What follows belongs to an exercise in optimizing a design on an open flow for small area; a production flow would make more cautious choices. Where RTL was checked, it was by simulation tests only, not by an equivalence proof against the original. Some runs may be left out. An edit can pass the tests and still lose a function that they never use. The RTL of runs 2, 3 and 5 was laid out without a check of its function. Power is estimated from default activity; no workload was simulated.

Figure 1. Clock network drawn from the DEF (run 1).
Bar = 50 µm.
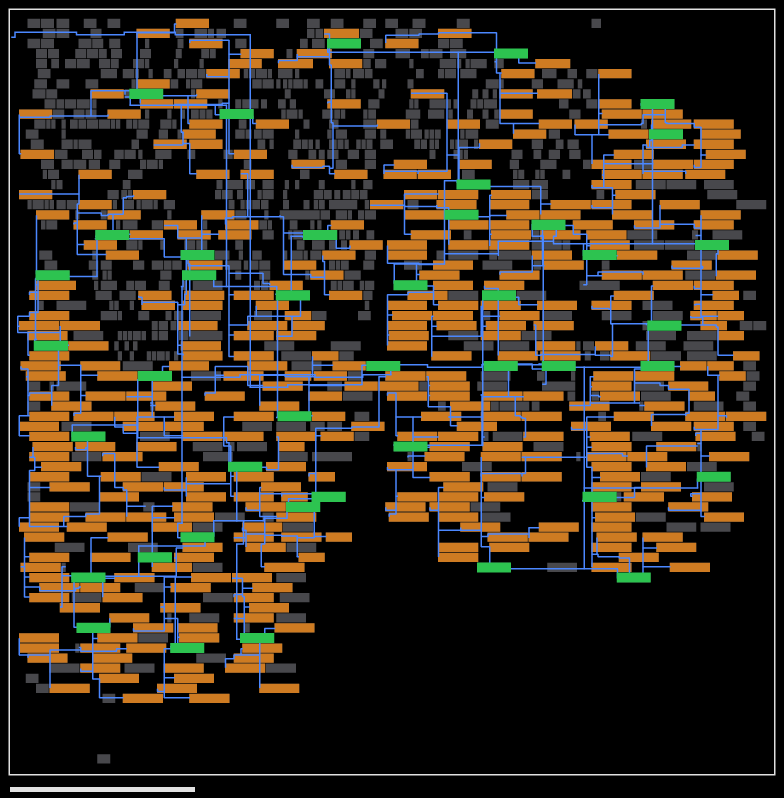
Figure 2. Metal 2 (run 1).
Bar = 50 µm.
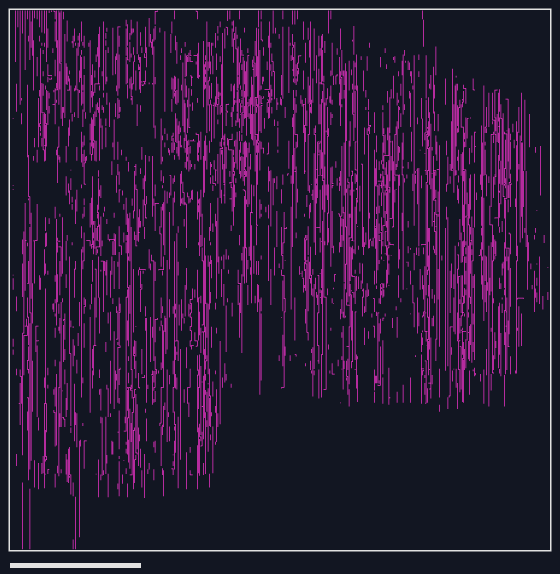
Figure 3. Static IR drop (run 1).
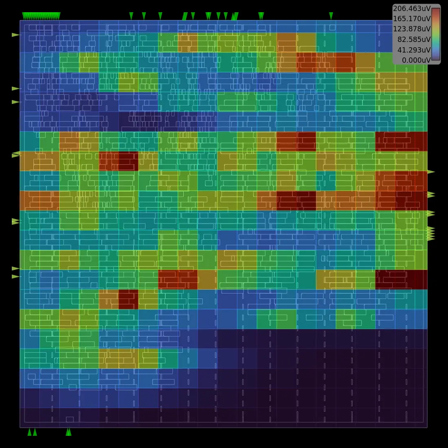
## flow/config.mk

```make
export PLATFORM = sky130hd
export DESIGN_NAME = uart_top
export DESIGN_NICKNAME = uart_top
export VERILOG_FILES = /design/flow/design.v
export SDC_FILE = /design/flow/constraint.sdc
export NUM_CORES = 4
export LEC_CHECK = 0
export CAP_MARGIN = 20
export CORE_MARGIN = 2
export CORE_UTILIZATION = 40
export SLEW_MARGIN = 20
```

## flow/run.sh

```bash
#!/bin/bash
# synth_recipe.tcl (not shown) runs the flow's synth.tcl, then flattens the netlist and writes it again
# the make line also repeats each setting of config.mk as NAME=value (left out here)
make -C /OpenROAD-flow-scripts/flow DESIGN_CONFIG=/design/flow/config.mk WORK_HOME=/design/flow/orfs CLKGATE_MAP_FILE= SYNTH_SCRIPT=/design/flow/synth_recipe.tcl finish
```

## flow/design.v

```verilog
module baud_gen #(
  parameter BAUD_WIDTH   = 24  
)(
  input  logic i_clk,
  input  logic i_rst_n,
  input  logic [BAUD_WIDTH - 1 : 0] i_brd_value,
  output logic o_baud
); 
  logic [BAUD_WIDTH - 1 : 0] p_brd_count, n_brd_count;
  logic tick;
  assign tick        = (p_brd_count == i_brd_value);
  assign n_brd_count = tick ? '0 : (p_brd_count + 1);
  always_ff @(posedge i_clk, negedge i_rst_n) begin: proc_devider_update
    if(~i_rst_n) p_brd_count  <= '0;
    else p_brd_count  <= n_brd_count;
  end
  assign o_baud = tick;
endmodule
module duo_port_RAM_single_clk #(
  parameter DATA_WIDTH = 8,
  parameter ADDR_WIDTH = 3
)(
  input  logic i_clk,
  input  logic [DATA_WIDTH - 1:0] i_data_a, i_data_b,
  input  logic [ADDR_WIDTH - 1:0] i_addr_a, i_addr_b,
  input  logic i_wr_a, i_wr_b,
  output logic [DATA_WIDTH - 1:0] o_data_a, o_data_b
);
  reg [DATA_WIDTH - 1:0] ram [2**ADDR_WIDTH - 1:0];
  always_ff @(posedge i_clk) begin
    if(i_wr_a) begin
      ram[i_addr_a] <= i_data_a;
      o_data_a      <= i_data_a;
    end else begin
      o_data_a      <= ram[i_addr_a];
    end
  end
  always_ff @(posedge i_clk) begin
    if(i_wr_b) begin
      ram[i_addr_b] <= i_data_b;
      o_data_b      <= i_data_b;
    end else begin
      o_data_b      <= ram[i_addr_b];
    end 
  end
endmodule
module syn_fifo #(
  parameter DEPTH = 16,
  parameter WIDTH = 8
)(
  input  logic i_clk,
  input  logic i_rst_n,
  input  logic i_wr_en,
  input  logic i_rd_en,
  input  logic [WIDTH - 1:0] i_data_in,
  output logic [WIDTH - 1:0] o_data_out,
  output logic o_full,
  output logic o_empty
);
  localparam ADDR_WIDTH = $clog2(DEPTH);
  logic [ADDR_WIDTH:0] p_rd_ptr, n_rd_ptr;
  logic [ADDR_WIDTH:0] p_wr_ptr, n_wr_ptr;
  logic update_wr_ptr, update_rd_ptr;
  assign update_wr_ptr = ~o_full  & i_wr_en;
  assign update_rd_ptr = ~o_empty & i_rd_en;
  always_ff @(posedge i_clk, negedge i_rst_n) begin: proc_update_ptr
    if(~i_rst_n) begin
      p_rd_ptr <= '0;
      p_wr_ptr <= '0;
    end
    else begin
      p_rd_ptr <= n_rd_ptr;
      p_wr_ptr <= n_wr_ptr;
    end
  end
  assign o_full  = (p_rd_ptr[ADDR_WIDTH] == ~p_wr_ptr[ADDR_WIDTH]) & (p_rd_ptr[ADDR_WIDTH - 1:0] == p_wr_ptr[ADDR_WIDTH - 1:0]);
  assign o_empty = (p_rd_ptr == p_wr_ptr);
  assign n_rd_ptr = update_rd_ptr ? (p_rd_ptr + 1'b1) : p_rd_ptr;
  assign n_wr_ptr = update_wr_ptr ? (p_wr_ptr + 1'b1) : p_wr_ptr;
  duo_port_RAM_single_clk #(.DATA_WIDTH(WIDTH), .ADDR_WIDTH(ADDR_WIDTH)) RAM (
    .i_clk(i_clk),
    .i_addr_a(p_wr_ptr[ADDR_WIDTH - 1:0]),
    .i_data_a(i_data_in),
    .i_addr_b(p_rd_ptr[ADDR_WIDTH - 1:0]),
    .i_data_b(i_data_in),
    .i_wr_a(update_wr_ptr),
    .i_wr_b(1'b0),
    .o_data_a(),
    .o_data_b(o_data_out)
  );
endmodule
module negedge_detect (
    input  logic i_clk,
    input  logic i_rst_n,
    input  logic i_rx_serial,
    input  logic i_rx_en,
    output logic o_rx_in,
    output logic o_start_signal
);
    logic rx_buffer_1, rx_buffer_2, rx_in;
    always_ff @(posedge i_clk, negedge i_rst_n) begin: proc_CDC_rx_buffer
        if(~i_rst_n) begin
            rx_buffer_1 <= 1'b1;
            rx_buffer_2 <= 1'b1;
            rx_in       <= 1'b1;
        end 
        else begin
            if(i_rx_en) begin
                rx_buffer_1 <= i_rx_serial;
                rx_buffer_2 <= rx_buffer_1;
                rx_in       <= rx_buffer_2;
            end 
            else begin
                rx_buffer_1 <= 1'b1;
                rx_buffer_2 <= 1'b1;
                rx_in       <= 1'b1;
            end
        end
    end
    assign o_start_signal = ~rx_buffer_2 & rx_in;
    assign o_rx_in        = rx_in;
endmodule
module parity_check (
    input  logic i_clk,
    input  logic i_baud,
    input  logic i_rst_n,
    input  logic i_rx_in,
    input  logic i_count_full,
    input  logic [2:0] i_parity_sel,
    input  logic [2:0] i_p_state,
    output logic o_parity_flag     
);
    localparam [2:0] IDLE        = 3'b000,
                     START       = 3'b001,
                     RECEIVER    = 3'b010,
                     PARITY      = 3'b011,
                     STOP_I      = 3'b100,
                     STOP_II     = 3'b101;
    logic p_xor_data, n_xor_data;
    always_comb begin: proc_parity_xor_data
        case(i_p_state)
            RECEIVER : n_xor_data = (i_count_full & i_baud)? (i_rx_in ^ p_xor_data) : p_xor_data;
            START    : n_xor_data = 1'b0;
            default  : n_xor_data = p_xor_data;
        endcase
    end    
    always_ff @(posedge i_clk, negedge i_rst_n) begin: proc_parity_check
        if(~i_rst_n) p_xor_data <= 1'b0;
        else p_xor_data <= n_xor_data;
    end
    logic parity_calc, parity_equal, parity_reg;
    always_comb begin: proc_sel_parity_calc_mode
        if(i_parity_sel[1]) parity_calc = i_parity_sel[0];  
        else parity_calc = p_xor_data ^ i_parity_sel[0];  
    end
    assign parity_equal  = i_parity_sel[2] & (parity_calc ^ i_rx_in);  
    always_comb begin: proc_setup_flag
        if(i_p_state == PARITY) parity_reg = parity_equal;
        else if(i_p_state == IDLE) parity_reg = 1'b0;
        else parity_reg = o_parity_flag;
    end
    always_ff @(posedge i_clk, negedge i_rst_n) begin: proc_parity_flag
        if(~i_rst_n) o_parity_flag <= 1'b0;
        else o_parity_flag <= parity_reg;
    end
endmodule
module data_collect (
    input  logic i_clk,
    input  logic i_rst_n,
    input  logic i_rx_serial,
    input  logic        i_count_full,
    input  logic [2:0]  i_p_state,
    input  logic [2:0]  i_index_data,
    output logic [7:0]  o_rx_data
);
    logic [7:0] temp_reg;
    localparam [2:0] IDLE        = 3'b000,
                     START       = 3'b001,
                     RECEIVER    = 3'b010,
                     PARITY      = 3'b011,
                     STOP_I      = 3'b100,
                     STOP_II     = 3'b101;
    logic [7:0] in_data, wr_en;
    always_ff @(posedge i_clk, negedge i_rst_n) begin: proc_rx_data
        if(~i_rst_n) temp_reg <= 8'b0;
        else temp_reg <= in_data;
    end
    always_comb begin: proc_decode_en
        case(i_index_data)
            3'b000 : wr_en = 8'b0000_0001;  
            3'b001 : wr_en = 8'b0000_0010;  
            3'b010 : wr_en = 8'b0000_0100;  
            3'b011 : wr_en = 8'b0000_1000;  
            3'b100 : wr_en = 8'b0001_0000;  
            3'b101 : wr_en = 8'b0010_0000;  
            3'b110 : wr_en = 8'b0100_0000;  
            3'b111 : wr_en = 8'b1000_0000;  
            default: wr_en = 8'b0000_0000;
        endcase
    end
    logic rec_state, start_state;
    assign rec_state   = (i_p_state == RECEIVER);  
    assign start_state = (i_p_state == START);
    always_comb begin: proc_mux_in_data
        integer i;
        for(i = 0; i < 8; i++) begin      
            if(start_state) in_data[i] = 1'b0;
            else if(rec_state) in_data[i] = (wr_en[i] & i_count_full) ? i_rx_serial : temp_reg[i];
            else in_data[i] = temp_reg[i];  
        end
    end
    assign o_rx_data = temp_reg;
endmodule
module overrun_check(
    input  logic i_clk,
    input  logic i_rst_n,
    input  logic i_rx_done,
    input  logic i_rx_fifo_full,
    output logic o_overrun_flag     
);
    localparam NORMAL  = 1'b0; 
    localparam OVERRUN = 1'b1;
    logic p_state, n_state;
    always_ff @(posedge i_clk, negedge i_rst_n) begin: proc_overrun_check
        if(~i_rst_n) p_state <= NORMAL;  
        else p_state <= n_state;  
    end
    always_comb begin
        case(p_state)
            NORMAL : n_state = (i_rx_fifo_full & i_rx_done) ? OVERRUN : NORMAL;  
            OVERRUN: n_state = i_rx_fifo_full ? OVERRUN : NORMAL;  
            default: n_state = NORMAL;  
        endcase
    end
    assign o_overrun_flag = p_state;
endmodule
module uart_rx #(parameter OV_SAMP = 16)(
    input  logic        i_clk,
    input  logic        i_baud,          
    input  logic        i_rst_n,
    input  logic        i_rx,            
    input  logic        i_fifo_full,     
    input  logic        i_rx_en,         
    input  logic [2:0]  i_parity_sel,    
    input  logic        i_stop_sel,      
    input  logic [1:0]  i_width_sel,     
    output logic        o_rx_fifo_wr_en, 
    output logic [7:0]  o_data,          
    output logic        o_error_frame,   
    output logic        o_error_parity,  
    output logic        o_error_overrun  
);
    localparam  MID_SAMP   = OV_SAMP/2;
    localparam [2:0] IDLE        = 3'b000,
                     START       = 3'b001,
                     RECEIVER    = 3'b010,
                     PARITY      = 3'b011,
                     STOP_I      = 3'b100,
                     STOP_II     = 3'b101;
    logic [2:0] bit_width;
    always_comb begin: proc_decode_bit_width
        case(i_width_sel)
            2'b00: bit_width    = 3'd4;  
            2'b01: bit_width    = 3'd5;  
            2'b10: bit_width    = 3'd6;  
            2'b11: bit_width    = 3'd7;  
            default: bit_width  = 3'd7;  
        endcase
    end
    logic rx_in, start_signal;
    negedge_detect rx_cdc_buffer(
        .i_clk(i_clk),
        .i_rst_n(i_rst_n),
        .i_rx_serial(i_rx),
        .i_rx_en(i_rx_en),
        .o_rx_in(rx_in),
        .o_start_signal(start_signal)
    );
    logic [2:0] p_state, n_state;
    logic [3:0] p_counter, n_counter; 
    logic [2:0] p_index, n_index;
    always_ff @(posedge i_clk, negedge i_rst_n) begin: proc_update_state
        if(~i_rst_n) begin
            p_state   <= IDLE;
            p_counter <= 4'b0;
            p_index   <= 4'b0;
        end
        else begin
            p_state   <= n_state;
            p_counter <= n_counter;
            p_index   <= n_index; 
        end 
    end
    logic  count_16, count_8;
    assign count_16 = (p_counter == OV_SAMP  - 1);   
    assign count_8  = (p_counter == MID_SAMP - 1);   
    logic receive_done;
    assign receive_done = (p_index == bit_width);  
    logic rx_done, parity_flag;
    assign o_rx_fifo_wr_en = rx_done;  
    assign o_error_parity  = parity_flag;
    assign o_error_frame   = ~rx_in;
    always_comb begin
        case(p_state)
            IDLE: begin 
                n_state   = (start_signal) ? START : IDLE;    
                n_counter = 4'b0;
                n_index   = 3'b0;
                rx_done   = 1'b0;
            end
            START: begin
                if(i_baud) begin  
                    if(count_8) n_state = rx_in ? IDLE : RECEIVER;  
                    else n_state = p_state;                         
                    n_counter = count_8 ? 4'b0 : p_counter + 4'b1;  
                end
                else begin
                    n_state   = p_state;
                    n_counter = p_counter;
                end
                n_index   = p_index;   
                rx_done   = 1'b0;
            end
            RECEIVER: begin
                if(i_baud) begin
                    if(count_16) begin
                        n_state   = receive_done ? (i_parity_sel[2] ? PARITY : STOP_I) : RECEIVER;
                        n_counter = 4'b0;
                        n_index   = receive_done ? 3'b0 : p_index + 3'b1;  
                    end
                    else begin
                        n_state   = p_state;
                        n_counter = p_counter + 4'b1;   
                        n_index   = p_index;
                    end
                end
                else begin
                    n_state   = p_state;
                    n_counter = p_counter;
                    n_index   = p_index;
                end
                rx_done = 1'b0;
            end
            PARITY: begin
                if(i_baud) begin 
                    if(count_16) begin
                        n_state   = STOP_I;  
                        n_counter = 4'b0;  
                    end
                    else begin
                        n_state   = p_state;
                        n_counter = p_counter + 4'b1;
                    end
                end
                else begin
                    n_state   = p_state;
                    n_counter = p_counter;
                end
                n_index   = p_index;
                rx_done = 1'b0;
            end
            STOP_I: begin
                if(i_baud) begin
                    if(count_16) begin
                        n_state   = i_stop_sel & rx_in ? STOP_II : IDLE;  
                        n_counter = 4'b0;
                        n_index   = 3'b0;
                        rx_done   = ~i_stop_sel | ~rx_in;  
                    end
                    else begin
                        n_state   = STOP_I;
                        n_counter = p_counter + 4'b1;
                        n_index   = p_index;
                        rx_done   = 1'b0;
                    end
                end
                else begin
                    n_state   = STOP_I;
                    n_counter = p_counter;
                    n_index   = p_index;
                    rx_done   = 1'b0;
                end
            end
            STOP_II: begin
                if(i_baud) begin
                    if(count_16) begin
                        n_state   = IDLE;
                        n_counter = 4'b0;
                        n_index   = 3'b0;
                        rx_done   = 1'b1;  
                    end
                    else begin
                        n_state   = STOP_II;
                        n_counter = p_counter + 4'b1;
                        n_index   = p_index;
                        rx_done   = 1'b0;
                    end
                end
                else begin
                    n_state   = STOP_II;
                    n_counter = p_counter;
                    n_index   = p_index;
                    rx_done   = 1'b0;
                end
            end
            default: begin
                n_state   = IDLE;
                n_counter = p_counter;
                n_index   = p_index;
                rx_done   = 1'b0;
            end
            endcase
    end
    parity_check parity_check(
        .i_clk(i_clk),
        .i_baud(i_baud),
        .i_rst_n(i_rst_n),
        .i_rx_in(rx_in),
        .i_count_full(count_16),
        .i_parity_sel(i_parity_sel),
        .i_p_state(p_state),
        .o_parity_flag(parity_flag)
    );
    data_collect data_collect(
        .i_clk(i_clk),
        .i_rst_n(i_rst_n),
        .i_rx_serial(rx_in),
        .i_count_full(count_16),
        .i_p_state(p_state),
        .i_index_data(p_index),
        .o_rx_data(o_data)
    );
    overrun_check overrun_check(
        .i_clk(i_clk),
        .i_rst_n(i_rst_n),
        .i_rx_done(rx_done),
        .i_rx_fifo_full(i_fifo_full),
        .o_overrun_flag(o_error_overrun)
    );
endmodule
module uart_tx #(parameter OV_SAMP = 16)(
    input  logic       i_clk,
    input  logic       i_baud,          
    input  logic       i_rst_n,
    input  logic       i_tx_en,         
    input  logic       i_fifo_tx_emty,  
    input  logic [7:0] i_data,          
    input  logic [2:0] i_parity_sel,    
    input  logic       i_stop_sel,      
    input  logic [1:0] i_width_sel,     
    output logic       o_tx_done,       
    output logic       o_tx             
);
    localparam MID_SAMPLE = OV_SAMP / 2;  
    localparam [2:0] IDLE        = 3'b000,
                     START       = 3'b001,
                     TRANSMITTER = 3'b010,
                     PARITY      = 3'b011,
                     STOP_I      = 3'b100,
                     STOP_II     = 3'b101;
    logic [2:0] bit_width;
    always_comb begin: proc_decode_bit_width
        case(i_width_sel)
            2'b00  : bit_width  = 3'd4;  
            2'b01  : bit_width  = 3'd5;  
            2'b10  : bit_width  = 3'd6;  
            2'b11  : bit_width  = 3'd7;  
            default: bit_width  = 3'd7;  
        endcase
    end
    logic [2:0] p_state, n_state;
    logic [3:0] p_counter, n_counter;
    logic [2:0] p_index, n_index;
    always_ff @(posedge i_clk or negedge i_rst_n) begin: proc_state_counter
        if(!i_rst_n) begin
            p_state   <= IDLE;
            p_counter <= 4'd0;
            p_index   <= 3'd0;
        end else begin
            p_state   <= n_state;
            p_counter <= n_counter;
            p_index   <= n_index;
        end
    end
    logic count_full, transmit_done;
    assign count_full    = (p_counter == OV_SAMP - 1);
    assign transmit_done = (p_index == bit_width);
    always_comb begin
        case(p_state)
            IDLE: begin
                n_state   = (i_tx_en & ~i_fifo_tx_emty) ? START : IDLE;
                n_counter = 4'b0;
                n_index   = 3'b0;
                o_tx_done = 1'b0;
            end
            START: begin
                if(i_baud) begin
                    n_state   = count_full ? TRANSMITTER : START;
                    n_counter = count_full ? 4'b0 : p_counter + 4'b1;
                end
                else begin
                    n_state   = p_state;
                    n_counter = p_counter;
                end
                n_index   = 3'b0;
                o_tx_done = 1'b0; 
            end
            TRANSMITTER: begin
                if(i_baud) begin
                    if(count_full) begin
                        n_state   = transmit_done ? (i_parity_sel[2] ? PARITY : STOP_I) : TRANSMITTER;
                        n_counter = 4'b0;
                        n_index   = transmit_done ? 3'b0 : p_index + 3'b1;
                    end
                    else begin
                        n_state   = p_state;
                        n_counter = p_counter + 4'b1;
                        n_index   = p_index;
                    end
                end 
                else begin
                    n_state   = p_state;
                    n_counter = p_counter;
                    n_index   = p_index;
                end
                o_tx_done = 1'b0;
            end
            PARITY: begin
                if(i_baud) begin
                    if(count_full) begin
                        n_state = STOP_I;
                        n_counter = 4'd0;
                    end
                    else begin
                        n_state   = p_state;
                        n_counter = p_counter + 1'b1;
                    end
                end
                else begin
                    n_state   = p_state;
                    n_counter = p_counter;
                end
                n_index   = p_index;
                o_tx_done = 1'b0;
            end
            STOP_I: begin
                if(i_baud) begin
                    if(count_full) begin
                        n_state = i_stop_sel ? STOP_II : IDLE;  
                        n_counter = 4'd0;
                        o_tx_done = ~i_stop_sel;  
                    end
                    else begin
                        n_state   = p_state;
                        n_counter = p_counter + 1'b1;
                        o_tx_done = 1'b0;
                    end
                end
                else begin
                    n_state   = p_state;
                    n_counter = p_counter;
                    o_tx_done = 1'b0;
                end
                n_index   = 3'd0;
            end
            STOP_II: begin
                if(i_baud) begin
                    if(count_full) begin
                        n_state   = IDLE;  
                        n_counter = 4'd0;
                        o_tx_done = 1'b1;
                    end
                    else begin
                        n_state   = p_state;
                        n_counter = p_counter + 1'b1;
                        o_tx_done = 1'b0;
                    end
                end
                else begin
                    n_state   = p_state;
                    n_counter = p_counter;
                    o_tx_done = 1'b0;
                end
                n_index   = 3'd0;
            end
            default: begin
                n_state   = IDLE;
                n_counter = p_counter;
                n_index   = p_index;
                o_tx_done = 1'b0;
            end
        endcase
    end
    logic [7:0] data_reg, data_in;
    assign data_in = ((p_state == START)) ? i_data : data_reg;
    always_ff @(posedge i_clk, negedge i_rst_n) begin: proc_latch_data
        if(~i_rst_n) data_reg <= 8'b0;
        else         data_reg <= data_in;
    end
    logic p_xor_data, n_xor_data;
    always_comb begin: proc_parity_xor_data
        case(p_state)
            TRANSMITTER: n_xor_data = (count_full & i_baud) ? (data_reg[p_index] ^ p_xor_data) : p_xor_data;
            START      : n_xor_data = 1'b0;
            default    : n_xor_data = p_xor_data;
        endcase
    end    
    always_ff @(posedge i_clk, negedge i_rst_n) begin: proc_parity_check
        if(~i_rst_n) p_xor_data <= 1'b0;
        else p_xor_data <= n_xor_data;
    end
    always_comb begin: proc_tx_out
        case(p_state)
            IDLE       : o_tx = 1'b1;  
            START      : o_tx = 1'b0;  
            TRANSMITTER: o_tx = data_reg[p_index];  
            PARITY     :  
            begin
                if(i_parity_sel[1]) o_tx = i_parity_sel[0];               
                else                o_tx = p_xor_data ^ i_parity_sel[0];  
            end
            STOP_I     : o_tx = 1'b1;  
            STOP_II    : o_tx = 1'b1;  
            default    : o_tx = 1'b1;  
        endcase
    end
endmodule
module uart_top(
    input  logic i_clk,  
    input  logic i_rst_n,  
    input  logic        i_rx_en,
    input  logic        i_tx_en,
    input  logic [ 1:0] i_width_sel,
    input  logic [ 2:0] i_parity_sel, 
    input  logic        i_stop_sel,   
    input  logic [23:0] i_baud_rate_value, 
    output logic o_tx_fifo_full,  
    output logic o_rx_data_avail,  
    output logic o_e_overrun_flag, 
    output logic o_e_parity_flag,  
    output logic o_e_frame_flag,   
    input  logic i_load_uart,   
    input  logic i_store_uart,  
    input  logic i_rx_serial,  
    output logic o_tx_serial,  
    input  logic [7:0] i_trans_data,
    output logic [7:0] o_receive_data
);
    logic baud_tick;
    baud_gen #(.BAUD_WIDTH(24)) baud_gen (
        .i_clk(i_clk),
        .i_rst_n(i_rst_n),
        .i_brd_value(i_baud_rate_value),
        .o_baud(baud_tick)
    );
    logic rx_fifo_full;
    logic rx_SIPO_done;
    logic rx_fifo_emty;
    logic fifo_e_frame, fifo_e_parity;
    assign o_rx_data_avail = ~rx_fifo_emty;
    logic [7:0] rx_data_in;
    logic [9:0] rx_fifo_data_in, rx_fifo_data_out;
    assign rx_fifo_data_in = {fifo_e_frame, fifo_e_parity, rx_data_in};
    assign o_e_frame_flag  = rx_fifo_data_out[9];
    assign o_e_parity_flag = rx_fifo_data_out[8];
    assign o_receive_data  = rx_fifo_data_out[7:0];
    syn_fifo #(.DEPTH(16), .WIDTH(10)) rx_fifo (
        .i_clk(i_clk),
        .i_rst_n(i_rst_n),
        .i_wr_en(rx_SIPO_done),
        .i_rd_en(i_load_uart),
        .i_data_in(rx_fifo_data_in),
        .o_data_out(rx_fifo_data_out),
        .o_full(rx_fifo_full),
        .o_empty(rx_fifo_emty)
    );
    uart_rx #(.OV_SAMP(16)) uart_rx (
        .i_clk(i_clk),
        .i_baud(baud_tick),
        .i_rst_n(i_rst_n),
        .i_rx(i_rx_serial),
        .i_fifo_full(rx_fifo_full),
        .i_rx_en(i_rx_en),
        .i_parity_sel(i_parity_sel),
        .i_stop_sel(i_stop_sel),
        .i_width_sel(i_width_sel),
        .o_rx_fifo_wr_en(rx_SIPO_done),
        .o_data(rx_data_in),
        .o_error_frame(fifo_e_frame),
        .o_error_parity(fifo_e_parity),
        .o_error_overrun(o_e_overrun_flag)
    );
    logic tx_fifo_empty;
    logic tx_done;
    logic [7:0] fifo_2_tx_data;
    syn_fifo #(.DEPTH(16), .WIDTH(8)) tx_fifo (
        .i_clk(i_clk),
        .i_rst_n(i_rst_n),
        .i_wr_en(i_store_uart),
        .i_rd_en(tx_done),
        .i_data_in(i_trans_data),
        .o_data_out(fifo_2_tx_data),
        .o_full(o_tx_fifo_full),
        .o_empty(tx_fifo_empty)
    );
    uart_tx #(.OV_SAMP(16)) uart_tx (
        .i_clk(i_clk),
        .i_baud(baud_tick),         
        .i_rst_n(i_rst_n),
        .i_tx_en(i_tx_en),        
        .i_fifo_tx_emty(tx_fifo_empty), 
        .i_data(fifo_2_tx_data),         
        .i_parity_sel(i_parity_sel),   
        .i_stop_sel(i_stop_sel),    
        .i_width_sel(i_width_sel),    
        .o_tx_done(tx_done),      
        .o_tx(o_tx_serial)           
    );  
endmodule
```

## flow/constraint.sdc

```tcl
create_clock -name core_clock -period 5.0 [get_ports {i_clk}]
set_input_delay 1.0000 -clock core_clock [delete_from_list [all_inputs] [get_ports {i_clk}]]
set_output_delay 1.0000 -clock core_clock [all_outputs]
set_load 0.01 [all_outputs]
```

==> reports/results.txt, run 1 <==
Worst VDD drop = 288 µV
Clock slew at reported path FFs = 0.06 ns
Non-CTS buffers = 72
Antenna violations before repair = 0
Hpwl dp = 22300 µm
Most common cell after layout, fill and taps aside = edfxtp_1
Gpl congestion = 0.814
Max Slew Vio Count = 0
Synth top cells by count = edfxtp_1, mux4_2, dfrtp_1
Die area = 42500 µm²
Largest register FFs = 160
TritonCTS clock tree = yes
Clk_skew = 0.0123 ns
Max clock buf depth = 3
Final setup viols = 0
Pre-CTS setup slack = 0.891 ns
First-pass GRT wire length = 53000 µm
Reg area = 11200 µm²
Multiplexer area fraction after synthesis = 0.140
Tot GR Track Use = 0.167
Simple-gate area share of the yosys netlist = 0.0711
Top reg by flops = rx_fifo.RAM.ram
Worst path required time = 4.00 ns
Crit path buf inv count = 1
Row count = 74
Worst-path cell chain = mux4_2 -> mux2i_1 -> nor3_1 -> or4_1 -> clkdlybuf4s50_1
Post-Synth Adder-Cell Area = 0.0153
Crit end category = output port
Final non-filler cell total = 1609
Layout clock buffer count = 57
Yosys top cell by area = edfxtp_1
FMAX = 0.254 GHz
Data buffer area share = 0.0362
DR pass1 iterations = 5
Largest fanout on the critical path = 6
Multi-In Gates = 512
Final net count = 1108
Compound-cell area share of the yosys netlist = 0.0291
Antenna Violating Nets Remaining = 0
Skew-Pair Late Insertion Delay = 0.54 ns
Most numerous cell in the Yosys netlist = edfxtp_1
Syn. warnings = 11
Critical path launch point type = flip-flop
IO buf count = 58
Hold bufs inserted after CTS = 0
Antenna cell count = 0
Final worst path period share = 0.786
Slew headroom = 0.371
Commonest non-fill, non-tap cells in the layout = edfxtp_1, mux4_2, dfrtp_1
DR DRC count = 0
Clock sink count = 393
Hold WC Path Type = flip-flop to flip-flop
Largest family of logic cells by synthesized area = multiplexers
Tap Cells = 532
Top FF cell, synth = edfxtp_1
Vias in the first global route = 8730
Worst Path Arrival = 2.93 ns
Number of unique standard cell types used by synthesis = 66
Clock root cell = clkbuf_16
Area occupied by multi-input gates = 4870 µm²
Ys async rst share = 0.221
Lkg Pwr = 6.86 nW
Largest regs = rx_fifo.RAM.ram x160, tx_fifo.RAM.ram x128, baud_gen.p_brd_count x24
Seq/total area = 0.593
Worst path max stage delay = 0.56 ns
Worst hold slack = 0.462 ns
Total grt overflow = 0
Routed vias/inst = 5.33
Core area = 40600 µm²
Status = no timing/DRC/antenna violations
Setup TNS = 0 ns
Synthesized net count = 1043
Layout cells sized above 1 = 0.188
Fin util = 0.465
Placed Cells incl. Taps = 1531
Post-synthesis register bit count = 393
Drt wl/cell = 21.3 µm
IO Count = 59
CTS H-tree lvls = 2
FF+latch count = 393
Kind of critical path = flip-flop to output port
Largest class = flip-flops and latches
Top cells by area, synth = edfxtp_1, dfrtp_1, mux4_2
Slew @ Worst Pin = 0.940 ns
Syn-to-layout area delta = 15.4%
## Picture notes: Figure 1
Key: blue = clock wires [length 4590 µm]; green = clock-net drivers [count 42]; orange = flip-flops [count 393]
There are 43 routed clock nets.

## Picture notes: Figure 2
The layer carries 16900 µm of wire. The longest straight run is 76.8 µm.
DR vias: 8584
routed wire length: 34300 µm
grt met2 use: 0.273

## Picture notes: Figure 3
internal power: 6.00 mW
P per Cell Area: 421 nW/µm²
Total Power: 7.94 mW
Sw Pwr: 1.94 mW

## run 1: final timing paths
check / startpoint / to / slack (ns) / cells past startpoint
worst max-delay path: uart_tx.p_index[0] / o_tx_serial / 1.07 / 5
worst min-delay path: tx_fifo.RAM.o_data_b[1] / uart_tx.data_reg[1] / 0.46 / 1
worst max register to register: baud_gen.p_brd_count[23] / rx_fifo.RAM.ram[0][9] / 1.92 / 5
worst min register to register: tx_fifo.RAM.o_data_b[1] / uart_tx.data_reg[1] / 0.46 / 1
max in group asynchronous: i_rst_n / uart_rx.rx_cdc_buffer.rx_buffer_1 / 3.52 / 2
min in group asynchronous: i_rst_n / rx_fifo.p_rd_ptr[1] / 0.52 / 1
## run 1: layer usage
layer / track usage / up-vias / wire length (µm)
met5: 0 / - / 0
met2: 0.273 / 234 / 16900
met4: 0.0426 / 0 / 632
li1: - / 3907 / -
met3: 0.0262 / 53 / 1680
met1: 0.234 / 4390 / 15100
## run 1: where the power goes
part	switching (mW)	internal, mW	total [mW]
sequential	0.185	3.69	3.87
combinational	0.521	0.467	0.988
clock	1.24	1.84	3.08
total	1.94	6.00	7.94
==> run 2: a larger rewrite; changed files in full <==
==> flow/design.v <==
module baud_gen #(
  parameter BAUD_WIDTH = 24
)(
  input  logic i_clk,
  input  logic i_rst_n,
  input  logic [BAUD_WIDTH - 1 : 0] i_brd_value,
  output logic o_baud
);
  logic [BAUD_WIDTH - 1 : 0] p_count;
  assign o_baud = (p_count == '0);
  always_ff @(posedge i_clk) begin: proc_divider_update
    if (~i_rst_n | o_baud) p_count <= i_brd_value;
    else                   p_count <= p_count - 1'b1;
  end
endmodule
module fifo_rows #(
  parameter DEPTH = 16,
  parameter WIDTH = 8
)(
  input  logic i_clk,
  input  logic [DEPTH - 1:0] i_hold,
  input  logic [DEPTH - 1:0] i_shift,
  input  logic [DEPTH - 1:0] i_load,
  input  logic [WIDTH - 1:0] i_data,
  output logic [WIDTH - 1:0] o_head
);
  logic [WIDTH - 1:0] mem [DEPTH];
  always_ff @(posedge i_clk) begin: proc_rows
    for (int i = 0; i < DEPTH; i++) begin
      if (i == DEPTH - 1)
        mem[i] <= ~(({WIDTH{i_hold[i]}} & mem[i]) |
                    ({WIDTH{i_load[i]}} & i_data));
      else
        mem[i] <= ~(({WIDTH{i_hold[i]}}  & mem[i]) |
                    ({WIDTH{i_shift[i]}} & mem[i + 1]) |
                    ({WIDTH{i_load[i]}}  & i_data));
    end
  end
  assign o_head = mem[0];
endmodule
module syn_fifo #(
  parameter DEPTH = 16,
  parameter WIDTH = 8
)(
  input  logic i_clk,
  input  logic i_rst_n,
  input  logic i_phase,           
  input  logic i_wr_en,
  input  logic i_rd_en,
  input  logic [WIDTH - 1:0] i_data_in,
  output logic [WIDTH - 1:0] o_data_out,
  output logic o_full,
  output logic o_empty
);
  localparam CW = $clog2(DEPTH) + 1;
  logic [CW - 1:0] p_count;
  assign o_full  = p_count[CW - 1];
  assign o_empty = (p_count == '0);
  logic do_wr, do_rd;
  assign do_wr = i_wr_en & ~o_full;
  assign do_rd = i_rd_en & ~o_empty;
  always_ff @(posedge i_clk, negedge i_rst_n) begin: proc_count
    if (~i_rst_n)            p_count <= '0;
    else if (do_wr & ~do_rd) p_count <= p_count + 1'b1;
    else if (do_rd & ~do_wr) p_count <= p_count - 1'b1;
  end
  logic [DEPTH:0] used;
  always_comb begin
    for (int i = 0; i <= DEPTH; i++) used[i] = (p_count > i);
  end
  logic [WIDTH - 1:0] din_x;
  assign din_x = i_data_in ^ {WIDTH{i_phase}};
  logic [DEPTH - 1:0] sel_hold, sel_shift, sel_in;
  always_comb begin
    for (int i = 0; i < DEPTH; i++) begin
      sel_hold[i]  = ~i_rd_en & used[i];
      sel_shift[i] =  i_rd_en & used[i + 1];
      sel_in[i]    = ~(sel_hold[i] | sel_shift[i]);
    end
  end
  logic [WIDTH - 1:0] head_x;
  fifo_rows #(.DEPTH(DEPTH), .WIDTH(WIDTH)) rows (
    .i_clk(i_clk),
    .i_hold(sel_hold),
    .i_shift(sel_shift),
    .i_load(sel_in),
    .i_data(din_x),
    .o_head(head_x)
  );
  assign o_data_out = head_x ^ {WIDTH{i_phase}};
endmodule
module uart_rx #(parameter OV_SAMP = 16)(
    input  logic        i_clk,
    input  logic        i_baud,          
    input  logic        i_rst_n,
    input  logic        i_rx,            
    input  logic        i_fifo_full,     
    input  logic        i_rx_en,
    input  logic [2:0]  i_parity_sel,
    input  logic        i_stop_sel,
    input  logic [1:0]  i_width_sel,
    output logic        o_rx_fifo_wr_en,  
    output logic [7:0]  o_data,
    output logic        o_error_frame,
    output logic        o_error_parity,
    output logic        o_error_overrun
);
    localparam [2:0] IDLE        = 3'b000,
                     START       = 3'b001,
                     RECEIVER    = 3'b010,
                     PARITY      = 3'b011,
                     STOP_I      = 3'b100,
                     STOP_II     = 3'b101;
    logic rx_buffer_1, rx_buffer_2, rx_in;
    logic sync_en;
    assign sync_en = i_rx_en & i_rst_n;
    always_ff @(posedge i_clk) begin: proc_sync
        rx_buffer_1 <= ~sync_en | i_rx;
        rx_buffer_2 <= ~sync_en | rx_buffer_1;
        rx_in       <= ~sync_en | rx_buffer_2;
    end
    logic start_signal;
    assign start_signal = ~rx_buffer_2 & rx_in;
    logic [2:0] p_state, n_state;
    logic [3:0] p_counter;
    logic [2:0] p_index;
    logic       p_parity;
    logic [7:0] p_data;
    logic       p_overrun;
    always_ff @(posedge i_clk, negedge i_rst_n) begin: proc_state
        if (~i_rst_n) p_state <= IDLE;
        else          p_state <= n_state;
    end
    logic bit_end, last_bit;
    assign bit_end  = i_baud & (p_counter == OV_SAMP - 1);
    assign last_bit = (p_index == {1'b1, i_width_sel});
    logic rx_done;
    always_comb begin
        n_state = p_state;
        rx_done = 1'b0;
        case (p_state)
            IDLE:     if (start_signal) n_state = START;
            START:    if (bit_end) n_state = rx_in ? IDLE : RECEIVER;
            RECEIVER: if (bit_end & last_bit) n_state = i_parity_sel[2] ? PARITY : STOP_I;
            PARITY:   if (bit_end) n_state = STOP_I;
            STOP_I:   if (bit_end) begin
                          n_state = (i_stop_sel & rx_in) ? STOP_II : IDLE;
                          rx_done = ~i_stop_sel | ~rx_in;
                      end
            STOP_II:  if (bit_end) begin
                          n_state = IDLE;
                          rx_done = 1'b1;
                      end
            default:  n_state = IDLE;
        endcase
    end
    always_ff @(posedge i_clk) begin: proc_datapath
        if (p_state == IDLE) p_counter <= 4'd8;
        else if (i_baud)     p_counter <= p_counter + 1'b1;
        if (p_state != RECEIVER) p_index <= '0;
        else if (bit_end)        p_index <= p_index + 1'b1;
        if (p_state == RECEIVER & bit_end) p_data[p_index] <= rx_in;
        if (p_state == START) p_parity <= 1'b0;
        else if (bit_end & ((p_state == RECEIVER & ~i_parity_sel[1]) | p_state == PARITY))
            p_parity <= p_parity ^ rx_in;
    end
    always_ff @(posedge i_clk, negedge i_rst_n) begin: proc_overrun
        if (~i_rst_n) p_overrun <= 1'b0;
        else          p_overrun <= i_fifo_full & (p_overrun | rx_done);
    end
    assign o_data = {p_data[7] & (&i_width_sel),
                     p_data[6] & i_width_sel[1],
                     p_data[5] & (|i_width_sel),
                     p_data[4:0]};
    assign o_error_parity  = i_parity_sel[2] & (p_parity ^ i_parity_sel[0]);
    assign o_error_frame   = ~rx_in;
    assign o_rx_fifo_wr_en = rx_done;
    assign o_error_overrun = p_overrun;
endmodule
module uart_tx #(parameter OV_SAMP = 16)(
    input  logic       i_clk,
    input  logic       i_baud,          
    input  logic       i_rst_n,
    input  logic       i_tx_en,         
    input  logic       i_fifo_tx_emty,  
    input  logic [7:0] i_data,          
    input  logic [2:0] i_parity_sel,
    input  logic       i_stop_sel,
    input  logic [1:0] i_width_sel,
    output logic       o_tx_done,       
    output logic       o_tx             
);
    localparam [2:0] IDLE        = 3'b000,
                     START       = 3'b001,
                     TRANSMITTER = 3'b010,
                     PARITY      = 3'b011,
                     STOP_I      = 3'b100,
                     STOP_II     = 3'b101;
    logic [2:0] p_state, n_state;
    logic [3:0] p_counter;
    logic [2:0] p_index;
    logic       p_xor_data;
    always_ff @(posedge i_clk or negedge i_rst_n) begin: proc_state
        if (!i_rst_n) p_state <= IDLE;
        else          p_state <= n_state;
    end
    logic bit_end, last_bit, data_bit;
    assign bit_end  = i_baud & (p_counter == OV_SAMP - 1);
    assign last_bit = (p_index == {1'b1, i_width_sel});
    assign data_bit = i_data[p_index];
    always_comb begin
        n_state   = p_state;
        o_tx_done = 1'b0;
        case (p_state)
            IDLE:        if (i_tx_en & ~i_fifo_tx_emty) n_state = START;
            START:       if (bit_end) n_state = TRANSMITTER;
            TRANSMITTER: if (bit_end & last_bit) n_state = i_parity_sel[2] ? PARITY : STOP_I;
            PARITY:      if (bit_end) n_state = STOP_I;
            STOP_I:      if (bit_end) begin
                             n_state   = i_stop_sel ? STOP_II : IDLE;
                             o_tx_done = ~i_stop_sel;
                         end
            STOP_II:     if (bit_end) begin
                             n_state   = IDLE;
                             o_tx_done = 1'b1;
                         end
            default:     n_state = IDLE;
        endcase
    end
    always_ff @(posedge i_clk) begin: proc_counters
        if (p_state == IDLE)  p_counter <= '0;
        else if (i_baud)      p_counter <= p_counter + 1'b1;
        if (p_state != TRANSMITTER) p_index <= '0;
        else if (bit_end)           p_index <= p_index + 1'b1;
        if (p_state == START)                      p_xor_data <= 1'b0;
        else if (p_state == TRANSMITTER & bit_end) p_xor_data <= p_xor_data ^ data_bit;
    end
    always_comb begin: proc_tx_out
        case (p_state)
            START      : o_tx = 1'b0;
            TRANSMITTER: o_tx = data_bit;
            PARITY     : o_tx = i_parity_sel[1] ? i_parity_sel[0] : (p_xor_data ^ i_parity_sel[0]);
            default    : o_tx = 1'b1;
        endcase
    end
endmodule
module uart_top(
    input  logic i_clk,
    input  logic i_rst_n,  
    input  logic        i_rx_en,
    input  logic        i_tx_en,
    input  logic [ 1:0] i_width_sel,
    input  logic [ 2:0] i_parity_sel,
    input  logic        i_stop_sel,
    input  logic [23:0] i_baud_rate_value,
    output logic o_tx_fifo_full,
    output logic o_rx_data_avail,
    output logic o_e_overrun_flag,
    output logic o_e_parity_flag,
    output logic o_e_frame_flag,
    input  logic i_load_uart,
    input  logic i_store_uart,
    input  logic i_rx_serial,
    output logic o_tx_serial,
    input  logic [7:0] i_trans_data,
    output logic [7:0] o_receive_data
);
    logic baud_tick;
    baud_gen #(.BAUD_WIDTH(24)) baud_gen (
        .i_clk(i_clk),
        .i_rst_n(i_rst_n),
        .i_brd_value(i_baud_rate_value),
        .o_baud(baud_tick)
    );
    logic phase;
    always_ff @(posedge i_clk, negedge i_rst_n) begin: proc_phase
        if (~i_rst_n) phase <= 1'b0;
        else          phase <= ~phase;
    end
    logic rx_fifo_full, rx_fifo_empty, rx_done;
    logic fifo_e_frame, fifo_e_parity;
    logic [7:0] rx_data_in;
    logic [9:0] rx_fifo_data_out;
    assign o_rx_data_avail = ~rx_fifo_empty;
    assign o_e_frame_flag  = rx_fifo_data_out[9];
    assign o_e_parity_flag = rx_fifo_data_out[8];
    assign o_receive_data  = rx_fifo_data_out[7:0];
    syn_fifo #(.DEPTH(16), .WIDTH(10)) rx_fifo (
        .i_clk(i_clk),
        .i_rst_n(i_rst_n),
        .i_phase(phase),
        .i_wr_en(rx_done),
        .i_rd_en(i_load_uart),
        .i_data_in({fifo_e_frame, fifo_e_parity, rx_data_in}),
        .o_data_out(rx_fifo_data_out),
        .o_full(rx_fifo_full),
        .o_empty(rx_fifo_empty)
    );
    uart_rx #(.OV_SAMP(16)) uart_rx (
        .i_clk(i_clk),
        .i_baud(baud_tick),
        .i_rst_n(i_rst_n),
        .i_rx(i_rx_serial),
        .i_fifo_full(rx_fifo_full),
        .i_rx_en(i_rx_en),
        .i_parity_sel(i_parity_sel),
        .i_stop_sel(i_stop_sel),
        .i_width_sel(i_width_sel),
        .o_rx_fifo_wr_en(rx_done),
        .o_data(rx_data_in),
        .o_error_frame(fifo_e_frame),
        .o_error_parity(fifo_e_parity),
        .o_error_overrun(o_e_overrun_flag)
    );
    logic tx_fifo_empty, tx_done;
    logic [7:0] fifo_2_tx_data;
    syn_fifo #(.DEPTH(16), .WIDTH(8)) tx_fifo (
        .i_clk(i_clk),
        .i_rst_n(i_rst_n),
        .i_phase(phase),
        .i_wr_en(i_store_uart),
        .i_rd_en(tx_done),
        .i_data_in(i_trans_data),
        .o_data_out(fifo_2_tx_data),
        .o_full(o_tx_fifo_full),
        .o_empty(tx_fifo_empty)
    );
    uart_tx #(.OV_SAMP(16)) uart_tx (
        .i_clk(i_clk),
        .i_baud(baud_tick),
        .i_rst_n(i_rst_n),
        .i_tx_en(i_tx_en),
        .i_fifo_tx_emty(tx_fifo_empty),
        .i_data(fifo_2_tx_data),
        .i_parity_sel(i_parity_sel),
        .i_stop_sel(i_stop_sel),
        .i_width_sel(i_width_sel),
        .o_tx_done(tx_done),
        .o_tx(o_tx_serial)
    );
endmodule
==> flow/config.mk <==
export PLATFORM = sky130hd
export DESIGN_NAME = uart_top
export DESIGN_NICKNAME = uart_top
export VERILOG_FILES = /design/flow/design.v
export SDC_FILE = /design/flow/constraint.sdc
export NUM_CORES = 4
export LEC_CHECK = 0
export CAP_MARGIN = 20
export CORE_MARGIN = 2
export CORE_UTILIZATION = 40
export SLEW_MARGIN = 20
export SYNTH_HIERARCHICAL = 1
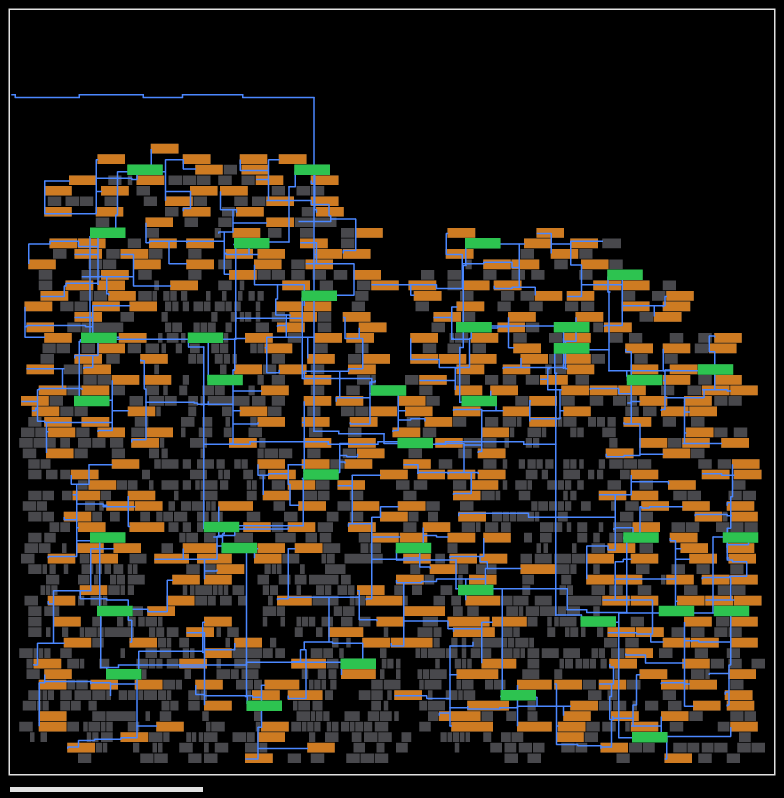
Figure 4: run 2, clock network drawn from the DEF.
Bar = 50 µm.
Key: orange = flip-flops [count 357]; green = clock-net drivers [count 36]; blue = clock wires [length 4170 µm]
There are 37 routed clock nets.

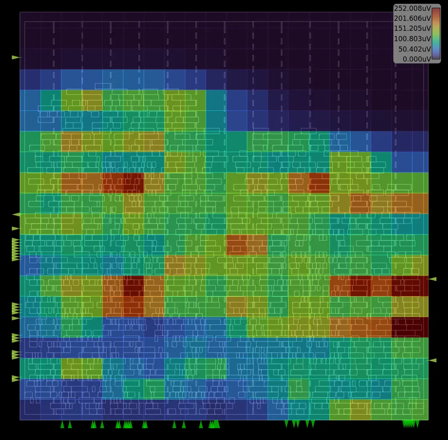
Figure 5: run 2, static IR drop.
Sw Pwr: 2.98 mW
Total Power: 9.96 mW

==> reports/results.txt, run 2 <==
Top cells by area, synth = dfxtp_1, a222oi_1, buf_6
Status = no timing/DRC/antenna violations
DR pass1 iterations = 13
Setup TNS = 0 ns
Worst VDD drop = 360 µV
Worst Min Path Start = uart_rx.rx_buffer_1
Die area = 39100 µm²
FF+latch count = 357
Hold Path End = uart_rx.rx_buffer_2
R2R Path Start = baud_gen.p_count[11]
Crit end category = output port
Clk pwr share = 0.276
CTS H-tree lvls = 2
Drt wl/cell = 19.4 µm
Final non-filler cell total = 1813
Combinational share of power = 0.208
Gpl congestion = 0.777
Largest class = flip-flops and latches
Clk_skew = 0.0213 ns
Reg area = 7320 µm²
DR DRC count = 0
Clock slew at reported path FFs = 0.06 ns
Layout cells sized above 1 = 0.0900
Ys async rst share = 0.0504
Synthesized net count = 1429
Routed vias/inst = 6.29
Metal2 WL = 17200 µm
Most Crowded Layer GR = met2
Antenna cell count = 0
Clock root cell = clkbuf_16
P_clk = 2.75 mW
Yosys top cell by area = dfxtp_1
Largest fanout on the critical path = 17
Final worst path period share = 0.782
Clock sink count = 357
Crit path launch = phase
Part of the power in registers = 0.516
Hpwl dp = 23400 µm
Routed met3 length = 1690 µm
TritonCTS clock tree = yes
Worst-path cell chain = xor2_1 -> nor2b_1 -> a2111oi_4 -> nor3_1 -> or4_1 -> clkdlybuf4s50_1
Skew-Pair Late Insertion Delay = 0.53 ns
Most common cell after layout, fill and taps aside = dfxtp_1
Multi-In Gates = 821
Final setup viols = 0
Met1 Use GR = 0.231
IO buf count = 58
Pre-CTS setup slack = 1.16 ns
Tot GR Track Use = 0.175
Row count = 70
Max clock buf depth = 3
Grt met2 use = 0.303
Max Slew Vio Count = 0
Critical path launch point type = flip-flop
Antenna Violating Nets Remaining = 0
Lkg Pwr = 5.89 nW
Met3 Usage GRT = 0.0237
Combinational cell power = 2.08 mW
Number of unique standard cell types used by synthesis = 76
Post-synthesis register bit count = 357
Seq/total area = 0.448
Antenna violations before repair = 0
Synth top cells by count = dfxtp_1, a222oi_1, buf_6
R2r setup slk = 1.36 ns
Most numerous cell in the Yosys netlist = dfxtp_1
Data buffer area share = 0.0465
Total grt overflow = 0
R2r worst-path depth = 10
Routed wire length = 35200 µm
Area occupied by multi-input gates = 6400 µm²
Hold WC Path Type = flip-flop to flip-flop
Placed Cells incl. Taps = 1747
Kind of critical path = flip-flop to output port
Net Sw Frac = 0.299
FMAX = 0.256 GHz
Top reg by flops = rx_fifo.rows.mem
IO Count = 59
Internal power = 6.99 mW
Core area = 36800 µm²
P per Cell Area = 609 nW/µm²
Crit path buf inv count = 1
DR vias = 11400
run 2: cell types whose count changed after synthesis, moves of 17 or more:
| cell | previous run | this run |
|---|---|---|
| edfxtp_1 | 288 | 8 |
| xor2_1 | 19 | 58 |
| o21ai_0 | 14 | 31 |
| xnor2_1 | 60 | 22 |
| buf_6 | 0 | 72 |
| a21oi_1 | 14 | 61 |
| mux4_2 | 92 | 0 |
| nand2_1 | 42 | 61 |
| dfrtp_1 | 84 | 18 |
| a22oi_1 | 2 | 19 |
| a222oi_1 | 0 | 270 |
| dfxtp_1 | 18 | 331 |
run 2: how the worst max path moves through the flow:
stage,cells after the start,endpoint,slack (ns)
5_1_grt,9,tx_fifo.rows.mem[14][1],0.95
6_report,6,o_tx_serial,1.09
3_3_place_gp,6,o_tx_serial,1.16
4_1_cts,6,o_tx_serial,1.04
2_1_floorplan,12,tx_fifo.p_count[3],1.31
3_5_place_dp,6,o_tx_serial,1.16
run 2: cells by family after synthesis:
family,Yosys count,share of synthesized area
AOI/OAI and AO/OA,454,0.258
muxes,15,0.0111
buffers and inverters,182,0.0885
adders and majority gates,24,0.0200
xor gates and xnor gates,80,0.0467
and+or+nand+nor,248,0.0880
DFF,357,0.487
--- run 3 (diff from run 2) ---
--- a/flow/config.mk
+++ b/flow/config.mk
@@ -8,5 +8,6 @@
 export CAP_MARGIN = 20
 export CORE_MARGIN = 2
-export CORE_UTILIZATION = 40
+export CORE_UTILIZATION = 60
+export CTS_BUF_LIST = sky130_fd_sc_hd__clkbuf_4 sky130_fd_sc_hd__clkbuf_8
 export SLEW_MARGIN = 20
 export SYNTH_HIERARCHICAL = 1
==> reports/results.txt, run 3 <==
Status = no timing/DRC/antenna violations
Die area = 26300 µm²
Metal2 WL = 16600 µm
Grt met2 use = 0.443
Setup TNS = 0 ns
Antenna Violating Nets Remaining = 0
Biggest consumer = registers
Top reg by flops = rx_fifo.rows.mem
Slew @ Worst Pin = 0.987 ns
R2R Path Start = baud_gen.p_count[11]
Final setup viols = 0
Routed wire length = 33900 µm
Compound-cell area share of the yosys netlist = 0.258
Largest class = flip-flops and latches
Max clock buf depth = 3
Largest fanout on the critical path = 16
Antenna violations before repair = 0
Part of the power in registers = 0.521
Worst Min Path Start = uart_rx.rx_buffer_1
TritonCTS clock tree = yes
Clk_skew = 0.0179 ns
IO buf count = 58
Worst path required time = 4.00 ns
FF+latch count = 357
Syn. warnings = 16
Seq/total area = 0.452
Most numerous cell in the Yosys netlist = dfxtp_1
Crit end category = output port
Top FF cell, synth = dfxtp_1
Vias in the first global route = 11100
Tap Cells = 324
Met3 Usage GRT = 0.0416
Kind of critical path = flip-flop to output port
Hold WC Path Type = flip-flop to flip-flop
Hpwl dp = 22400 µm
Worst hold slack = 0.417 ns
Net Sw Frac = 0.301
Ys async rst share = 0.0504
Data buffer area share = 0.0497
Combinational share of power = 0.212
Layout clock buffer count = 88
Uppermost layer routed = met4
Syn-to-layout area delta = 7.88%
Lkg Pwr = 5.97 nW
DR vias = 11500
Multiplexer area fraction after synthesis = 0.0111
Worst Path Arrival = 2.96 ns
Post-Synth Adder-Cell Area = 0.0200
Final worst path period share = 0.792
Critical path launch point type = flip-flop
Crit path launch = phase
Simple-gate area share of the yosys netlist = 0.0880
Row count = 57
Max Slew Vio Count = 0
Largest register FFs = 160
Layout cells sized above 1 = 0.121
Routed met3 length = 2000 µm
Worst VDD drop = 329 µV
Seq group = 5.11 mW
Largest regs = rx_fifo.rows.mem x160, tx_fifo.rows.mem x128, baud_gen.p_count x24
Post-synthesis register bit count = 357
Met1 Use GR = 0.324
Tot GR Track Use = 0.253
CTS H-tree lvls = 2
Antenna cell count = 0
Total grt overflow = 0
Core area = 24500 µm²
Multi-In Gates = 821
Largest family of logic cells by synthesized area = compound AO/OA/AOI/OAI gates
Gpl congestion = 0.817
Slew headroom = 0.337
Pre-CTS setup slack = 1.12 ns
Combinational cell power = 2.08 mW
Synth top cells by count = dfxtp_1, a222oi_1, buf_6
FMAX = 0.252 GHz
Top cells by area, synth = dfxtp_1, a222oi_1, buf_6
Yosys top cell by area = dfxtp_1
Routed vias/inst = 6.75
Clk pwr share = 0.266
Horiz. Die Dim = 162 µm
DR DRC count = 0
Hold bufs inserted after CTS = 0
Final non-filler cell total = 1708
Reg area = 7320 µm²
Clock root cell = clkbuf_8
Synthesized net count = 1429
Most common cell after layout, fill and taps aside = dfxtp_1
## run 3: cell types whose count changed in the layout (fill, tap and decap cells not counted), moves of 3 or more
cell and change:
buf_4 +6, clkbuf_1 -12, clkbuf_4 +16, clkinv_2 +3
clkbuf_8 +66, clkbuf_16 -38
## run 3: through the flow
step	total power, mW	util
2_1_floorplan	6.66	-
3_3_place_gp	7.14	0.612
3_5_place_dp	7.22	0.612
4_1_cts	9.85	0.662
5_1_grt	10.4	0.662
6_report	9.80	0.662
## run 3: worst paths after layout
kind                                           end  slack (ns)  cells past startpoint
setup / recovery                       o_tx_serial        1.04                      6
hold / removal                 uart_rx.rx_buffer_2        0.42                      1
setup reg to reg           tx_fifo.rows.mem[14][5]        1.15                     10
hold reg to reg                uart_rx.rx_buffer_2        0.42                      1
max in group asynchronous                    phase        3.91                      2
min in group asynchronous        uart_rx.p_overrun        0.82                      2
## run 3: worst max-delay path: stages, from the launching register on
cell,delay [ns]
dfrtp_2,0.57
xor2_1,0.22
nor2b_1,0.17
a2111oi_4,0.38
nor3_1,0.14
or4_1,0.41
clkdlybuf4s50_1,0.49
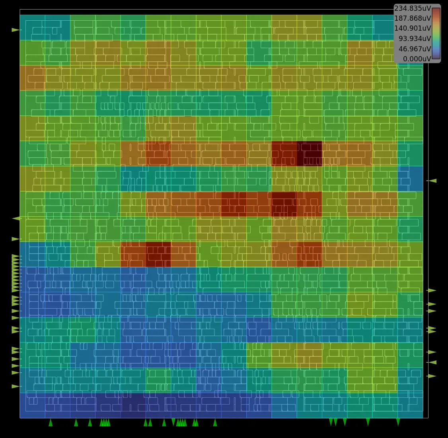
Figure 6: run 3, static IR drop.
Sw Pwr: 2.95 mW
Total Power: 9.80 mW
internal power: 6.86 mW
P per Cell Area: 605 nW/µm²

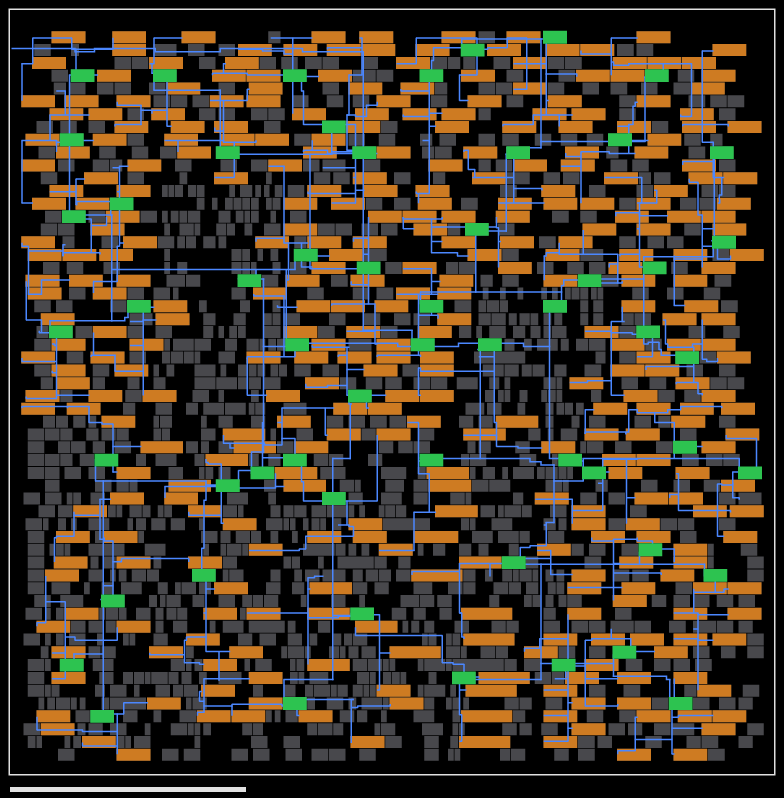
Figure 7: run 3, clock network drawn from the DEF.
Bar = 50 µm.
Key: orange = flip-flops [count 357]; blue = clock wires [length 4190 µm]; green = clock-net drivers [count 56]
There are 57 routed clock nets.
Skew-Pair Late Insertion Delay: 0.58 ns
P_clk: 2.61 mW

--- run 4 (diff from run 3) ---
--- a/flow/design.v
+++ b/flow/design.v
@@ -45,9 +45,8 @@
   input  logic i_clk,
   input  logic i_rst_n,
-  input  logic i_phase,           
   input  logic i_wr_en,
   input  logic i_rd_en,
-  input  logic [WIDTH - 1:0] i_data_in,
-  output logic [WIDTH - 1:0] o_data_out,
+  input  logic [WIDTH - 1:0] i_data_x,    
+  output logic [WIDTH - 1:0] o_head_x,    
   output logic o_full,
   output logic o_empty
@@ -69,6 +68,4 @@
     for (int i = 0; i <= DEPTH; i++) used[i] = (p_count > i);
   end
-  logic [WIDTH - 1:0] din_x;
-  assign din_x = i_data_in ^ {WIDTH{i_phase}};
   logic [DEPTH - 1:0] sel_hold, sel_shift, sel_in;
   always_comb begin
@@ -79,5 +76,4 @@
     end
   end
-  logic [WIDTH - 1:0] head_x;
   fifo_rows #(.DEPTH(DEPTH), .WIDTH(WIDTH)) rows (
     .i_clk(i_clk),
@@ -85,8 +81,7 @@
     .i_shift(sel_shift),
     .i_load(sel_in),
-    .i_data(din_x),
-    .o_head(head_x)
+    .i_data(i_data_x),
+    .o_head(o_head_x)
   );
-  assign o_data_out = head_x ^ {WIDTH{i_phase}};
 endmodule
 module uart_rx #(parameter OV_SAMP = 16)(
@@ -94,4 +89,5 @@
     input  logic        i_baud,          
     input  logic        i_rst_n,
+    input  logic        i_phase,         
     input  logic        i_rx,            
     input  logic        i_fifo_full,     
@@ -101,7 +97,5 @@
     input  logic [1:0]  i_width_sel,
     output logic        o_rx_fifo_wr_en,  
-    output logic [7:0]  o_data,
-    output logic        o_error_frame,
-    output logic        o_error_parity,
+    output logic [9:0]  o_entry_x,       
     output logic        o_error_overrun
 );
@@ -126,5 +120,5 @@
     logic [2:0] p_index;
     logic       p_parity;
-    logic [7:0] p_data;
+    logic [7:0] p_data_x;    
     logic       p_overrun;
     always_ff @(posedge i_clk, negedge i_rst_n) begin: proc_state
@@ -160,5 +154,6 @@
         if (p_state != RECEIVER) p_index <= '0;
         else if (bit_end)        p_index <= p_index + 1'b1;
-        if (p_state == RECEIVER & bit_end) p_data[p_index] <= rx_in;
+        for (int i = 0; i < 8; i++)
+            p_data_x[i] <= ~((p_state == RECEIVER & bit_end & p_index == i) ? (rx_in ^ i_phase) : p_data_x[i]);
         if (p_state == START) p_parity <= 1'b0;
         else if (bit_end & ((p_state == RECEIVER & ~i_parity_sel[1]) | p_state == PARITY))
@@ -169,10 +164,10 @@
         else          p_overrun <= i_fifo_full & (p_overrun | rx_done);
     end
-    assign o_data = {p_data[7] & (&i_width_sel),
-                     p_data[6] & i_width_sel[1],
-                     p_data[5] & (|i_width_sel),
-                     p_data[4:0]};
-    assign o_error_parity  = i_parity_sel[2] & (p_parity ^ i_parity_sel[0]);
-    assign o_error_frame   = ~rx_in;
+    assign o_entry_x = {~rx_in ^ i_phase,
+                        (i_parity_sel[2] & (p_parity ^ i_parity_sel[0])) ^ i_phase,
+                        (&i_width_sel) ? p_data_x[7] : i_phase,
+                        i_width_sel[1] ? p_data_x[6] : i_phase,
+                        (|i_width_sel) ? p_data_x[5] : i_phase,
+                        p_data_x[4:0]};
     assign o_rx_fifo_wr_en = rx_done;
     assign o_error_overrun = p_overrun;
@@ -184,5 +179,6 @@
     input  logic       i_tx_en,         
     input  logic       i_fifo_tx_emty,  
-    input  logic [7:0] i_data,          
+    input  logic [7:0] i_data_x,        
+    input  logic       i_phase,
     input  logic [2:0] i_parity_sel,
     input  logic       i_stop_sel,
@@ -208,5 +204,5 @@
     assign bit_end  = i_baud & (p_counter == OV_SAMP - 1);
     assign last_bit = (p_index == {1'b1, i_width_sel});
-    assign data_bit = i_data[p_index];
+    assign data_bit = i_data_x[p_index] ^ i_phase;
     always_comb begin
         n_state   = p_state;
@@ -279,19 +275,14 @@
     end
     logic rx_fifo_full, rx_fifo_empty, rx_done;
-    logic fifo_e_frame, fifo_e_parity;
-    logic [7:0] rx_data_in;
-    logic [9:0] rx_fifo_data_out;
+    logic [9:0] rx_entry_x, rx_head_x;
     assign o_rx_data_avail = ~rx_fifo_empty;
-    assign o_e_frame_flag  = rx_fifo_data_out[9];
-    assign o_e_parity_flag = rx_fifo_data_out[8];
-    assign o_receive_data  = rx_fifo_data_out[7:0];
+    assign {o_e_frame_flag, o_e_parity_flag, o_receive_data} = rx_head_x ^ {10{phase}};
     syn_fifo #(.DEPTH(16), .WIDTH(10)) rx_fifo (
         .i_clk(i_clk),
         .i_rst_n(i_rst_n),
-        .i_phase(phase),
         .i_wr_en(rx_done),
         .i_rd_en(i_load_uart),
-        .i_data_in({fifo_e_frame, fifo_e_parity, rx_data_in}),
-        .o_data_out(rx_fifo_data_out),
+        .i_data_x(rx_entry_x),
+        .o_head_x(rx_head_x),
         .o_full(rx_fifo_full),
         .o_empty(rx_fifo_empty)
@@ -301,4 +292,5 @@
         .i_baud(baud_tick),
         .i_rst_n(i_rst_n),
+        .i_phase(phase),
         .i_rx(i_rx_serial),
         .i_fifo_full(rx_fifo_full),
@@ -308,19 +300,16 @@
         .i_width_sel(i_width_sel),
         .o_rx_fifo_wr_en(rx_done),
-        .o_data(rx_data_in),
-        .o_error_frame(fifo_e_frame),
-        .o_error_parity(fifo_e_parity),
+        .o_entry_x(rx_entry_x),
         .o_error_overrun(o_e_overrun_flag)
     );
     logic tx_fifo_empty, tx_done;
-    logic [7:0] fifo_2_tx_data;
+    logic [7:0] tx_head_x;
     syn_fifo #(.DEPTH(16), .WIDTH(8)) tx_fifo (
         .i_clk(i_clk),
         .i_rst_n(i_rst_n),
-        .i_phase(phase),
         .i_wr_en(i_store_uart),
         .i_rd_en(tx_done),
-        .i_data_in(i_trans_data),
-        .o_data_out(fifo_2_tx_data),
+        .i_data_x(i_trans_data ^ {8{phase}}),
+        .o_head_x(tx_head_x),
         .o_full(o_tx_fifo_full),
         .o_empty(tx_fifo_empty)
@@ -332,5 +321,6 @@
         .i_tx_en(i_tx_en),
         .i_fifo_tx_emty(tx_fifo_empty),
-        .i_data(fifo_2_tx_data),
+        .i_data_x(tx_head_x),
+        .i_phase(phase),
         .i_parity_sel(i_parity_sel),
         .i_stop_sel(i_stop_sel),
==> flow/flow/run.sh (new file) <==
#!/bin/bash
# The standard layout, with plain buf_1 cells as the port buffers.
set -euo pipefail
bash standard.sh "BUFFER_PORTS_ARGS=-buffer_cell sky130_fd_sc_hd__buf_1" finish > orfs_make.log 2>&1
==> flow/standard.sh (new file) <==
#!/bin/bash
# synth_recipe.tcl (not shown) runs the flow's synth.tcl, then flattens the netlist and writes it again
# the make line also repeats each setting of config.mk as NAME=value (left out here)
make -C /OpenROAD-flow-scripts/flow DESIGN_CONFIG=/design/flow/config.mk WORK_HOME=/design/flow/orfs CLKGATE_MAP_FILE= SYNTH_SCRIPT=/design/flow/synth_recipe.tcl "${@:-finish}"
--- a/flow/config.mk
+++ b/flow/config.mk
@@ -8,6 +8,7 @@
 export CAP_MARGIN = 20
 export CORE_MARGIN = 2
-export CORE_UTILIZATION = 60
-export CTS_BUF_LIST = sky130_fd_sc_hd__clkbuf_4 sky130_fd_sc_hd__clkbuf_8
+export CORE_UTILIZATION = 70
+export CTS_CLUSTER_DIAMETER = 100
+export CTS_CLUSTER_SIZE = 30
 export SLEW_MARGIN = 20
 export SYNTH_HIERARCHICAL = 1
removed: flow/run.sh
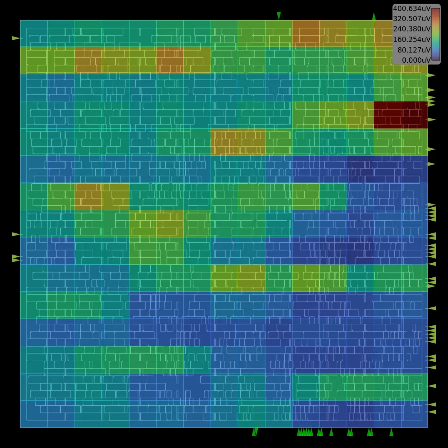
Figure 8: run 4, static IR drop.
internal power: 5.78 mW
Total Power: 8.40 mW

==> reports/results.txt, run 4 <==
Number of unique standard cell types used by synthesis = 74
CP max stage cell = nor2b_1
Combinational share of power = 0.228
Combinational cell power = 1.91 mW
Routed met3 length = 2270 µm
Drt wl/cell = 21.0 µm
Final non-filler cell total = 1537
Most common cell after layout, fill and taps aside = dfxtp_1
P_clk = 1.41 mW
Critical Path Sink = tx_fifo.rows.mem[14][3]
Met3 Usage GRT = 0.0296
Antenna cell count = 0
Critical path launch point type = flip-flop
DR vias = 11000
Skew-Pair Late Insertion Delay = 0.51 ns
Gpl congestion = 0.812
Ys async rst share = 0.0504
Commonest non-fill, non-tap cells in the layout = dfxtp_1, a222oi_1, buf_1
Final net count = 1328
R2r worst-path depth = 11
Top cells by area, synth = dfxtp_1, a222oi_1, buf_6
Routed wire length = 32300 µm
Clk pwr share = 0.168
Clock root cell = clkbuf_16
Post-synthesis register bit count = 357
Most Crowded Layer GR = met2
Crit path launch = baud_gen.p_count[11]
Total grt overflow = 0
Slew headroom = 0.293
Worst VDD drop = 449 µV
Top FF cell, synth = dfxtp_1
Tot GR Track Use = 0.282
Met1 Use GR = 0.421
Synth top cells by count = dfxtp_1, a222oi_1, buf_6
Die area = 22400 µm²
Clock sink count = 357
Vias in the first global route = 9965
Grt met2 use = 0.446
Worst Path Arrival = 4.18 ns
Hold bufs inserted after CTS = 0
Final setup viols = 0
Layout cells sized above 1 = 0.0563
Hpwl dp = 22000 µm
Seq group = 5.07 mW
Clock slew at reported path FFs = 0.11 ns
Sw Pwr = 2.62 mW
Clk_skew = 0.0174 ns
Antenna Violating Nets Remaining = 0
Crit end category = flip-flop
Net Sw Frac = 0.312
Setup TNS = 0 ns
Core area = 21000 µm²
Metal2 WL = 14800 µm
Min-Delay Path Depth = 1
Routed vias/inst = 7.14
DR DRC count = 0
Hold WC Path Type = flip-flop to flip-flop
Largest fanout on the critical path = 48
Antenna violations before repair = 0
Max Slew Vio Count = 0
Worst-path cell chain = nor4_2 -> nand3_2 -> nor2_1 -> buf_4 -> and4_1 -> nand2_1 -> nor3_2 -> buf_4 -> nor2b_1 -> nor2b_1 -> a222oi_1
R2r setup slk = 1.19 ns
Biggest consumer = registers
Syn-to-layout area delta = -1.33%
IO Count = 59
DR pass1 iterations = 12
Worst Min Path Start = uart_rx.rx_buffer_1
Reg-to-reg endpoint = tx_fifo.rows.mem[14][3]
Horiz. Die Dim = 150 µm
FMAX = 0.262 GHz
Syn. warnings = 16
Top reg by flops = rx_fifo.rows.mem
Length of routed wiring on met1 = 14700 µm
CTS H-tree lvls = 1
Row count = 53
Lkg Pwr = 5.42 nW
First-pass GRT wire length = 52500 µm
Kind of critical path = flip-flop to flip-flop
Yosys top cell by area = dfxtp_1
Uppermost layer routed = met4
Status = no timing/DRC/antenna violations
TritonCTS clock tree = yes
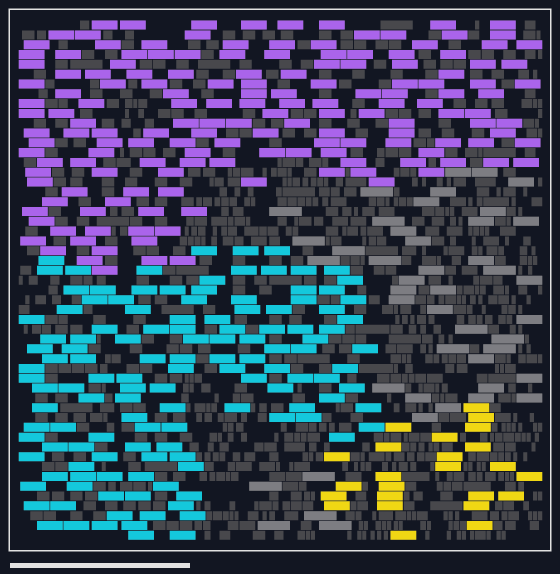
Figure 9: run 4, sequential cells colored by netlist name.
Bar = 50 µm. Other sequential cells in the stronger gray, the rest of the logic in the fainter gray.
Key: purple = rx_fifo.rows.mem [placed flops 160]; yellow = baud_gen.p_count [placed flops 24, where lower right]; cyan = tx_fifo.rows.mem [placed flops 128]

[run 4: cell types whose count changed after synthesis, sizes merged, moves of 15 or more]
cell / delta
a21oi: -21
nor2b: +19
xor2: -19
nor2: -15
[run 4: worst max-delay path, delay by kind of cell, from the launching register on]
family / cells / cell delay (ns)
compound gates: 1 / 0.22
buf+inv: 2 / 0.60
flops: 1 / 0.35
simple gates: 8 / 2.48
[run 4: per-stage QoR]
stage	util	hold slack (ns)	setup slack [ns]
after floorplan	-	0.392	1.14
after global placement	0.680	0.401	1.33
after detailed placement	0.680	0.421	1.28
after CTS	0.699	0.443	1.26
after global routing	0.700	0.458	0.748
final	0.700	0.440	1.19
[run 4: cells by family (layout without fill, tap and decap cells)]
group	Yosys count	in the layout	synth area share
compound gates	433	433	0.252
flops	357	357	0.487
simple gates	241	241	0.0915
buf+inv	188	119	0.0929
xor+xnor	63	63	0.0371
fa+ha+maj	25	25	0.0210
mux	24	24	0.0189
[run 4: layout make-up]
cell class	instances	area, µm²
flip-flops and latches	357	7240
fillers	1571	6290
inverters	22	82.6
repair buffers	76	352
clock buffers	20	394
well taps	275	344
clock inverters	1	5.00
multi-input cells	786	6250
--- run 5 (changed files replaced; the others as in run 4) ---
==> flow/design.v <==
module fifo_rows #(
  parameter DEPTH = 16,
  parameter WIDTH = 8
)(
  input  logic i_clk,
  input  logic [DEPTH - 1:0] i_hold,
  input  logic [DEPTH - 1:0] i_shift,
  input  logic [DEPTH - 1:0] i_load,
  input  logic [WIDTH - 1:0] i_data,
  output logic [WIDTH - 1:0] o_head
);
  logic [WIDTH - 1:0] mem [DEPTH];
  always_ff @(posedge i_clk) begin: proc_rows
    for (int i = 0; i < DEPTH; i++) begin
      if (i == DEPTH - 1)
        mem[i] <= ~(({WIDTH{i_hold[i]}} & mem[i]) |
                    ({WIDTH{i_load[i]}} & i_data));
      else
        mem[i] <= ~(({WIDTH{i_hold[i]}}  & mem[i]) |
                    ({WIDTH{i_shift[i]}} & mem[i + 1]) |
                    ({WIDTH{i_load[i]}}  & i_data));
    end
  end
  assign o_head = mem[0];
endmodule
module uart_top(
    input  logic i_clk,
    input  logic i_rst_n,  
    input  logic        i_rx_en,
    input  logic        i_tx_en,
    input  logic [ 1:0] i_width_sel,
    input  logic [ 2:0] i_parity_sel,
    input  logic        i_stop_sel,
    input  logic [23:0] i_baud_rate_value,
    output logic o_tx_fifo_full,
    output logic o_rx_data_avail,
    output logic o_e_overrun_flag,
    output logic o_e_parity_flag,
    output logic o_e_frame_flag,
    input  logic i_load_uart,
    input  logic i_store_uart,
    input  logic i_rx_serial,
    output logic o_tx_serial,
    input  logic [7:0] i_trans_data,
    output logic [7:0] o_receive_data
);
    localparam [2:0] IDLE   = 3'b000,
                     START  = 3'b001,
                     DATA   = 3'b010,
                     PARITY = 3'b011,
                     STOP_I = 3'b100,
                     STOP_II= 3'b101;
    logic [23:0] baud_count;
    logic        baud_tick;
    assign baud_tick = (baud_count == '0);
    always_ff @(posedge i_clk) begin: proc_baud
        if (~i_rst_n | baud_tick) baud_count <= i_baud_rate_value;
        else                      baud_count <= baud_count - 1'b1;
    end
    logic phase;
    always_ff @(posedge i_clk, negedge i_rst_n) begin: proc_phase
        if (~i_rst_n) phase <= 1'b0;
        else          phase <= ~phase;
    end
    logic [4:0]  rx_count, tx_count;
    logic [16:0] rx_used, tx_used;       
    logic        rx_push, rx_pop, tx_push, tx_pop;
    logic        rx_empty, tx_empty;
    assign rx_empty        = (rx_count == '0);
    assign tx_empty        = (tx_count == '0);
    assign o_rx_data_avail = ~rx_empty;
    assign o_tx_fifo_full  = tx_count[4];
    always_ff @(posedge i_clk, negedge i_rst_n) begin: proc_counts
        if (~i_rst_n) begin
            rx_count <= '0;
            tx_count <= '0;
        end else begin
            rx_count <= rx_count + (rx_push & ~rx_count[4]) - (rx_pop & ~rx_empty);
            tx_count <= tx_count + (tx_push & ~tx_count[4]) - (tx_pop & ~tx_empty);
        end
    end
    always_comb begin
        for (int i = 0; i <= 16; i++) begin
            rx_used[i] = (rx_count > i);
            tx_used[i] = (tx_count > i);
        end
    end
    logic [15:0] rx_hold, rx_shift, rx_load, tx_hold, tx_shift, tx_load;
    always_comb begin
        for (int i = 0; i < 16; i++) begin
            rx_hold[i]  = ~rx_pop & rx_used[i];
            rx_shift[i] =  rx_pop & rx_used[i + 1];
            rx_load[i]  = ~(rx_hold[i] | rx_shift[i]);
            tx_hold[i]  = ~tx_pop & tx_used[i];
            tx_shift[i] =  tx_pop & tx_used[i + 1];
            tx_load[i]  = ~(tx_hold[i] | tx_shift[i]);
        end
    end
    logic [9:0] rx_entry_x, rx_head_x;
    logic [7:0] tx_head_x;
    fifo_rows #(.DEPTH(16), .WIDTH(10)) rx_rows (
        .i_clk(i_clk),
        .i_hold(rx_hold),
        .i_shift(rx_shift),
        .i_load(rx_load),
        .i_data(rx_entry_x),
        .o_head(rx_head_x)
    );
    fifo_rows #(.DEPTH(16), .WIDTH(8)) tx_rows (
        .i_clk(i_clk),
        .i_hold(tx_hold),
        .i_shift(tx_shift),
        .i_load(tx_load),
        .i_data(i_trans_data ^ {8{phase}}),
        .o_head(tx_head_x)
    );
    assign {o_e_frame_flag, o_e_parity_flag, o_receive_data} = rx_head_x ^ {10{phase}};
    assign tx_push = i_store_uart;
    assign rx_pop  = i_load_uart;
    logic [2:0] tx_state, tx_state_n;
    logic [3:0] tx_counter;
    logic [2:0] tx_index;
    logic       tx_xor;
    logic       tx_bit_end, tx_last_bit, tx_data_bit;
    assign tx_bit_end  = baud_tick & (tx_counter == 4'd15);
    assign tx_last_bit = (tx_index == {1'b1, i_width_sel});
    assign tx_data_bit = tx_head_x[tx_index] ^ phase;
    always_comb begin
        tx_state_n = tx_state;
        tx_pop     = 1'b0;
        case (tx_state)
            IDLE:    if (i_tx_en & ~tx_empty) tx_state_n = START;
            START:   if (tx_bit_end) tx_state_n = DATA;
            DATA:    if (tx_bit_end & tx_last_bit) tx_state_n = i_parity_sel[2] ? PARITY : STOP_I;
            PARITY:  if (tx_bit_end) tx_state_n = STOP_I;
            STOP_I:  if (tx_bit_end) begin
                         tx_state_n = i_stop_sel ? STOP_II : IDLE;
                         tx_pop     = ~i_stop_sel;
                     end
            STOP_II: if (tx_bit_end) begin
                         tx_state_n = IDLE;
                         tx_pop     = 1'b1;
                     end
            default: tx_state_n = IDLE;
        endcase
    end
    always_ff @(posedge i_clk, negedge i_rst_n) begin: proc_tx_state
        if (~i_rst_n) tx_state <= IDLE;
        else          tx_state <= tx_state_n;
    end
    always_ff @(posedge i_clk) begin: proc_tx_datapath
        if (tx_state == IDLE) tx_counter <= '0;
        else if (baud_tick)   tx_counter <= tx_counter + 1'b1;
        if (tx_state != DATA) tx_index <= '0;
        else if (tx_bit_end)  tx_index <= tx_index + 1'b1;
        if (tx_state == START)                  tx_xor <= 1'b0;
        else if (tx_state == DATA & tx_bit_end) tx_xor <= tx_xor ^ tx_data_bit;
    end
    always_comb begin: proc_tx_out
        case (tx_state)
            START  : o_tx_serial = 1'b0;
            DATA   : o_tx_serial = tx_data_bit;
            PARITY : o_tx_serial = i_parity_sel[1] ? i_parity_sel[0] : (tx_xor ^ i_parity_sel[0]);
            default: o_tx_serial = 1'b1;
        endcase
    end
    logic rx_buffer_1, rx_buffer_2, rx_in, rx_sync_en;
    assign rx_sync_en = i_rx_en & i_rst_n;
    always_ff @(posedge i_clk) begin: proc_rx_sync
        rx_buffer_1 <= ~rx_sync_en | i_rx_serial;
        rx_buffer_2 <= ~rx_sync_en | rx_buffer_1;
        rx_in       <= ~rx_sync_en | rx_buffer_2;
    end
    logic [2:0] rx_state, rx_state_n;
    logic [3:0] rx_counter;
    logic [2:0] rx_index;
    logic       rx_parity;
    logic [7:0] rx_data_x;    
    logic       rx_bit_end, rx_last_bit;
    assign rx_bit_end  = baud_tick & (rx_counter == 4'd15);
    assign rx_last_bit = (rx_index == {1'b1, i_width_sel});
    always_comb begin
        rx_state_n = rx_state;
        rx_push    = 1'b0;
        case (rx_state)
            IDLE:    if (~rx_buffer_2 & rx_in) rx_state_n = START;
            START:   if (rx_bit_end) rx_state_n = rx_in ? IDLE : DATA;
            DATA:    if (rx_bit_end & rx_last_bit) rx_state_n = i_parity_sel[2] ? PARITY : STOP_I;
            PARITY:  if (rx_bit_end) rx_state_n = STOP_I;
            STOP_I:  if (rx_bit_end) begin
                         rx_state_n = (i_stop_sel & rx_in) ? STOP_II : IDLE;
                         rx_push    = ~i_stop_sel | ~rx_in;
                     end
            STOP_II: if (rx_bit_end) begin
                         rx_state_n = IDLE;
                         rx_push    = 1'b1;
                     end
            default: rx_state_n = IDLE;
        endcase
    end
    always_ff @(posedge i_clk, negedge i_rst_n) begin: proc_rx_state
        if (~i_rst_n) begin
            rx_state         <= IDLE;
            o_e_overrun_flag <= 1'b0;
        end else begin
            rx_state         <= rx_state_n;
            o_e_overrun_flag <= rx_count[4] & (o_e_overrun_flag | rx_push);
        end
    end
    always_ff @(posedge i_clk) begin: proc_rx_datapath
        if (rx_state == IDLE) rx_counter <= 4'd8;
        else if (baud_tick)   rx_counter <= rx_counter + 1'b1;
        if (rx_state != DATA) rx_index <= '0;
        else if (rx_bit_end)  rx_index <= rx_index + 1'b1;
        for (int i = 0; i < 8; i++)
            rx_data_x[i] <= ~((rx_state == DATA & rx_bit_end & rx_index == i) ? (rx_in ^ phase) : rx_data_x[i]);
        if (rx_state == START) rx_parity <= 1'b0;
        else if (rx_bit_end & ((rx_state == DATA & ~i_parity_sel[1]) | rx_state == PARITY))
            rx_parity <= rx_parity ^ rx_in;
    end
    assign rx_entry_x = {~rx_in ^ phase,
                         (i_parity_sel[2] & (rx_parity ^ i_parity_sel[0])) ^ phase,
                         (&i_width_sel) ? rx_data_x[7] : phase,
                         i_width_sel[1] ? rx_data_x[6] : phase,
                         (|i_width_sel) ? rx_data_x[5] : phase,
                         rx_data_x[4:0]};
endmodule
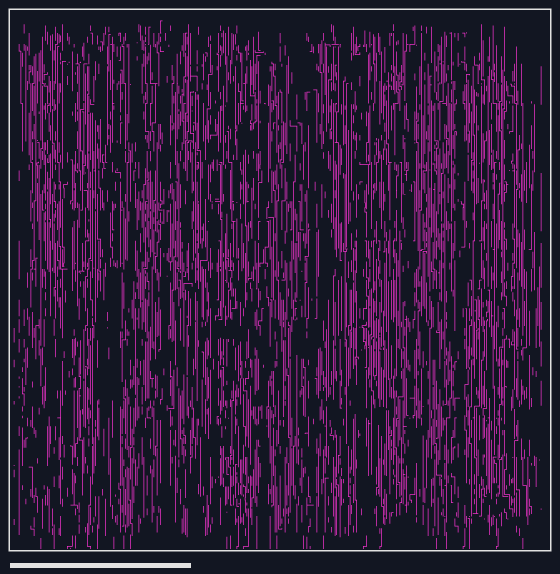
Figure 10: run 5, metal 2.
Bar = 50 µm.
The longest straight run is 64.3 µm. The layer holds 51% of the routed length. The wires run mostly vertical. 1255 nets have wire on it. The layer carries 16100 µm of wire.

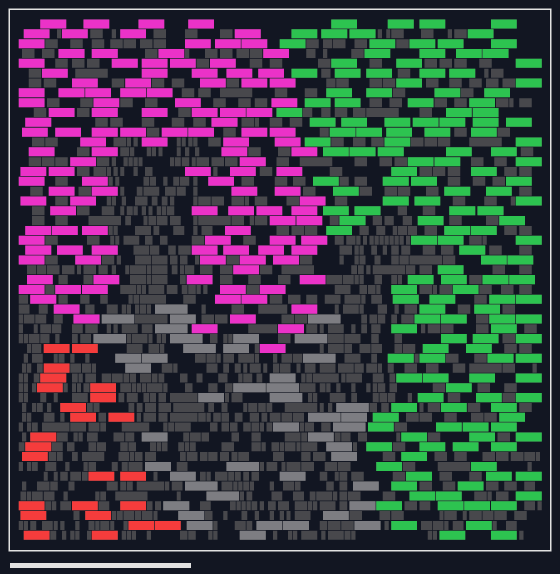
Figure 11: run 5, sequential cells colored by netlist name.
Bar = 50 µm. Other sequential cells in the stronger gray, the rest of the logic in the fainter gray.
Key: green = rx_rows.mem [placed flops 160]; magenta = tx_rows.mem [placed flops 128]; red = baud_count [placed flops 24, where lower left]
Another 45 sequential cells are not colored.
Seq/total area: 0.486
fin util: 0.713
Seq group: 3.95 mW
Reg area: 7240 µm²

==> reports/results.txt, run 5 <==
Status = no timing/DRC/antenna violations
Largest net degree at the start of global routing = 49
Clock root cell = clkbuf_16
DR vias = 11200
Final hold vios = 0
Combinational cell power = 1.71 mW
Unrepaired setup endpoints after global routing = no
Area occupied by multi-input gates = 6370 µm²
Skew-Pair Late Insertion Delay = 0.53 ns
Syn. warnings = 11
Row count = 53
Vias in the first global route = 10500
Gpl congestion = 0.866
Final setup viols = 0
Starting Density = 0.708
Clk_skew = 0.0246 ns
Clk pwr share = 0.199
Initial DRC count = 1927
FMAX = 0.288 GHz
Critical path launch point type = flip-flop
TritonCTS clock tree = yes
Largest fanout on the critical path = 13
Most used cell, CP = ha_1
Combinational share of power = 0.241
DR pass1 iterations = 11
Commonest non-fill, non-tap cells in the layout = dfxtp_1, a222oi_1, nor2_1
First-pass GRT wire length = 51500 µm
Net Sw Frac = 0.317
Syn-to-layout area delta = 0.659%
Metal2 WL = 16100 µm
Max clock buf depth = 3
Die area = 22300 µm²
Sw Pwr = 2.24 mW
Worst-path cell chain = inv_1 -> ha_1 -> nor4b_1 -> nand4_1 -> buf_4 -> or3_1 -> nor3_1 -> nand2_1 -> ha_1 -> inv_1 -> ha_1 -> fa_1 -> a21oi_1 -> nor2_1 -> nor2_1 -> xor2_1
Tap Cells = 275
Minimum clock period = 3.48 ns
Routed met3 length = 1400 µm
Antenna cell count = 0
Drt wl/cell = 19.9 µm
Worst path max stage delay = 0.43 ns
Clock slew at reported path FFs = 0.12 ns
Worst Path Arrival = 3.94 ns
Part of the power in registers = 0.559
Inverters = 31
P per Cell Area = 474 nW/µm²
CTS H-tree lvls = 1
Worst hold slack = 0.439 ns
Post-cts sizing count = 0
Routed vias/inst = 7.03
Biggest consumer = registers
Antenna Violating Nets Remaining = 0
Non-CTS buffers = 87
Setup TNS = 0 ns
Multi-In Gates = 826
Multi-input gate share of total cell area = 0.427
Lkg Pwr = 5.61 nW
Max Slew Vio Count = 0
Final clock-cell share = 0.0266
Internal power = 4.83 mW
Worst path required time = 5.46 ns
Die height = 149 µm
Crit end category = flip-flop
Hold WC Path Type = primary input to asynchronous set/reset pin
Hpwl dp = 21500 µm
Most common cell after layout, fill and taps aside = dfxtp_1
Top Family by Delay on Critical Path = simple AND/OR/NAND/NOR gates
Data buffer area share = 0.0292
DR DRC count = 0
CP max stage cell = fa_1
Total grt overflow = 0
Final net count = 1406
Routed wire length = 31700 µm
Top reg by flops = rx_rows.mem
IO Count = 59
Tot GR Track Use = 0.276
Horiz. Die Dim = 149 µm
Largest class = flip-flops and latches
Antenna violations before repair = 0
Uppermost layer routed = met4
Slew @ Worst Pin = 0.957 ns
Length of routed wiring on met1 = 13700 µm
Clock sink count = 357
Syn avg cell area = 10.9 µm²
Synthesized net count = 1444
FILL cells = 1621
Slew headroom = 0.356
Kind of critical path = flip-flop to flip-flop
Crit path buf inv count = 3
P_clk = 1.41 mW
Final worst path period share = 0.696
Layout cells sized above 1 = 0.0515
Post-CTS setup buffers = 0
Largest regs = rx_rows.mem x160, tx_rows.mem x128, baud_count x24
Core area = 20900 µm²
Largest register FFs = 160
Worst VDD drop = 223 µV
Hold bufs inserted after CTS = 0
Post-synthesis cell count = 1356
FF+latch count = 357
IO buf count = 58
Layout clock buffer count = 17
run 5: through the flow:
stage          worst slack [ns]  instances  total power [mW]  cell area, µm²
4_1_cts                    1.50       1595              7.07           14900
2_1_floorplan              1.82       1356              5.36           14800
3_3_place_gp               1.38       1576              5.61           14500
5_1_grt                    1.22       1595              7.43           14900
3_5_place_dp               1.34       1576              5.69           14500
6_report                   1.52       1595              7.06           14900
run 5: layer usage:
metal  vias to the layer above  global-route usage
met1                      5547               0.362
li1                       5316                   -
met2                       307               0.495
met3                        40              0.0251
met4                         0              0.0614
met5                         -                   0
run 5: path summary, 6_finish.rpt:
check / startpoint / to / slack (ns) / cells past startpoint
setup / recovery: baud_count[0] / rx_count[4] / 1.52 / 16
hold / removal: i_rst_n / tx_state[2] / 0.44 / 2
setup reg to reg: baud_count[0] / rx_count[4] / 1.52 / 16
hold reg to reg: rx_buffer_1 / rx_buffer_2 / 0.44 / 1
max in group asynchronous: i_rst_n / rx_state[2] / 4.31 / 2
min in group core_clock: rx_buffer_1 / rx_buffer_2 / 0.44 / 1
Figure 12. Static IR drop (run 5).
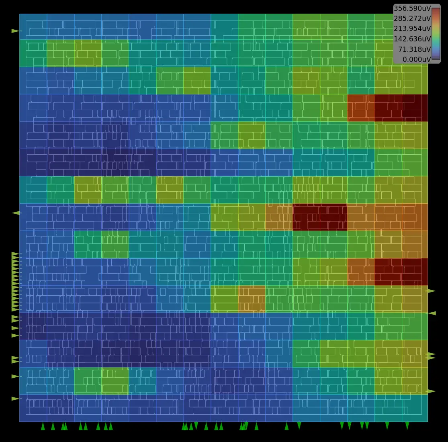

--- run 6 (diff from run 5) ---
--- a/flow/design.v
+++ b/flow/design.v
@@ -23,4 +23,26 @@
   end
   assign o_head = mem[0];
+endmodule
+module fifo_select (
+    input  logic        i_pop,
+    input  logic [16:0] i_free,     
+    output logic [15:0] o_hold,
+    output logic [15:0] o_shift,
+    output logic [15:0] o_load
+);
+    always_comb begin
+        for (int i = 0; i < 16; i++) begin
+            o_hold[i]  = ~(i_pop | i_free[i]);
+            o_shift[i] = ~(~i_pop | i_free[i + 1]);
+        end
+    end
+    fifo_nor nor_load (.i_a(o_hold), .i_b(o_shift), .o_y(o_load));
+endmodule
+module fifo_nor (
+    input  logic [15:0] i_a,
+    input  logic [15:0] i_b,
+    output logic [15:0] o_y
+);
+    assign o_y = ~(i_a | i_b);
 endmodule
 module uart_top(
@@ -47,14 +69,19 @@
     localparam [2:0] IDLE   = 3'b000,
                      START  = 3'b001,
-                     DATA   = 3'b010,
-                     PARITY = 3'b011,
-                     STOP_I = 3'b100,
-                     STOP_II= 3'b101;
-    logic [23:0] baud_count;
+                     DATA   = 3'b011,
+                     PARITY = 3'b111,
+                     STOP_I = 3'b110,
+                     STOP_II= 3'b100;
+    logic [23:0] baud_count_n;
+    logic [24:0] baud_ones;    
     logic        baud_tick;
-    assign baud_tick = (baud_count == '0);
+    assign baud_ones[0] = 1'b1;
+    for (genvar i = 0; i < 24; i++) begin: g_baud
+        assign baud_ones[i + 1] = baud_ones[i] & baud_count_n[i];
+    end
+    assign baud_tick = &baud_count_n;    
     always_ff @(posedge i_clk) begin: proc_baud
-        if (~i_rst_n | baud_tick) baud_count <= i_baud_rate_value;
-        else                      baud_count <= baud_count - 1'b1;
+        if (~i_rst_n | baud_tick) baud_count_n <= ~i_baud_rate_value;
+        else                      baud_count_n <= baud_count_n ^ baud_ones[23:0];
     end
     logic phase;
@@ -64,11 +91,15 @@
     end
     logic [4:0]  rx_count, tx_count;
-    logic [16:0] rx_used, tx_used;       
+    logic [16:0] rx_free, tx_free;       
     logic        rx_push, rx_pop, tx_push, tx_pop;
-    logic        rx_empty, tx_empty;
+    logic        rx_empty, tx_empty, rx_up, rx_dn, tx_up, tx_dn;
     assign rx_empty        = (rx_count == '0);
     assign tx_empty        = (tx_count == '0);
     assign o_rx_data_avail = ~rx_empty;
     assign o_tx_fifo_full  = tx_count[4];
+    assign rx_up = rx_push & ~rx_count[4] & ~(rx_pop & ~rx_empty);
+    assign rx_dn = rx_pop & ~rx_empty & ~(rx_push & ~rx_count[4]);
+    assign tx_up = tx_push & ~tx_count[4] & ~(tx_pop & ~tx_empty);
+    assign tx_dn = tx_pop & ~tx_empty & ~(tx_push & ~tx_count[4]);
     always_ff @(posedge i_clk, negedge i_rst_n) begin: proc_counts
         if (~i_rst_n) begin
@@ -76,25 +107,29 @@
             tx_count <= '0;
         end else begin
-            rx_count <= rx_count + (rx_push & ~rx_count[4]) - (rx_pop & ~rx_empty);
-            tx_count <= tx_count + (tx_push & ~tx_count[4]) - (tx_pop & ~tx_empty);
+            rx_count <= rx_count + {{4{rx_dn}}, rx_up | rx_dn};
+            tx_count <= tx_count + {{4{tx_dn}}, tx_up | tx_dn};
         end
     end
     always_comb begin
         for (int i = 0; i <= 16; i++) begin
-            rx_used[i] = (rx_count > i);
-            tx_used[i] = (tx_count > i);
+            rx_free[i] = (rx_count <= i);
+            tx_free[i] = (tx_count <= i);
         end
     end
     logic [15:0] rx_hold, rx_shift, rx_load, tx_hold, tx_shift, tx_load;
-    always_comb begin
-        for (int i = 0; i < 16; i++) begin
-            rx_hold[i]  = ~rx_pop & rx_used[i];
-            rx_shift[i] =  rx_pop & rx_used[i + 1];
-            rx_load[i]  = ~(rx_hold[i] | rx_shift[i]);
-            tx_hold[i]  = ~tx_pop & tx_used[i];
-            tx_shift[i] =  tx_pop & tx_used[i + 1];
-            tx_load[i]  = ~(tx_hold[i] | tx_shift[i]);
-        end
-    end
+    fifo_select rx_select (
+        .i_pop(rx_pop),
+        .i_free(rx_free),
+        .o_hold(rx_hold),
+        .o_shift(rx_shift),
+        .o_load(rx_load)
+    );
+    fifo_select tx_select (
+        .i_pop(tx_pop),
+        .i_free(tx_free),
+        .o_hold(tx_hold),
+        .o_shift(tx_shift),
+        .o_load(tx_load)
+    );
     logic [9:0] rx_entry_x, rx_head_x;
     logic [7:0] tx_head_x;
@@ -150,8 +185,6 @@
     end
     always_ff @(posedge i_clk) begin: proc_tx_datapath
-        if (tx_state == IDLE) tx_counter <= '0;
-        else if (baud_tick)   tx_counter <= tx_counter + 1'b1;
-        if (tx_state != DATA) tx_index <= '0;
-        else if (tx_bit_end)  tx_index <= tx_index + 1'b1;
+        tx_counter <= (tx_state == IDLE) ? 4'd0 : tx_counter + baud_tick;
+        tx_index <= (tx_state != DATA) ? 3'd0 : tx_index + tx_bit_end;
         if (tx_state == START)                  tx_xor <= 1'b0;
         else if (tx_state == DATA & tx_bit_end) tx_xor <= tx_xor ^ tx_data_bit;
@@ -209,8 +242,6 @@
     end
     always_ff @(posedge i_clk) begin: proc_rx_datapath
-        if (rx_state == IDLE) rx_counter <= 4'd8;
-        else if (baud_tick)   rx_counter <= rx_counter + 1'b1;
-        if (rx_state != DATA) rx_index <= '0;
-        else if (rx_bit_end)  rx_index <= rx_index + 1'b1;
+        rx_counter <= (rx_state == IDLE) ? 4'd8 : rx_counter + baud_tick;
+        rx_index <= (rx_state != DATA) ? 3'd0 : rx_index + rx_bit_end;
         for (int i = 0; i < 8; i++)
             rx_data_x[i] <= ~((rx_state == DATA & rx_bit_end & rx_index == i) ? (rx_in ^ phase) : rx_data_x[i]);
==> flow/flow/run.sh (replaced) <==
#!/bin/bash
# The standard layout, with plain buf_1 cells as the port buffers and
# power recovery (gate downsizing on paths with slack) after global routing.
set -euo pipefail
bash standard.sh "BUFFER_PORTS_ARGS=-buffer_cell sky130_fd_sc_hd__buf_1" RECOVER_POWER=100 finish > orfs_make.log 2>&1
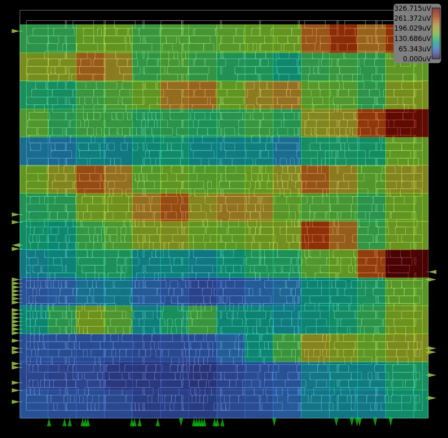
Figure 13: run 6, static IR drop.
P per Cell Area: 630 nW/µm²
Total Power: 8.77 mW
internal power: 5.83 mW
Sw Pwr: 2.94 mW

==> reports/results.txt, run 6 <==
Setup TNS = 0 ns
Gpl congestion = 0.822
Max Slew Vio Count = 23
Final worst path period share = 0.937
DR vias = 10100
Worst-path cell chain = ha_1 -> ha_1 -> ha_1 -> ha_1 -> ha_1 -> ha_1 -> ha_1 -> ha_1 -> ha_1 -> ha_1 -> ha_1 -> ha_1 -> ha_1 -> ha_1 -> ha_1 -> ha_1 -> ha_1 -> ha_1 -> ha_1 -> ha_1 -> ha_1 -> ha_1 -> xnor2_1 -> mux2i_1
WP depth = 24
Status = complete, but fails checks
Top Family by Delay on Critical Path = adder cells
Combinational share of power = 0.281
Post-cts sizing count = 0
Largest fanout on the critical path = 2
Vias in the first global route = 9269
Number of unique standard cell types used by synthesis = 55
Die area = 21100 µm²
Final net count = 1249
Compound-cell area share of the yosys netlist = 0.237
Starting Density = 0.714
Failing Checks = capacitance limit, slew limit
First-pass GRT wire length = 46200 µm
Area occupied by multi-input gates = 5510 µm²
Largest regs = rx_rows.mem x160, tx_rows.mem x128, baud_count_n x24
Clock root cell = clkbuf_16
Worst Min Path Start = rx_buffer_1
Reg-to-reg endpoint = baud_count_n[23]
Top reg by flops = rx_rows.mem
Min-Delay Path Depth = 1
Part of the power in registers = 0.560
Max cap viols = 1
Worst path required time = 5.38 ns
Hold WC Path Type = flip-flop to flip-flop
Syn avg cell area = 11.5 µm²
Net Sw Frac = 0.335
Critical path launch point type = flip-flop
Most used cell, CP = ha_1
Synth top cells by count = dfxtp_1, a222oi_1, nor2_1
Reg area = 7240 µm²
Kind of critical path = flip-flop to flip-flop
Critical Path Sink = baud_count_n[23]
Most common cell after layout, fill and taps aside = dfxtp_1
Antenna Violating Nets Remaining = 0
Worst hold slack = 0.427 ns
CTS H-tree lvls = 1
Synthesized net count = 1296
Total grt overflow = 0
Worst path max stage delay = 0.33 ns
Top cells by area, synth = dfxtp_1, a222oi_1, buf_6
Worst Path Arrival = 5.07 ns
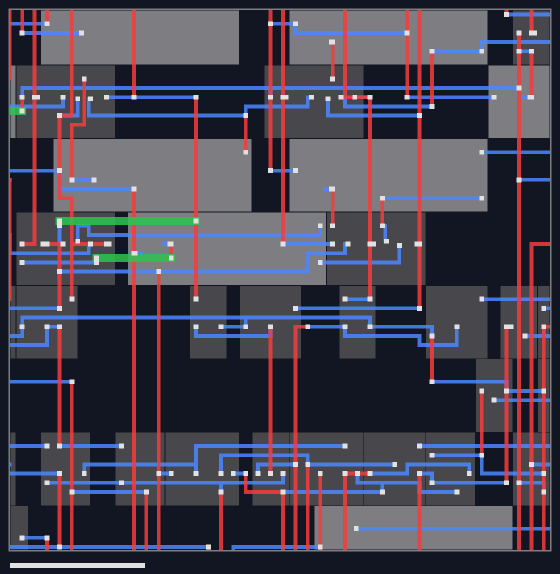
Figure 14: run 6, close-up of the layout.
Bar = 5 µm. Window x 26 to 46, y 99 to 119 µm. Cells in gray, sequential cells in the stronger gray; small squares are vias.
Key: red = M2; green = M3; blue = M1
25 logic cells have their middle in the window. Most frequent: dfxtp_1 (6). Sequential cells in the window: 6. Netlist names of flops here include tx_rows.mem (6).

## run 6: per-stage QoR
| stage | utilization | setup slack, ns |
|---|---|---|
| after CTS | 0.715 | 0.272 |
| final | 0.713 | 0.315 |
| after floorplan | - | 0.561 |
| after detailed placement | 0.695 | 0.291 |
| after global routing | 0.713 | 0.0493 |
| after global placement | 0.695 | 0.414 |
## run 6: power groups by stage
stage	clock network (mW)	logic (mW)	registers, mW
2_1_floorplan	0	2.45	4.61
3_3_place_gp	0	2.38	4.93
3_5_place_dp	0	2.46	4.95
4_1_cts	1.42	2.46	4.90
5_1_grt	1.52	2.76	5.05
6_report	1.39	2.47	4.92
## run 6: logic make-up after synthesis
kind of cell,after synthesis
buf+inv,169
fa+ha+maj,42
compound gates,365
xor+xnor,42
simple gates,218
flops,357
mux,16
## run 6: area by class of cell
class                      count  area share
multi-input combinational    683       0.396
clock inverter                 1    0.000359
tap                          265      0.0238
inverter                      26     0.00701
sequential                   357       0.520
timing repair buffer          79      0.0253
clock buffer                  19      0.0280
## run 6: routing by layer
metal,routed length (µm),track usage,vias up
met5,0,0,-
met4,339,0.0426,0
met3,1730,0.0261,29
met2,13800,0.448,377
met1,12200,0.352,4957
li1,-,-,4785
Figure 15. Sequential cells colored by netlist name (run 6).
Bar = 50 µm. Other sequential cells in the stronger gray, the rest of the logic in the fainter gray.
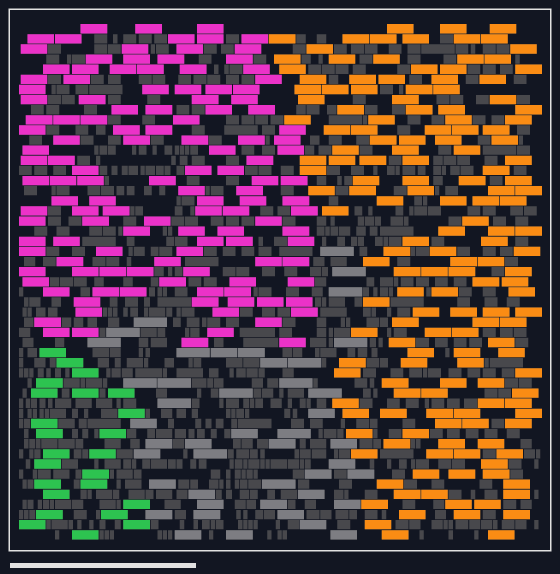

--- run 7 (diff from run 6) ---
==> flow/flow/run.sh (replaced) <==
#!/bin/bash
# The standard layout, with plain buf_1 cells as the port buffers.
set -euo pipefail
bash standard.sh "BUFFER_PORTS_ARGS=-buffer_cell sky130_fd_sc_hd__buf_1" finish > orfs_make.log 2>&1
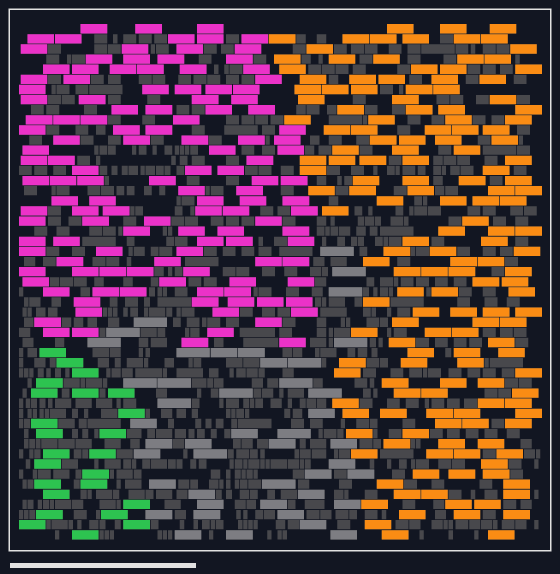
Figure 16: run 7, sequential cells colored by netlist name.
Bar = 50 µm. Other sequential cells in the stronger gray, the rest of the logic in the fainter gray.
Key: green = baud_count_n [placed flops 24, where lower left]; magenta = tx_rows.mem [placed flops 128]; orange = rx_rows.mem [placed flops 160]
Another 45 sequential cells are not colored.

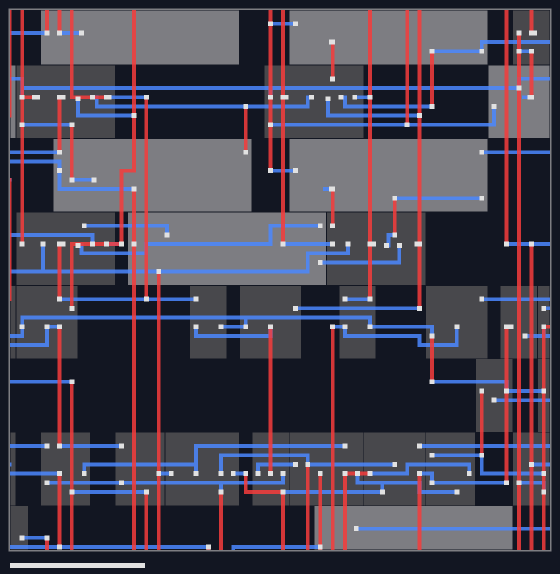
Figure 17: run 7, close-up of the layout.
Bar = 5 µm. Window x 26 to 46, y 99 to 119 µm. Cells in gray, sequential cells in the stronger gray; small squares are vias.
Key: blue = M1; red = M2
Sequential cells in the window: 6. 25 logic cells have their middle in the window. Most frequent: dfxtp_1 (6). Netlist names of flops here include tx_rows.mem (6).

==> reports/results.txt, run 7 <==
Reg-to-reg endpoint = baud_count_n[23]
Crit end category = flip-flop
Largest register FFs = 160
Worst hold slack = 0.427 ns
Most numerous cell in the Yosys netlist = dfxtp_1
Final hold vios = 0
Syn. warnings = 12
Total grt overflow = 0
Top FF cell, synth = dfxtp_1
Synth top cells by count = dfxtp_1, a222oi_1, nor2_1
Most common cell after layout, fill and taps aside = dfxtp_1
Yosys top cell by area = dfxtp_1
Final worst path period share = 0.937
Clock slew at reported path FFs = 0.12 ns
DR pass1 iterations = 12
Post-cts sizing count = 0
Hpwl dp = 19100 µm
CP max stage cell = dfxtp_1
Hold WC Path Type = flip-flop to flip-flop
WP depth = 24
Most used cell, CP = ha_1
Length of routed wiring on met1 = 12200 µm
Initial DRC count = 1950
Min-Delay Path Depth = 1
Die area = 21100 µm²
Commonest non-fill, non-tap cells in the layout = dfxtp_1, a222oi_1, nor2_1
Sw Pwr = 2.94 mW
Worst path max stage delay = 0.33 ns
Part of the power in registers = 0.560
Top Family by Delay on Critical Path = adder cells
Hold Path End = rx_buffer_2
Vias in the first global route = 9269
Top cells by area, synth = dfxtp_1, a222oi_1, buf_6
Core area = 19500 µm²
Final setup viols = 0
Met1 Use GR = 0.352
Post-synthesis cell count = 1209
IO buf count = 58
Clk_skew = 0.0152 ns
Skew-Pair Late Insertion Delay = 0.50 ns
Worst Min Path Start = rx_buffer_1
Routed met3 length = 1620 µm
Synthesized net count = 1296
Die height = 145 µm
Horiz. Die Dim = 145 µm
Grt met2 use = 0.448
CTS H-tree lvls = 1
R2R Path Start = baud_count_n[0]
Max clock buf depth = 3
Post-synthesis register bit count = 357
Net Sw Frac = 0.335
Largest net degree at the start of global routing = 46
Uppermost layer routed = met4
Hold bufs inserted after CTS = 0
Max Slew Vio Count = 0
Routed wire length = 28000 µm
Minimum clock period = 4.69 ns
Placed instance area = 13600 µm²
Clk pwr share = 0.158
IO Count = 59
Syn avg cell area = 11.5 µm²
Largest regs = rx_rows.mem x160, tx_rows.mem x128, baud_count_n x24
Total Power = 8.78 mW
Max cap viols = 0
Critical path launch point type = flip-flop
Worst Path Arrival = 5.07 ns
Internal power = 5.84 mW
Number of unique standard cell types used by synthesis = 55
Slew headroom = 0.460
Fin util = 0.715
Tot GR Track Use = 0.256
Layout cells sized above 1 = 0.0464
Worst path required time = 5.38 ns
Clock sink count = 357
P per Cell Area = 629 nW/µm²
Unrepaired setup endpoints after global routing = no
DR DRC count = 0
Lkg Pwr = 5.48 nW
TritonCTS clock tree = yes
Antenna violations before repair = 0
First-pass GRT wire length = 46200 µm
Metal2 WL = 13900 µm
Combinational share of power = 0.282
Top reg by flops = rx_rows.mem
Crit path launch = baud_count_n[0]
FMAX = 0.213 GHz
Most Crowded Layer GR = met2
Drt wl/cell = 19.6 µm
Syn-to-layout area delta = 0.170%
Design area = 14000 µm²
Slew @ Worst Pin = 0.808 ns
Clock root cell = clkbuf_16
R2r setup slk = 0.31 ns
Post-CTS setup buffers = 0
Final net count = 1249
Critical Path Sink = baud_count_n[23]
Kind of critical path = flip-flop to flip-flop
Gpl congestion = 0.822
R2r worst-path depth = 24
Worst-path cell chain = ha_1 -> ha_1 -> ha_1 -> ha_1 -> ha_1 -> ha_1 -> ha_1 -> ha_1 -> ha_1 -> ha_1 -> ha_1 -> ha_1 -> ha_1 -> ha_1 -> ha_1 -> ha_1 -> ha_1 -> ha_1 -> ha_1 -> ha_1 -> ha_1 -> ha_1 -> xnor2_1 -> mux2i_1
Row count = 51
DR vias = 10100
Largest fanout on the critical path = 2
Status = no timing/DRC/antenna violations
Met3 Usage GRT = 0.0261
Ys async rst share = 0.0504
Antenna Violating Nets Remaining = 0
Worst VDD drop = 439 µV
[run 7: layout make-up]
class	count	area, µm²
Clock buffer	19	390
Clock inverter	1	5.00
Fill cell	1457	5560
Inverter	26	97.6
Multi-Input combinational cell	683	5530
Sequential cell	357	7240
Tap cell	265	332
Timing Repair Buffer	79	377
[run 7: stage by stage]
| stage | std cells | setup slack (ns) |
|---|---|---|
| final | 1430 | 0.313 |
| after global placement | 1410 | 0.414 |
| after CTS | 1430 | 0.272 |
| after detailed placement | 1410 | 0.291 |
| after floorplan | 1209 | 0.561 |
| after global routing | 1430 | 0.0493 |
[run 7: logic make-up (layout without fill, tap and decap cells)]
kind of cell	count (synthesis)	in the layout	share of synthesized area
AOI/OAI and AO/OA	365	365	0.237
xor gates and xnor gates	42	42	0.0264
adders and majority gates	42	42	0.0388
buffers and inverters	169	125	0.0860
DFF	357	357	0.519
muxes	16	16	0.0140
and+or+nand+nor	218	218	0.0785
[run 7: power groups by stage]
stage               combinational, mW  clock, mW  sequential, mW
floorplan                        2.45          0            4.61
global placement                 2.38          0            4.93
detailed placement               2.46          0            4.95
CTS                              2.46       1.42            4.90
global route                     2.77       1.52            5.05
finish                           2.47       1.39            4.92
--- run 8 (diff from run 7) ---
==> flow/flow/run.sh (replaced) <==
#!/bin/bash
# The standard layout, with plain buf_1 cells as the port buffers and power
# recovery (downsizing gates on paths with slack) after global routing,
# followed by another slew/capacitance repair (flow/post_grt.tcl).
set -euo pipefail
HERE=$(cd "$(dirname "$0")" && pwd)
bash standard.sh "BUFFER_PORTS_ARGS=-buffer_cell sky130_fd_sc_hd__buf_1" RECOVER_POWER=100 \
  "POST_GLOBAL_ROUTE_TCL=$HERE/post_grt.tcl" finish > orfs_make.log 2>&1
==> flow/flow/post_grt.tcl (new file) <==
# Runs at the end of ORFS's global route step (POST_GLOBAL_ROUTE_TCL), after
# power recovery has downsized gates on paths with slack: repair the
# max-slew / max-capacitance limits again, then legalise and reroute the
# nets that changed.
global_route -start_incremental
repair_design_helper
detailed_placement
global_route -end_incremental -congestion_report_file $::env(REPORTS_DIR)/congestion_post_grt_hook.rpt
estimate_parasitics -global_routing
repair_timing_helper
global_route -start_incremental
detailed_placement
global_route -end_incremental -congestion_report_file $::env(REPORTS_DIR)/congestion_post_grt_hook2.rpt
estimate_parasitics -global_routing
write_guides $::env(RESULTS_DIR)/route.guide
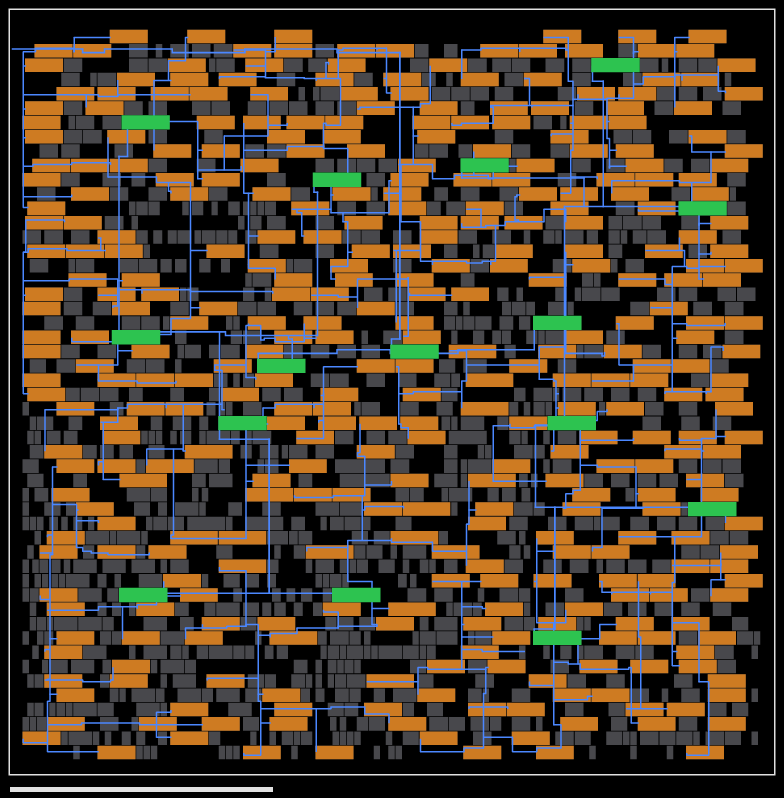
Figure 18: run 8, clock network drawn from the DEF.
Bar = 50 µm.
Key: blue = clock wires [length 3280 µm]; green = clock-net drivers [count 15]; orange = flip-flops [count 357]
There are 16 routed clock nets. Position of the flops: all over the die.

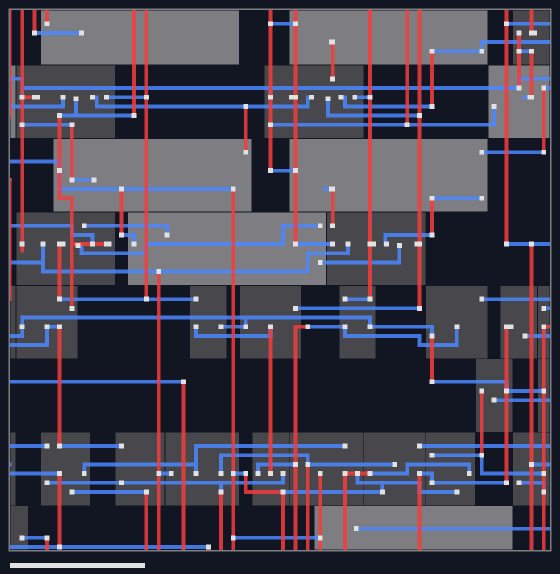
Figure 19: run 8, close-up of the layout.
Bar = 5 µm. Window x 26 to 46, y 99 to 119 µm. Cells in gray, sequential cells in the stronger gray; small squares are vias.
Key: blue = M1; red = M2
Most frequent: dfxtp_1 (6). 25 logic cells have their middle in the window. Sequential cells in the window: 6. Netlist names of flops here include tx_rows.mem (6).

==> reports/results.txt, run 8 <==
Routed vias/inst = 7.06
P_clk = 1.39 mW
Internal power = 5.83 mW
Largest net degree at the start of global routing = 46
Gpl congestion = 0.822
FILL cells = 1462
Antenna violations before repair = 0
Post-CTS setup buffers = 0
Top cells by area, synth = dfxtp_1, a222oi_1, buf_6
Max clock buf depth = 3
Worst setup margin = 0.314 ns
Slew @ Worst Pin = 0.870 ns
Worst Path Arrival = 5.07 ns
Clock slew at reported path FFs = 0.12 ns
Row count = 51
Area occupied by multi-input gates = 5510 µm²
Max cap viols = 0
Placed Cells incl. Taps = 1410
Most used cell, CP = ha_1
Crit path buf inv count = 0
Most common cell after layout, fill and taps aside = dfxtp_1
Post-synthesis register bit count = 357
Seq group = 4.91 mW
Tot GR Track Use = 0.256
Multi-In Gates = 683
Reg area = 7240 µm²
Die height = 145 µm
Post-cts sizing count = 0
Most numerous cell in the Yosys netlist = dfxtp_1
Starting Density = 0.714
Clk_skew = 0.0155 ns
Pre-CTS setup slack = 0.291 ns
Final setup viols = 0
Number of unique standard cell types used by synthesis = 55
Biggest consumer = registers
DR pass1 iterations = 10
Ys async rst share = 0.0504
Hold WC Path Type = flip-flop to flip-flop
Part of the power in registers = 0.560
Initial DRC count = 2056
FF+latch count = 357
Clk pwr share = 0.158
Status = no timing/DRC/antenna violations
Top Family by Delay on Critical Path = adder cells
WP depth = 24
Drt wl/cell = 19.6 µm
Min-Delay Path Depth = 1
Worst VDD drop = 439 µV
Total grt overflow = 0
Largest fanout on the critical path = 2
IO buf count = 58
Yosys top cell by area = dfxtp_1
Syn avg cell area = 11.5 µm²
CP max stage cell = dfxtp_1
Slew headroom = 0.420
Layout cells sized above 1 = 0.0386
CTS H-tree lvls = 1
Combinational share of power = 0.281
IO Count = 59
Synth top cells by count = dfxtp_1, a222oi_1, nor2_1
Synthesized net count = 1296
Core area = 19500 µm²
Largest regs = rx_rows.mem x160, tx_rows.mem x128, baud_count_n x24
Hpwl dp = 19100 µm
-- run 8: cell counts after synthesis --
Identical to the previous run, type by type.
-- run 8: routing by layer --
metal | track usage | up-vias | share of wire | wire (µm)
met5 | 0 | - | 0 | 0
met4 | 0.0426 | 0 | 0.010 | 293
met2 | 0.448 | 350 | 0.50 | 13900
met1 | 0.352 | 4936 | 0.44 | 12200
li1 | - | 4784 | - | -
met3 | 0.0261 | 23 | 0.057 | 1610
-- run 8: path summary, 6_finish.rpt --
| kind | end | slack [ns] | startpoint |
|---|---|---|---|
| worst max-delay path | baud_count_n[23] | 0.31 | baud_count_n[0] |
| worst min-delay path | rx_buffer_2 | 0.43 | rx_buffer_1 |
| worst max register to register | baud_count_n[23] | 0.31 | baud_count_n[0] |
| worst min register to register | rx_buffer_2 | 0.43 | rx_buffer_1 |
| max in group asynchronous | rx_count[3] | 4.05 | i_rst_n |
| min in group asynchronous | rx_state[1] | 0.57 | i_rst_n |
-- run 8: logic make-up after synthesis --
group / synth area share
fa+ha+maj: 0.0388
flops: 0.519
buf+inv: 0.0860
xor+xnor: 0.0264
compound gates: 0.237
mux: 0.0140
simple gates: 0.0785
--- run 9 (diff from run 8) ---
==> flow/flow/run.sh (replaced) <==
#!/bin/bash
# The standard layout, with:
#  - plain buf_1 cells as the port buffers,
#  - a clock tree of clkbuf_8 cells over clusters of up to 18 flip-flops,
#    a clkbuf_4 root and no dummy loads,
#  - power recovery (downsizing gates on paths with slack) after global
#    routing, followed by another slew/capacitance repair (flow/post_grt.tcl).
set -euo pipefail
HERE=$(cd "$(dirname "$0")" && pwd)
CTS="-sink_clustering_enable -repair_clock_nets -dont_use_dummy_load"
CTS="$CTS -sink_clustering_size 18 -sink_clustering_max_diameter 70"
CTS="$CTS -root_buf sky130_fd_sc_hd__clkbuf_4 -sink_clustering_buffer sky130_fd_sc_hd__clkbuf_8"
bash standard.sh "BUFFER_PORTS_ARGS=-buffer_cell sky130_fd_sc_hd__buf_1" "CTS_ARGS=$CTS" \
  RECOVER_POWER=100 "POST_GLOBAL_ROUTE_TCL=$HERE/post_grt.tcl" finish > orfs_make.log 2>&1
--- a/flow/config.mk
+++ b/flow/config.mk
@@ -8,7 +8,6 @@
 export CAP_MARGIN = 20
 export CORE_MARGIN = 2
-export CORE_UTILIZATION = 70
-export CTS_CLUSTER_DIAMETER = 100
-export CTS_CLUSTER_SIZE = 30
+export CORE_UTILIZATION = 80
+export PLACE_DENSITY = 0.9
 export SLEW_MARGIN = 20
 export SYNTH_HIERARCHICAL = 1
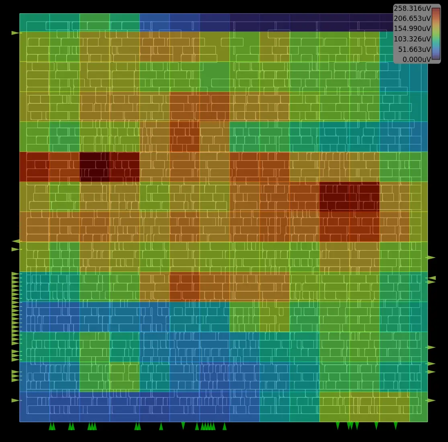
Figure 20: run 9, static IR drop.
P per Cell Area: 630 nW/µm²
Total Power: 8.66 mW
internal power: 5.66 mW

==> reports/results.txt, run 9 <==
Clock sink count = 357
Clock root cell = clkbuf_4
Worst path max stage delay = 0.34 ns
Starting Density = 0.812
Top Family by Delay on Critical Path = adder cells
Routed wire length = 30100 µm
Synth top cells by count = dfxtp_1, a222oi_1, nor2_1
Die area = 18500 µm²
Hold bufs inserted after CTS = 0
FMAX = 0.212 GHz
IO Count = 59
Post-cts sizing count = 0
Metal2 WL = 15100 µm
Uppermost layer routed = met4
Worst-path cell chain = ha_1 -> ha_1 -> ha_1 -> ha_1 -> ha_1 -> ha_1 -> ha_1 -> ha_1 -> ha_1 -> ha_1 -> ha_1 -> ha_1 -> ha_1 -> ha_1 -> ha_1 -> ha_1 -> ha_2 -> ha_1 -> ha_1 -> ha_1 -> ha_1 -> ha_1 -> xnor2_1 -> mux2i_1
Layout clock buffer count = 23
DR pass1 iterations = 14
Pre-CTS setup slack = 0.278 ns
Die height = 136 µm
Final net count = 1255
Slew @ Worst Pin = 0.869 ns
Drt wl/cell = 21.6 µm
Clock slew at reported path FFs = 0.11 ns
Most numerous cell in the Yosys netlist = dfxtp_1
Total grt overflow = 0
Most Crowded Layer GR = met2
Gpl congestion = 0.817
Status = no timing/DRC/antenna violations
Most used cell, CP = ha_1
Placed Cells incl. Taps = 1368
Row count = 48
Antenna Violating Nets Remaining = 0
Largest regs = rx_rows.mem x160, tx_rows.mem x128, baud_count_n x24
Syn-to-layout area delta = -1.31%
DR vias = 10500
Crit end category = flip-flop
Antenna violations before repair = 1
Post-CTS setup buffers = 0
Final setup viols = 0
Most common cell after layout, fill and taps aside = dfxtp_1
Tot GR Track Use = 0.324
Hold WC Path Type = primary input to asynchronous set/reset pin
Length of routed wiring on met1 = 11900 µm
Initial DRC count = 2265
Inverters = 26
Largest net degree at the start of global routing = 46
CP max stage cell = dfxtp_2
Worst VDD drop = 451 µV
Post-synthesis register bit count = 357
Hpwl dp = 20200 µm
Multi-In Gates = 683
Max Slew Vio Count = 0
Crit path buf inv count = 0
Commonest non-fill, non-tap cells in the layout = dfxtp_1, a222oi_1, nor2_1
Horiz. Die Dim = 136 µm
Multi-input gate share of total cell area = 0.399
Final worst path period share = 0.941
Grt met2 use = 0.571
First-pass GRT wire length = 49200 µm
Worst hold slack = 0.396 ns
Critical path launch point type = flip-flop
Slew headroom = 0.419
Reg area = 7240 µm²
Largest fanout on the critical path = 2
Synthesized net count = 1296
Final hold vios = 0
Design area = 13800 µm²
Post-synthesis cell count = 1209
DR DRC count = 0
Tap Cells = 225
Antenna cell count = 1
Ys async rst share = 0.0504
Top cells by area, synth = dfxtp_1, a222oi_1, buf_6
IO buf count = 58
Data buffer area share = 0.0251
Syn. warnings = 12
Fin util = 0.801
Max clock buf depth = 3
Largest class = flip-flops and latches
WP depth = 24
Final clock-cell share = 0.0216
Layout cells sized above 1 = 0.0437
Worst Path Arrival = 5.27 ns
Non-CTS buffers = 77
Minimum clock period = 4.71 ns
Lkg Pwr = 5.41 nW
Vias in the first global route = 10200
Syn avg cell area = 11.5 µm²
Routed vias/inst = 7.51
Max cap viols = 0
Yosys top cell by area = dfxtp_1
TritonCTS clock tree = yes
Worst path required time = 5.56 ns
Number of unique standard cell types used by synthesis = 55
FF+latch count = 357
Met1 Use GR = 0.400
Met3 Usage GRT = 0.0436
Placed instance area = 13500 µm²
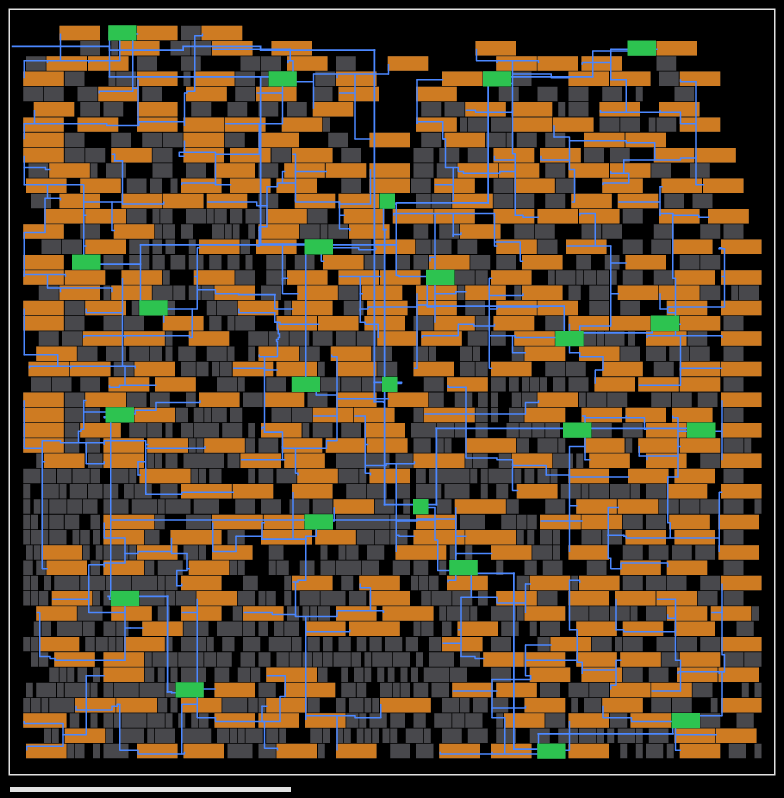
Figure 21: run 9, clock network drawn from the DEF.
Bar = 50 µm.
Key: blue = clock wires [length 3250 µm]; orange = flip-flops [count 357]; green = clock-net drivers [count 23]
Position of the flops: all over the die.
Skew-Pair Late Insertion Delay: 0.71 ns
Clk pwr share: 0.139
P_clk: 1.20 mW
clk_skew: 0.0597 ns

run 9: cell counts after synthesis:
No cell type changed its count.
run 9: final timing paths:
check | end | slack (ns) | start
max in group asynchronous | tx_count[3] | 4.22 | i_rst_n
setup reg to reg | baud_count_n[23] | 0.29 | baud_count_n[0]
setup / recovery | baud_count_n[23] | 0.29 | baud_count_n[0]
hold reg to reg | tx_rows.mem[13][5] | 0.43 | tx_rows.mem[14][5]
min in group core_clock | tx_rows.mem[13][5] | 0.43 | tx_rows.mem[14][5]
hold / removal | tx_count[1] | 0.40 | i_rst_n
run 9: logic make-up after synthesis:
| logic type | count (synthesis) | share of synthesized area |
|---|---|---|
| multiplexers | 16 | 0.0140 |
| adder cells (fa/ha/maj) | 42 | 0.0388 |
| buffers and inverters | 169 | 0.0860 |
| AND/OR/NAND/NOR | 218 | 0.0785 |
| AO/OA/AOI/OAI | 365 | 0.237 |
| XOR/XNOR | 42 | 0.0264 |
| flip-flops | 357 | 0.519 |
run 9: where the power goes:
| part | internal (mW) | leakage (nW) | switching, mW |
|---|---|---|---|
| logic | 1.17 | 2.20 | 1.35 |
| clock network | 0.383 | 0.158 | 0.817 |
| registers | 4.11 | 3.05 | 0.830 |
--- run 10 (diff from run 9) ---
--- a/flow/config.mk
+++ b/flow/config.mk
@@ -8,6 +8,7 @@
 export CAP_MARGIN = 20
 export CORE_MARGIN = 2
-export CORE_UTILIZATION = 80
-export PLACE_DENSITY = 0.9
+export CORE_UTILIZATION = 70
+export CTS_CLUSTER_DIAMETER = 100
+export CTS_CLUSTER_SIZE = 30
 export SLEW_MARGIN = 20
 export SYNTH_HIERARCHICAL = 1
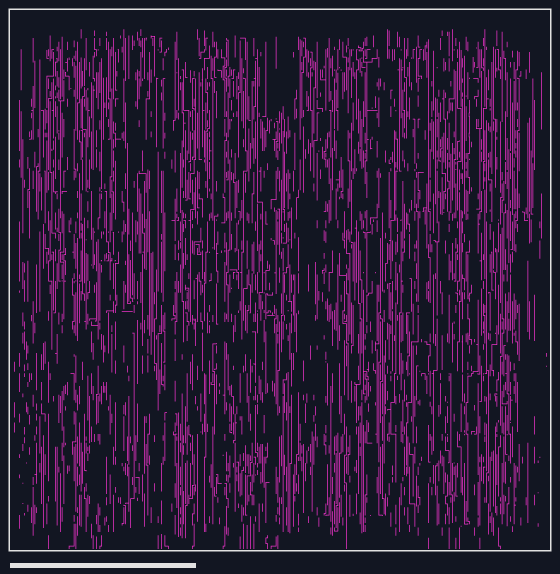
Figure 22: run 10, metal 2.
Bar = 50 µm.
The longest straight run is 46.2 µm. The layer carries 13900 µm of wire. 1116 nets have wire on it. The layer holds 50% of the routed length.

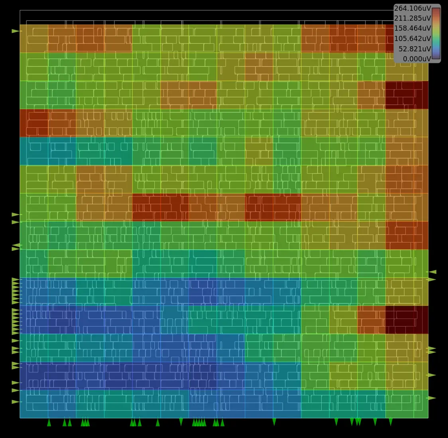
Figure 23: run 10, static IR drop.
P per Cell Area: 620 nW/µm²
Sw Pwr: 2.92 mW

==> reports/results.txt, run 10 <==
Largest class = flip-flops and latches
Met3 Usage GRT = 0.0242
Syn. warnings = 12
Synth top cells by count = dfxtp_1, a222oi_1, nor2_1
Final hold vios = 0
Biggest consumer = registers
R2r setup slk = 0.31 ns
Worst path required time = 5.59 ns
Grt met2 use = 0.452
Final setup viols = 0
Syn avg cell area = 11.5 µm²
Kind of critical path = flip-flop to flip-flop
Fin util = 0.708
Final net count = 1257
Metal2 WL = 13900 µm
Post-synthesis register bit count = 357
Largest net degree at the start of global routing = 46
Max cap viols = 0
Largest register FFs = 160
Core area = 19500 µm²
Antenna violations before repair = 1
Critical path launch point type = flip-flop
Part of the power in registers = 0.573
Clock slew at reported path FFs = 0.11 ns
Multi-input gate share of total cell area = 0.398
IO Count = 59
Final clock-cell share = 0.0215
Reg area = 7240 µm²
Top Family by Delay on Critical Path = adder cells
FMAX = 0.213 GHz
Worst-path cell chain = ha_1 -> ha_1 -> ha_1 -> ha_1 -> ha_1 -> ha_1 -> ha_1 -> ha_1 -> ha_1 -> ha_1 -> ha_1 -> ha_1 -> ha_1 -> ha_1 -> ha_1 -> ha_1 -> ha_1 -> ha_1 -> ha_1 -> ha_1 -> ha_1 -> ha_1 -> xnor2_1 -> mux2i_1
Largest fanout on the critical path = 2
Most Crowded Layer GR = met2
Minimum clock period = 4.69 ns
Slew @ Worst Pin = 0.907 ns
Crit path buf inv count = 0
Length of routed wiring on met1 = 12300 µm
Routed vias/inst = 7.01
Most used cell, CP = ha_1
Drt wl/cell = 19.6 µm
IO buf count = 58
DR vias = 10100
Horiz. Die Dim = 145 µm
Crit end category = flip-flop
Vias in the first global route = 9390
Top reg by flops = rx_rows.mem
Multi-In Gates = 683
Syn-to-layout area delta = -0.781%
Simple-gate area share of the yosys netlist = 0.0785
Worst VDD drop = 401 µV
Net Sw Frac = 0.340
Max clock buf depth = 3
Die area = 21100 µm²
Hpwl dp = 19100 µm
Max Slew Vio Count = 0
DR pass1 iterations = 12
Uppermost layer routed = met4
Met1 Use GR = 0.349
Skew-Pair Late Insertion Delay = 0.70 ns
Fraction of synthesized cell area in xor and xnor cells = 0.0264
Seq group = 4.92 mW
Synthesized net count = 1296
Worst path max stage delay = 0.32 ns
Area occupied by multi-input gates = 5510 µm²
Layout clock buffer count = 23
Worst Path Arrival = 5.27 ns
Tot GR Track Use = 0.258
Data buffer area share = 0.0255
Inverters = 26
Setup TNS = 0 ns
First-pass GRT wire length = 46500 µm
Number of unique standard cell types used by synthesis = 55
Status = no timing/DRC/antenna violations
Post-synthesis cell count = 1209
TritonCTS clock tree = yes
Gpl congestion = 0.822
Tap Cells = 265
Initial DRC count = 1909
FF+latch count = 357
run 10: cell counts after synthesis:
Identical to the previous run, type by type.
run 10: path summary, 6_finish.rpt:
| kind | depth (start not counted) | endpoint | start |
|---|---|---|---|
| worst max register to register | 24 | baud_count_n[23] | baud_count_n[0] |
| worst max-delay path | 24 | baud_count_n[23] | baud_count_n[0] |
| max in group asynchronous | 2 | tx_state[2] | i_rst_n |
| min in group core_clock | 1 | rx_buffer_2 | rx_buffer_1 |
| worst min register to register | 1 | rx_buffer_2 | rx_buffer_1 |
| worst min-delay path | 2 | rx_state[2] | i_rst_n |
run 10: per-module statistics from Yosys (local to each module, per instance), a selection:
module	cells	copies in the design
fifo_select	35	2
uart_top	419	1
fifo_nor	16	2
run 10: through the flow:
| step | hold WS, ns | area (µm²) | setup WS [ns] | cells | power (mW) |
|---|---|---|---|---|---|
| 2_1_floorplan | 0.392 | 13900 | 0.561 | 1209 | 7.06 |
| 3_3_place_gp | 0.396 | 13600 | 0.414 | 1410 | 7.31 |
| 3_5_place_dp | 0.401 | 13600 | 0.291 | 1410 | 7.42 |
| 4_1_cts | 0.243 | 13900 | 0.278 | 1433 | 8.59 |
| 6_report | 0.372 | 13800 | 0.312 | 1435 | 8.57 |

what the ideal ports hide:
No port has a modelled driver above. Below, the same layouts with a new extraction and two added sets of constraints. Step 1 assumes that a clkbuf_16 drives the clock port and a buf_2 every other input. Step 2, shift: input delay + t, output delay - t, t = (earliest + latest rising clock arrival at the registers) / 2. This alone moves slack from input paths to output paths. a / b / c = ideal ports / drivers / drivers and shift; a / b = the first two.
run | shift t [ns] | setup WS [ns] | slew at the worst register clock pin (ns)
run 1 | 0.595 | 1.070 / 1.014 / 0.865 | 0.06 / 0.06
run 2 | 0.575 | 1.091 / 1.040 / 1.129 | 0.07 / 0.07
run 3 | 0.621 | 1.039 / 0.991 / 1.105 | 0.06 / 0.06
run 4 | 0.549 | 1.189 / 1.189 / 1.189 | 0.12 / 0.12
run 5 | 0.562 | 1.522 / 1.522 / 1.278 | 0.12 / 0.12
run 6 | 0.540 | 0.315 / 0.315 / 0.315 | 0.12 / 0.12
run 7 | 0.542 | 0.313 / 0.313 / 0.313 | 0.12 / 0.12
run 8 | 0.542 | 0.314 / 0.314 / 0.314 | 0.12 / 0.12
run 9 | 0.726 | 0.293 / 0.293 / 0.293 | 0.11 / 0.11
run 10 | 0.732 | 0.312 / 0.312 / 0.312 | 0.11 / 0.11
For run 5, which loses most, drivers alone change the setup slack by 0.000 ns; drivers and shift together by -0.244 ns.
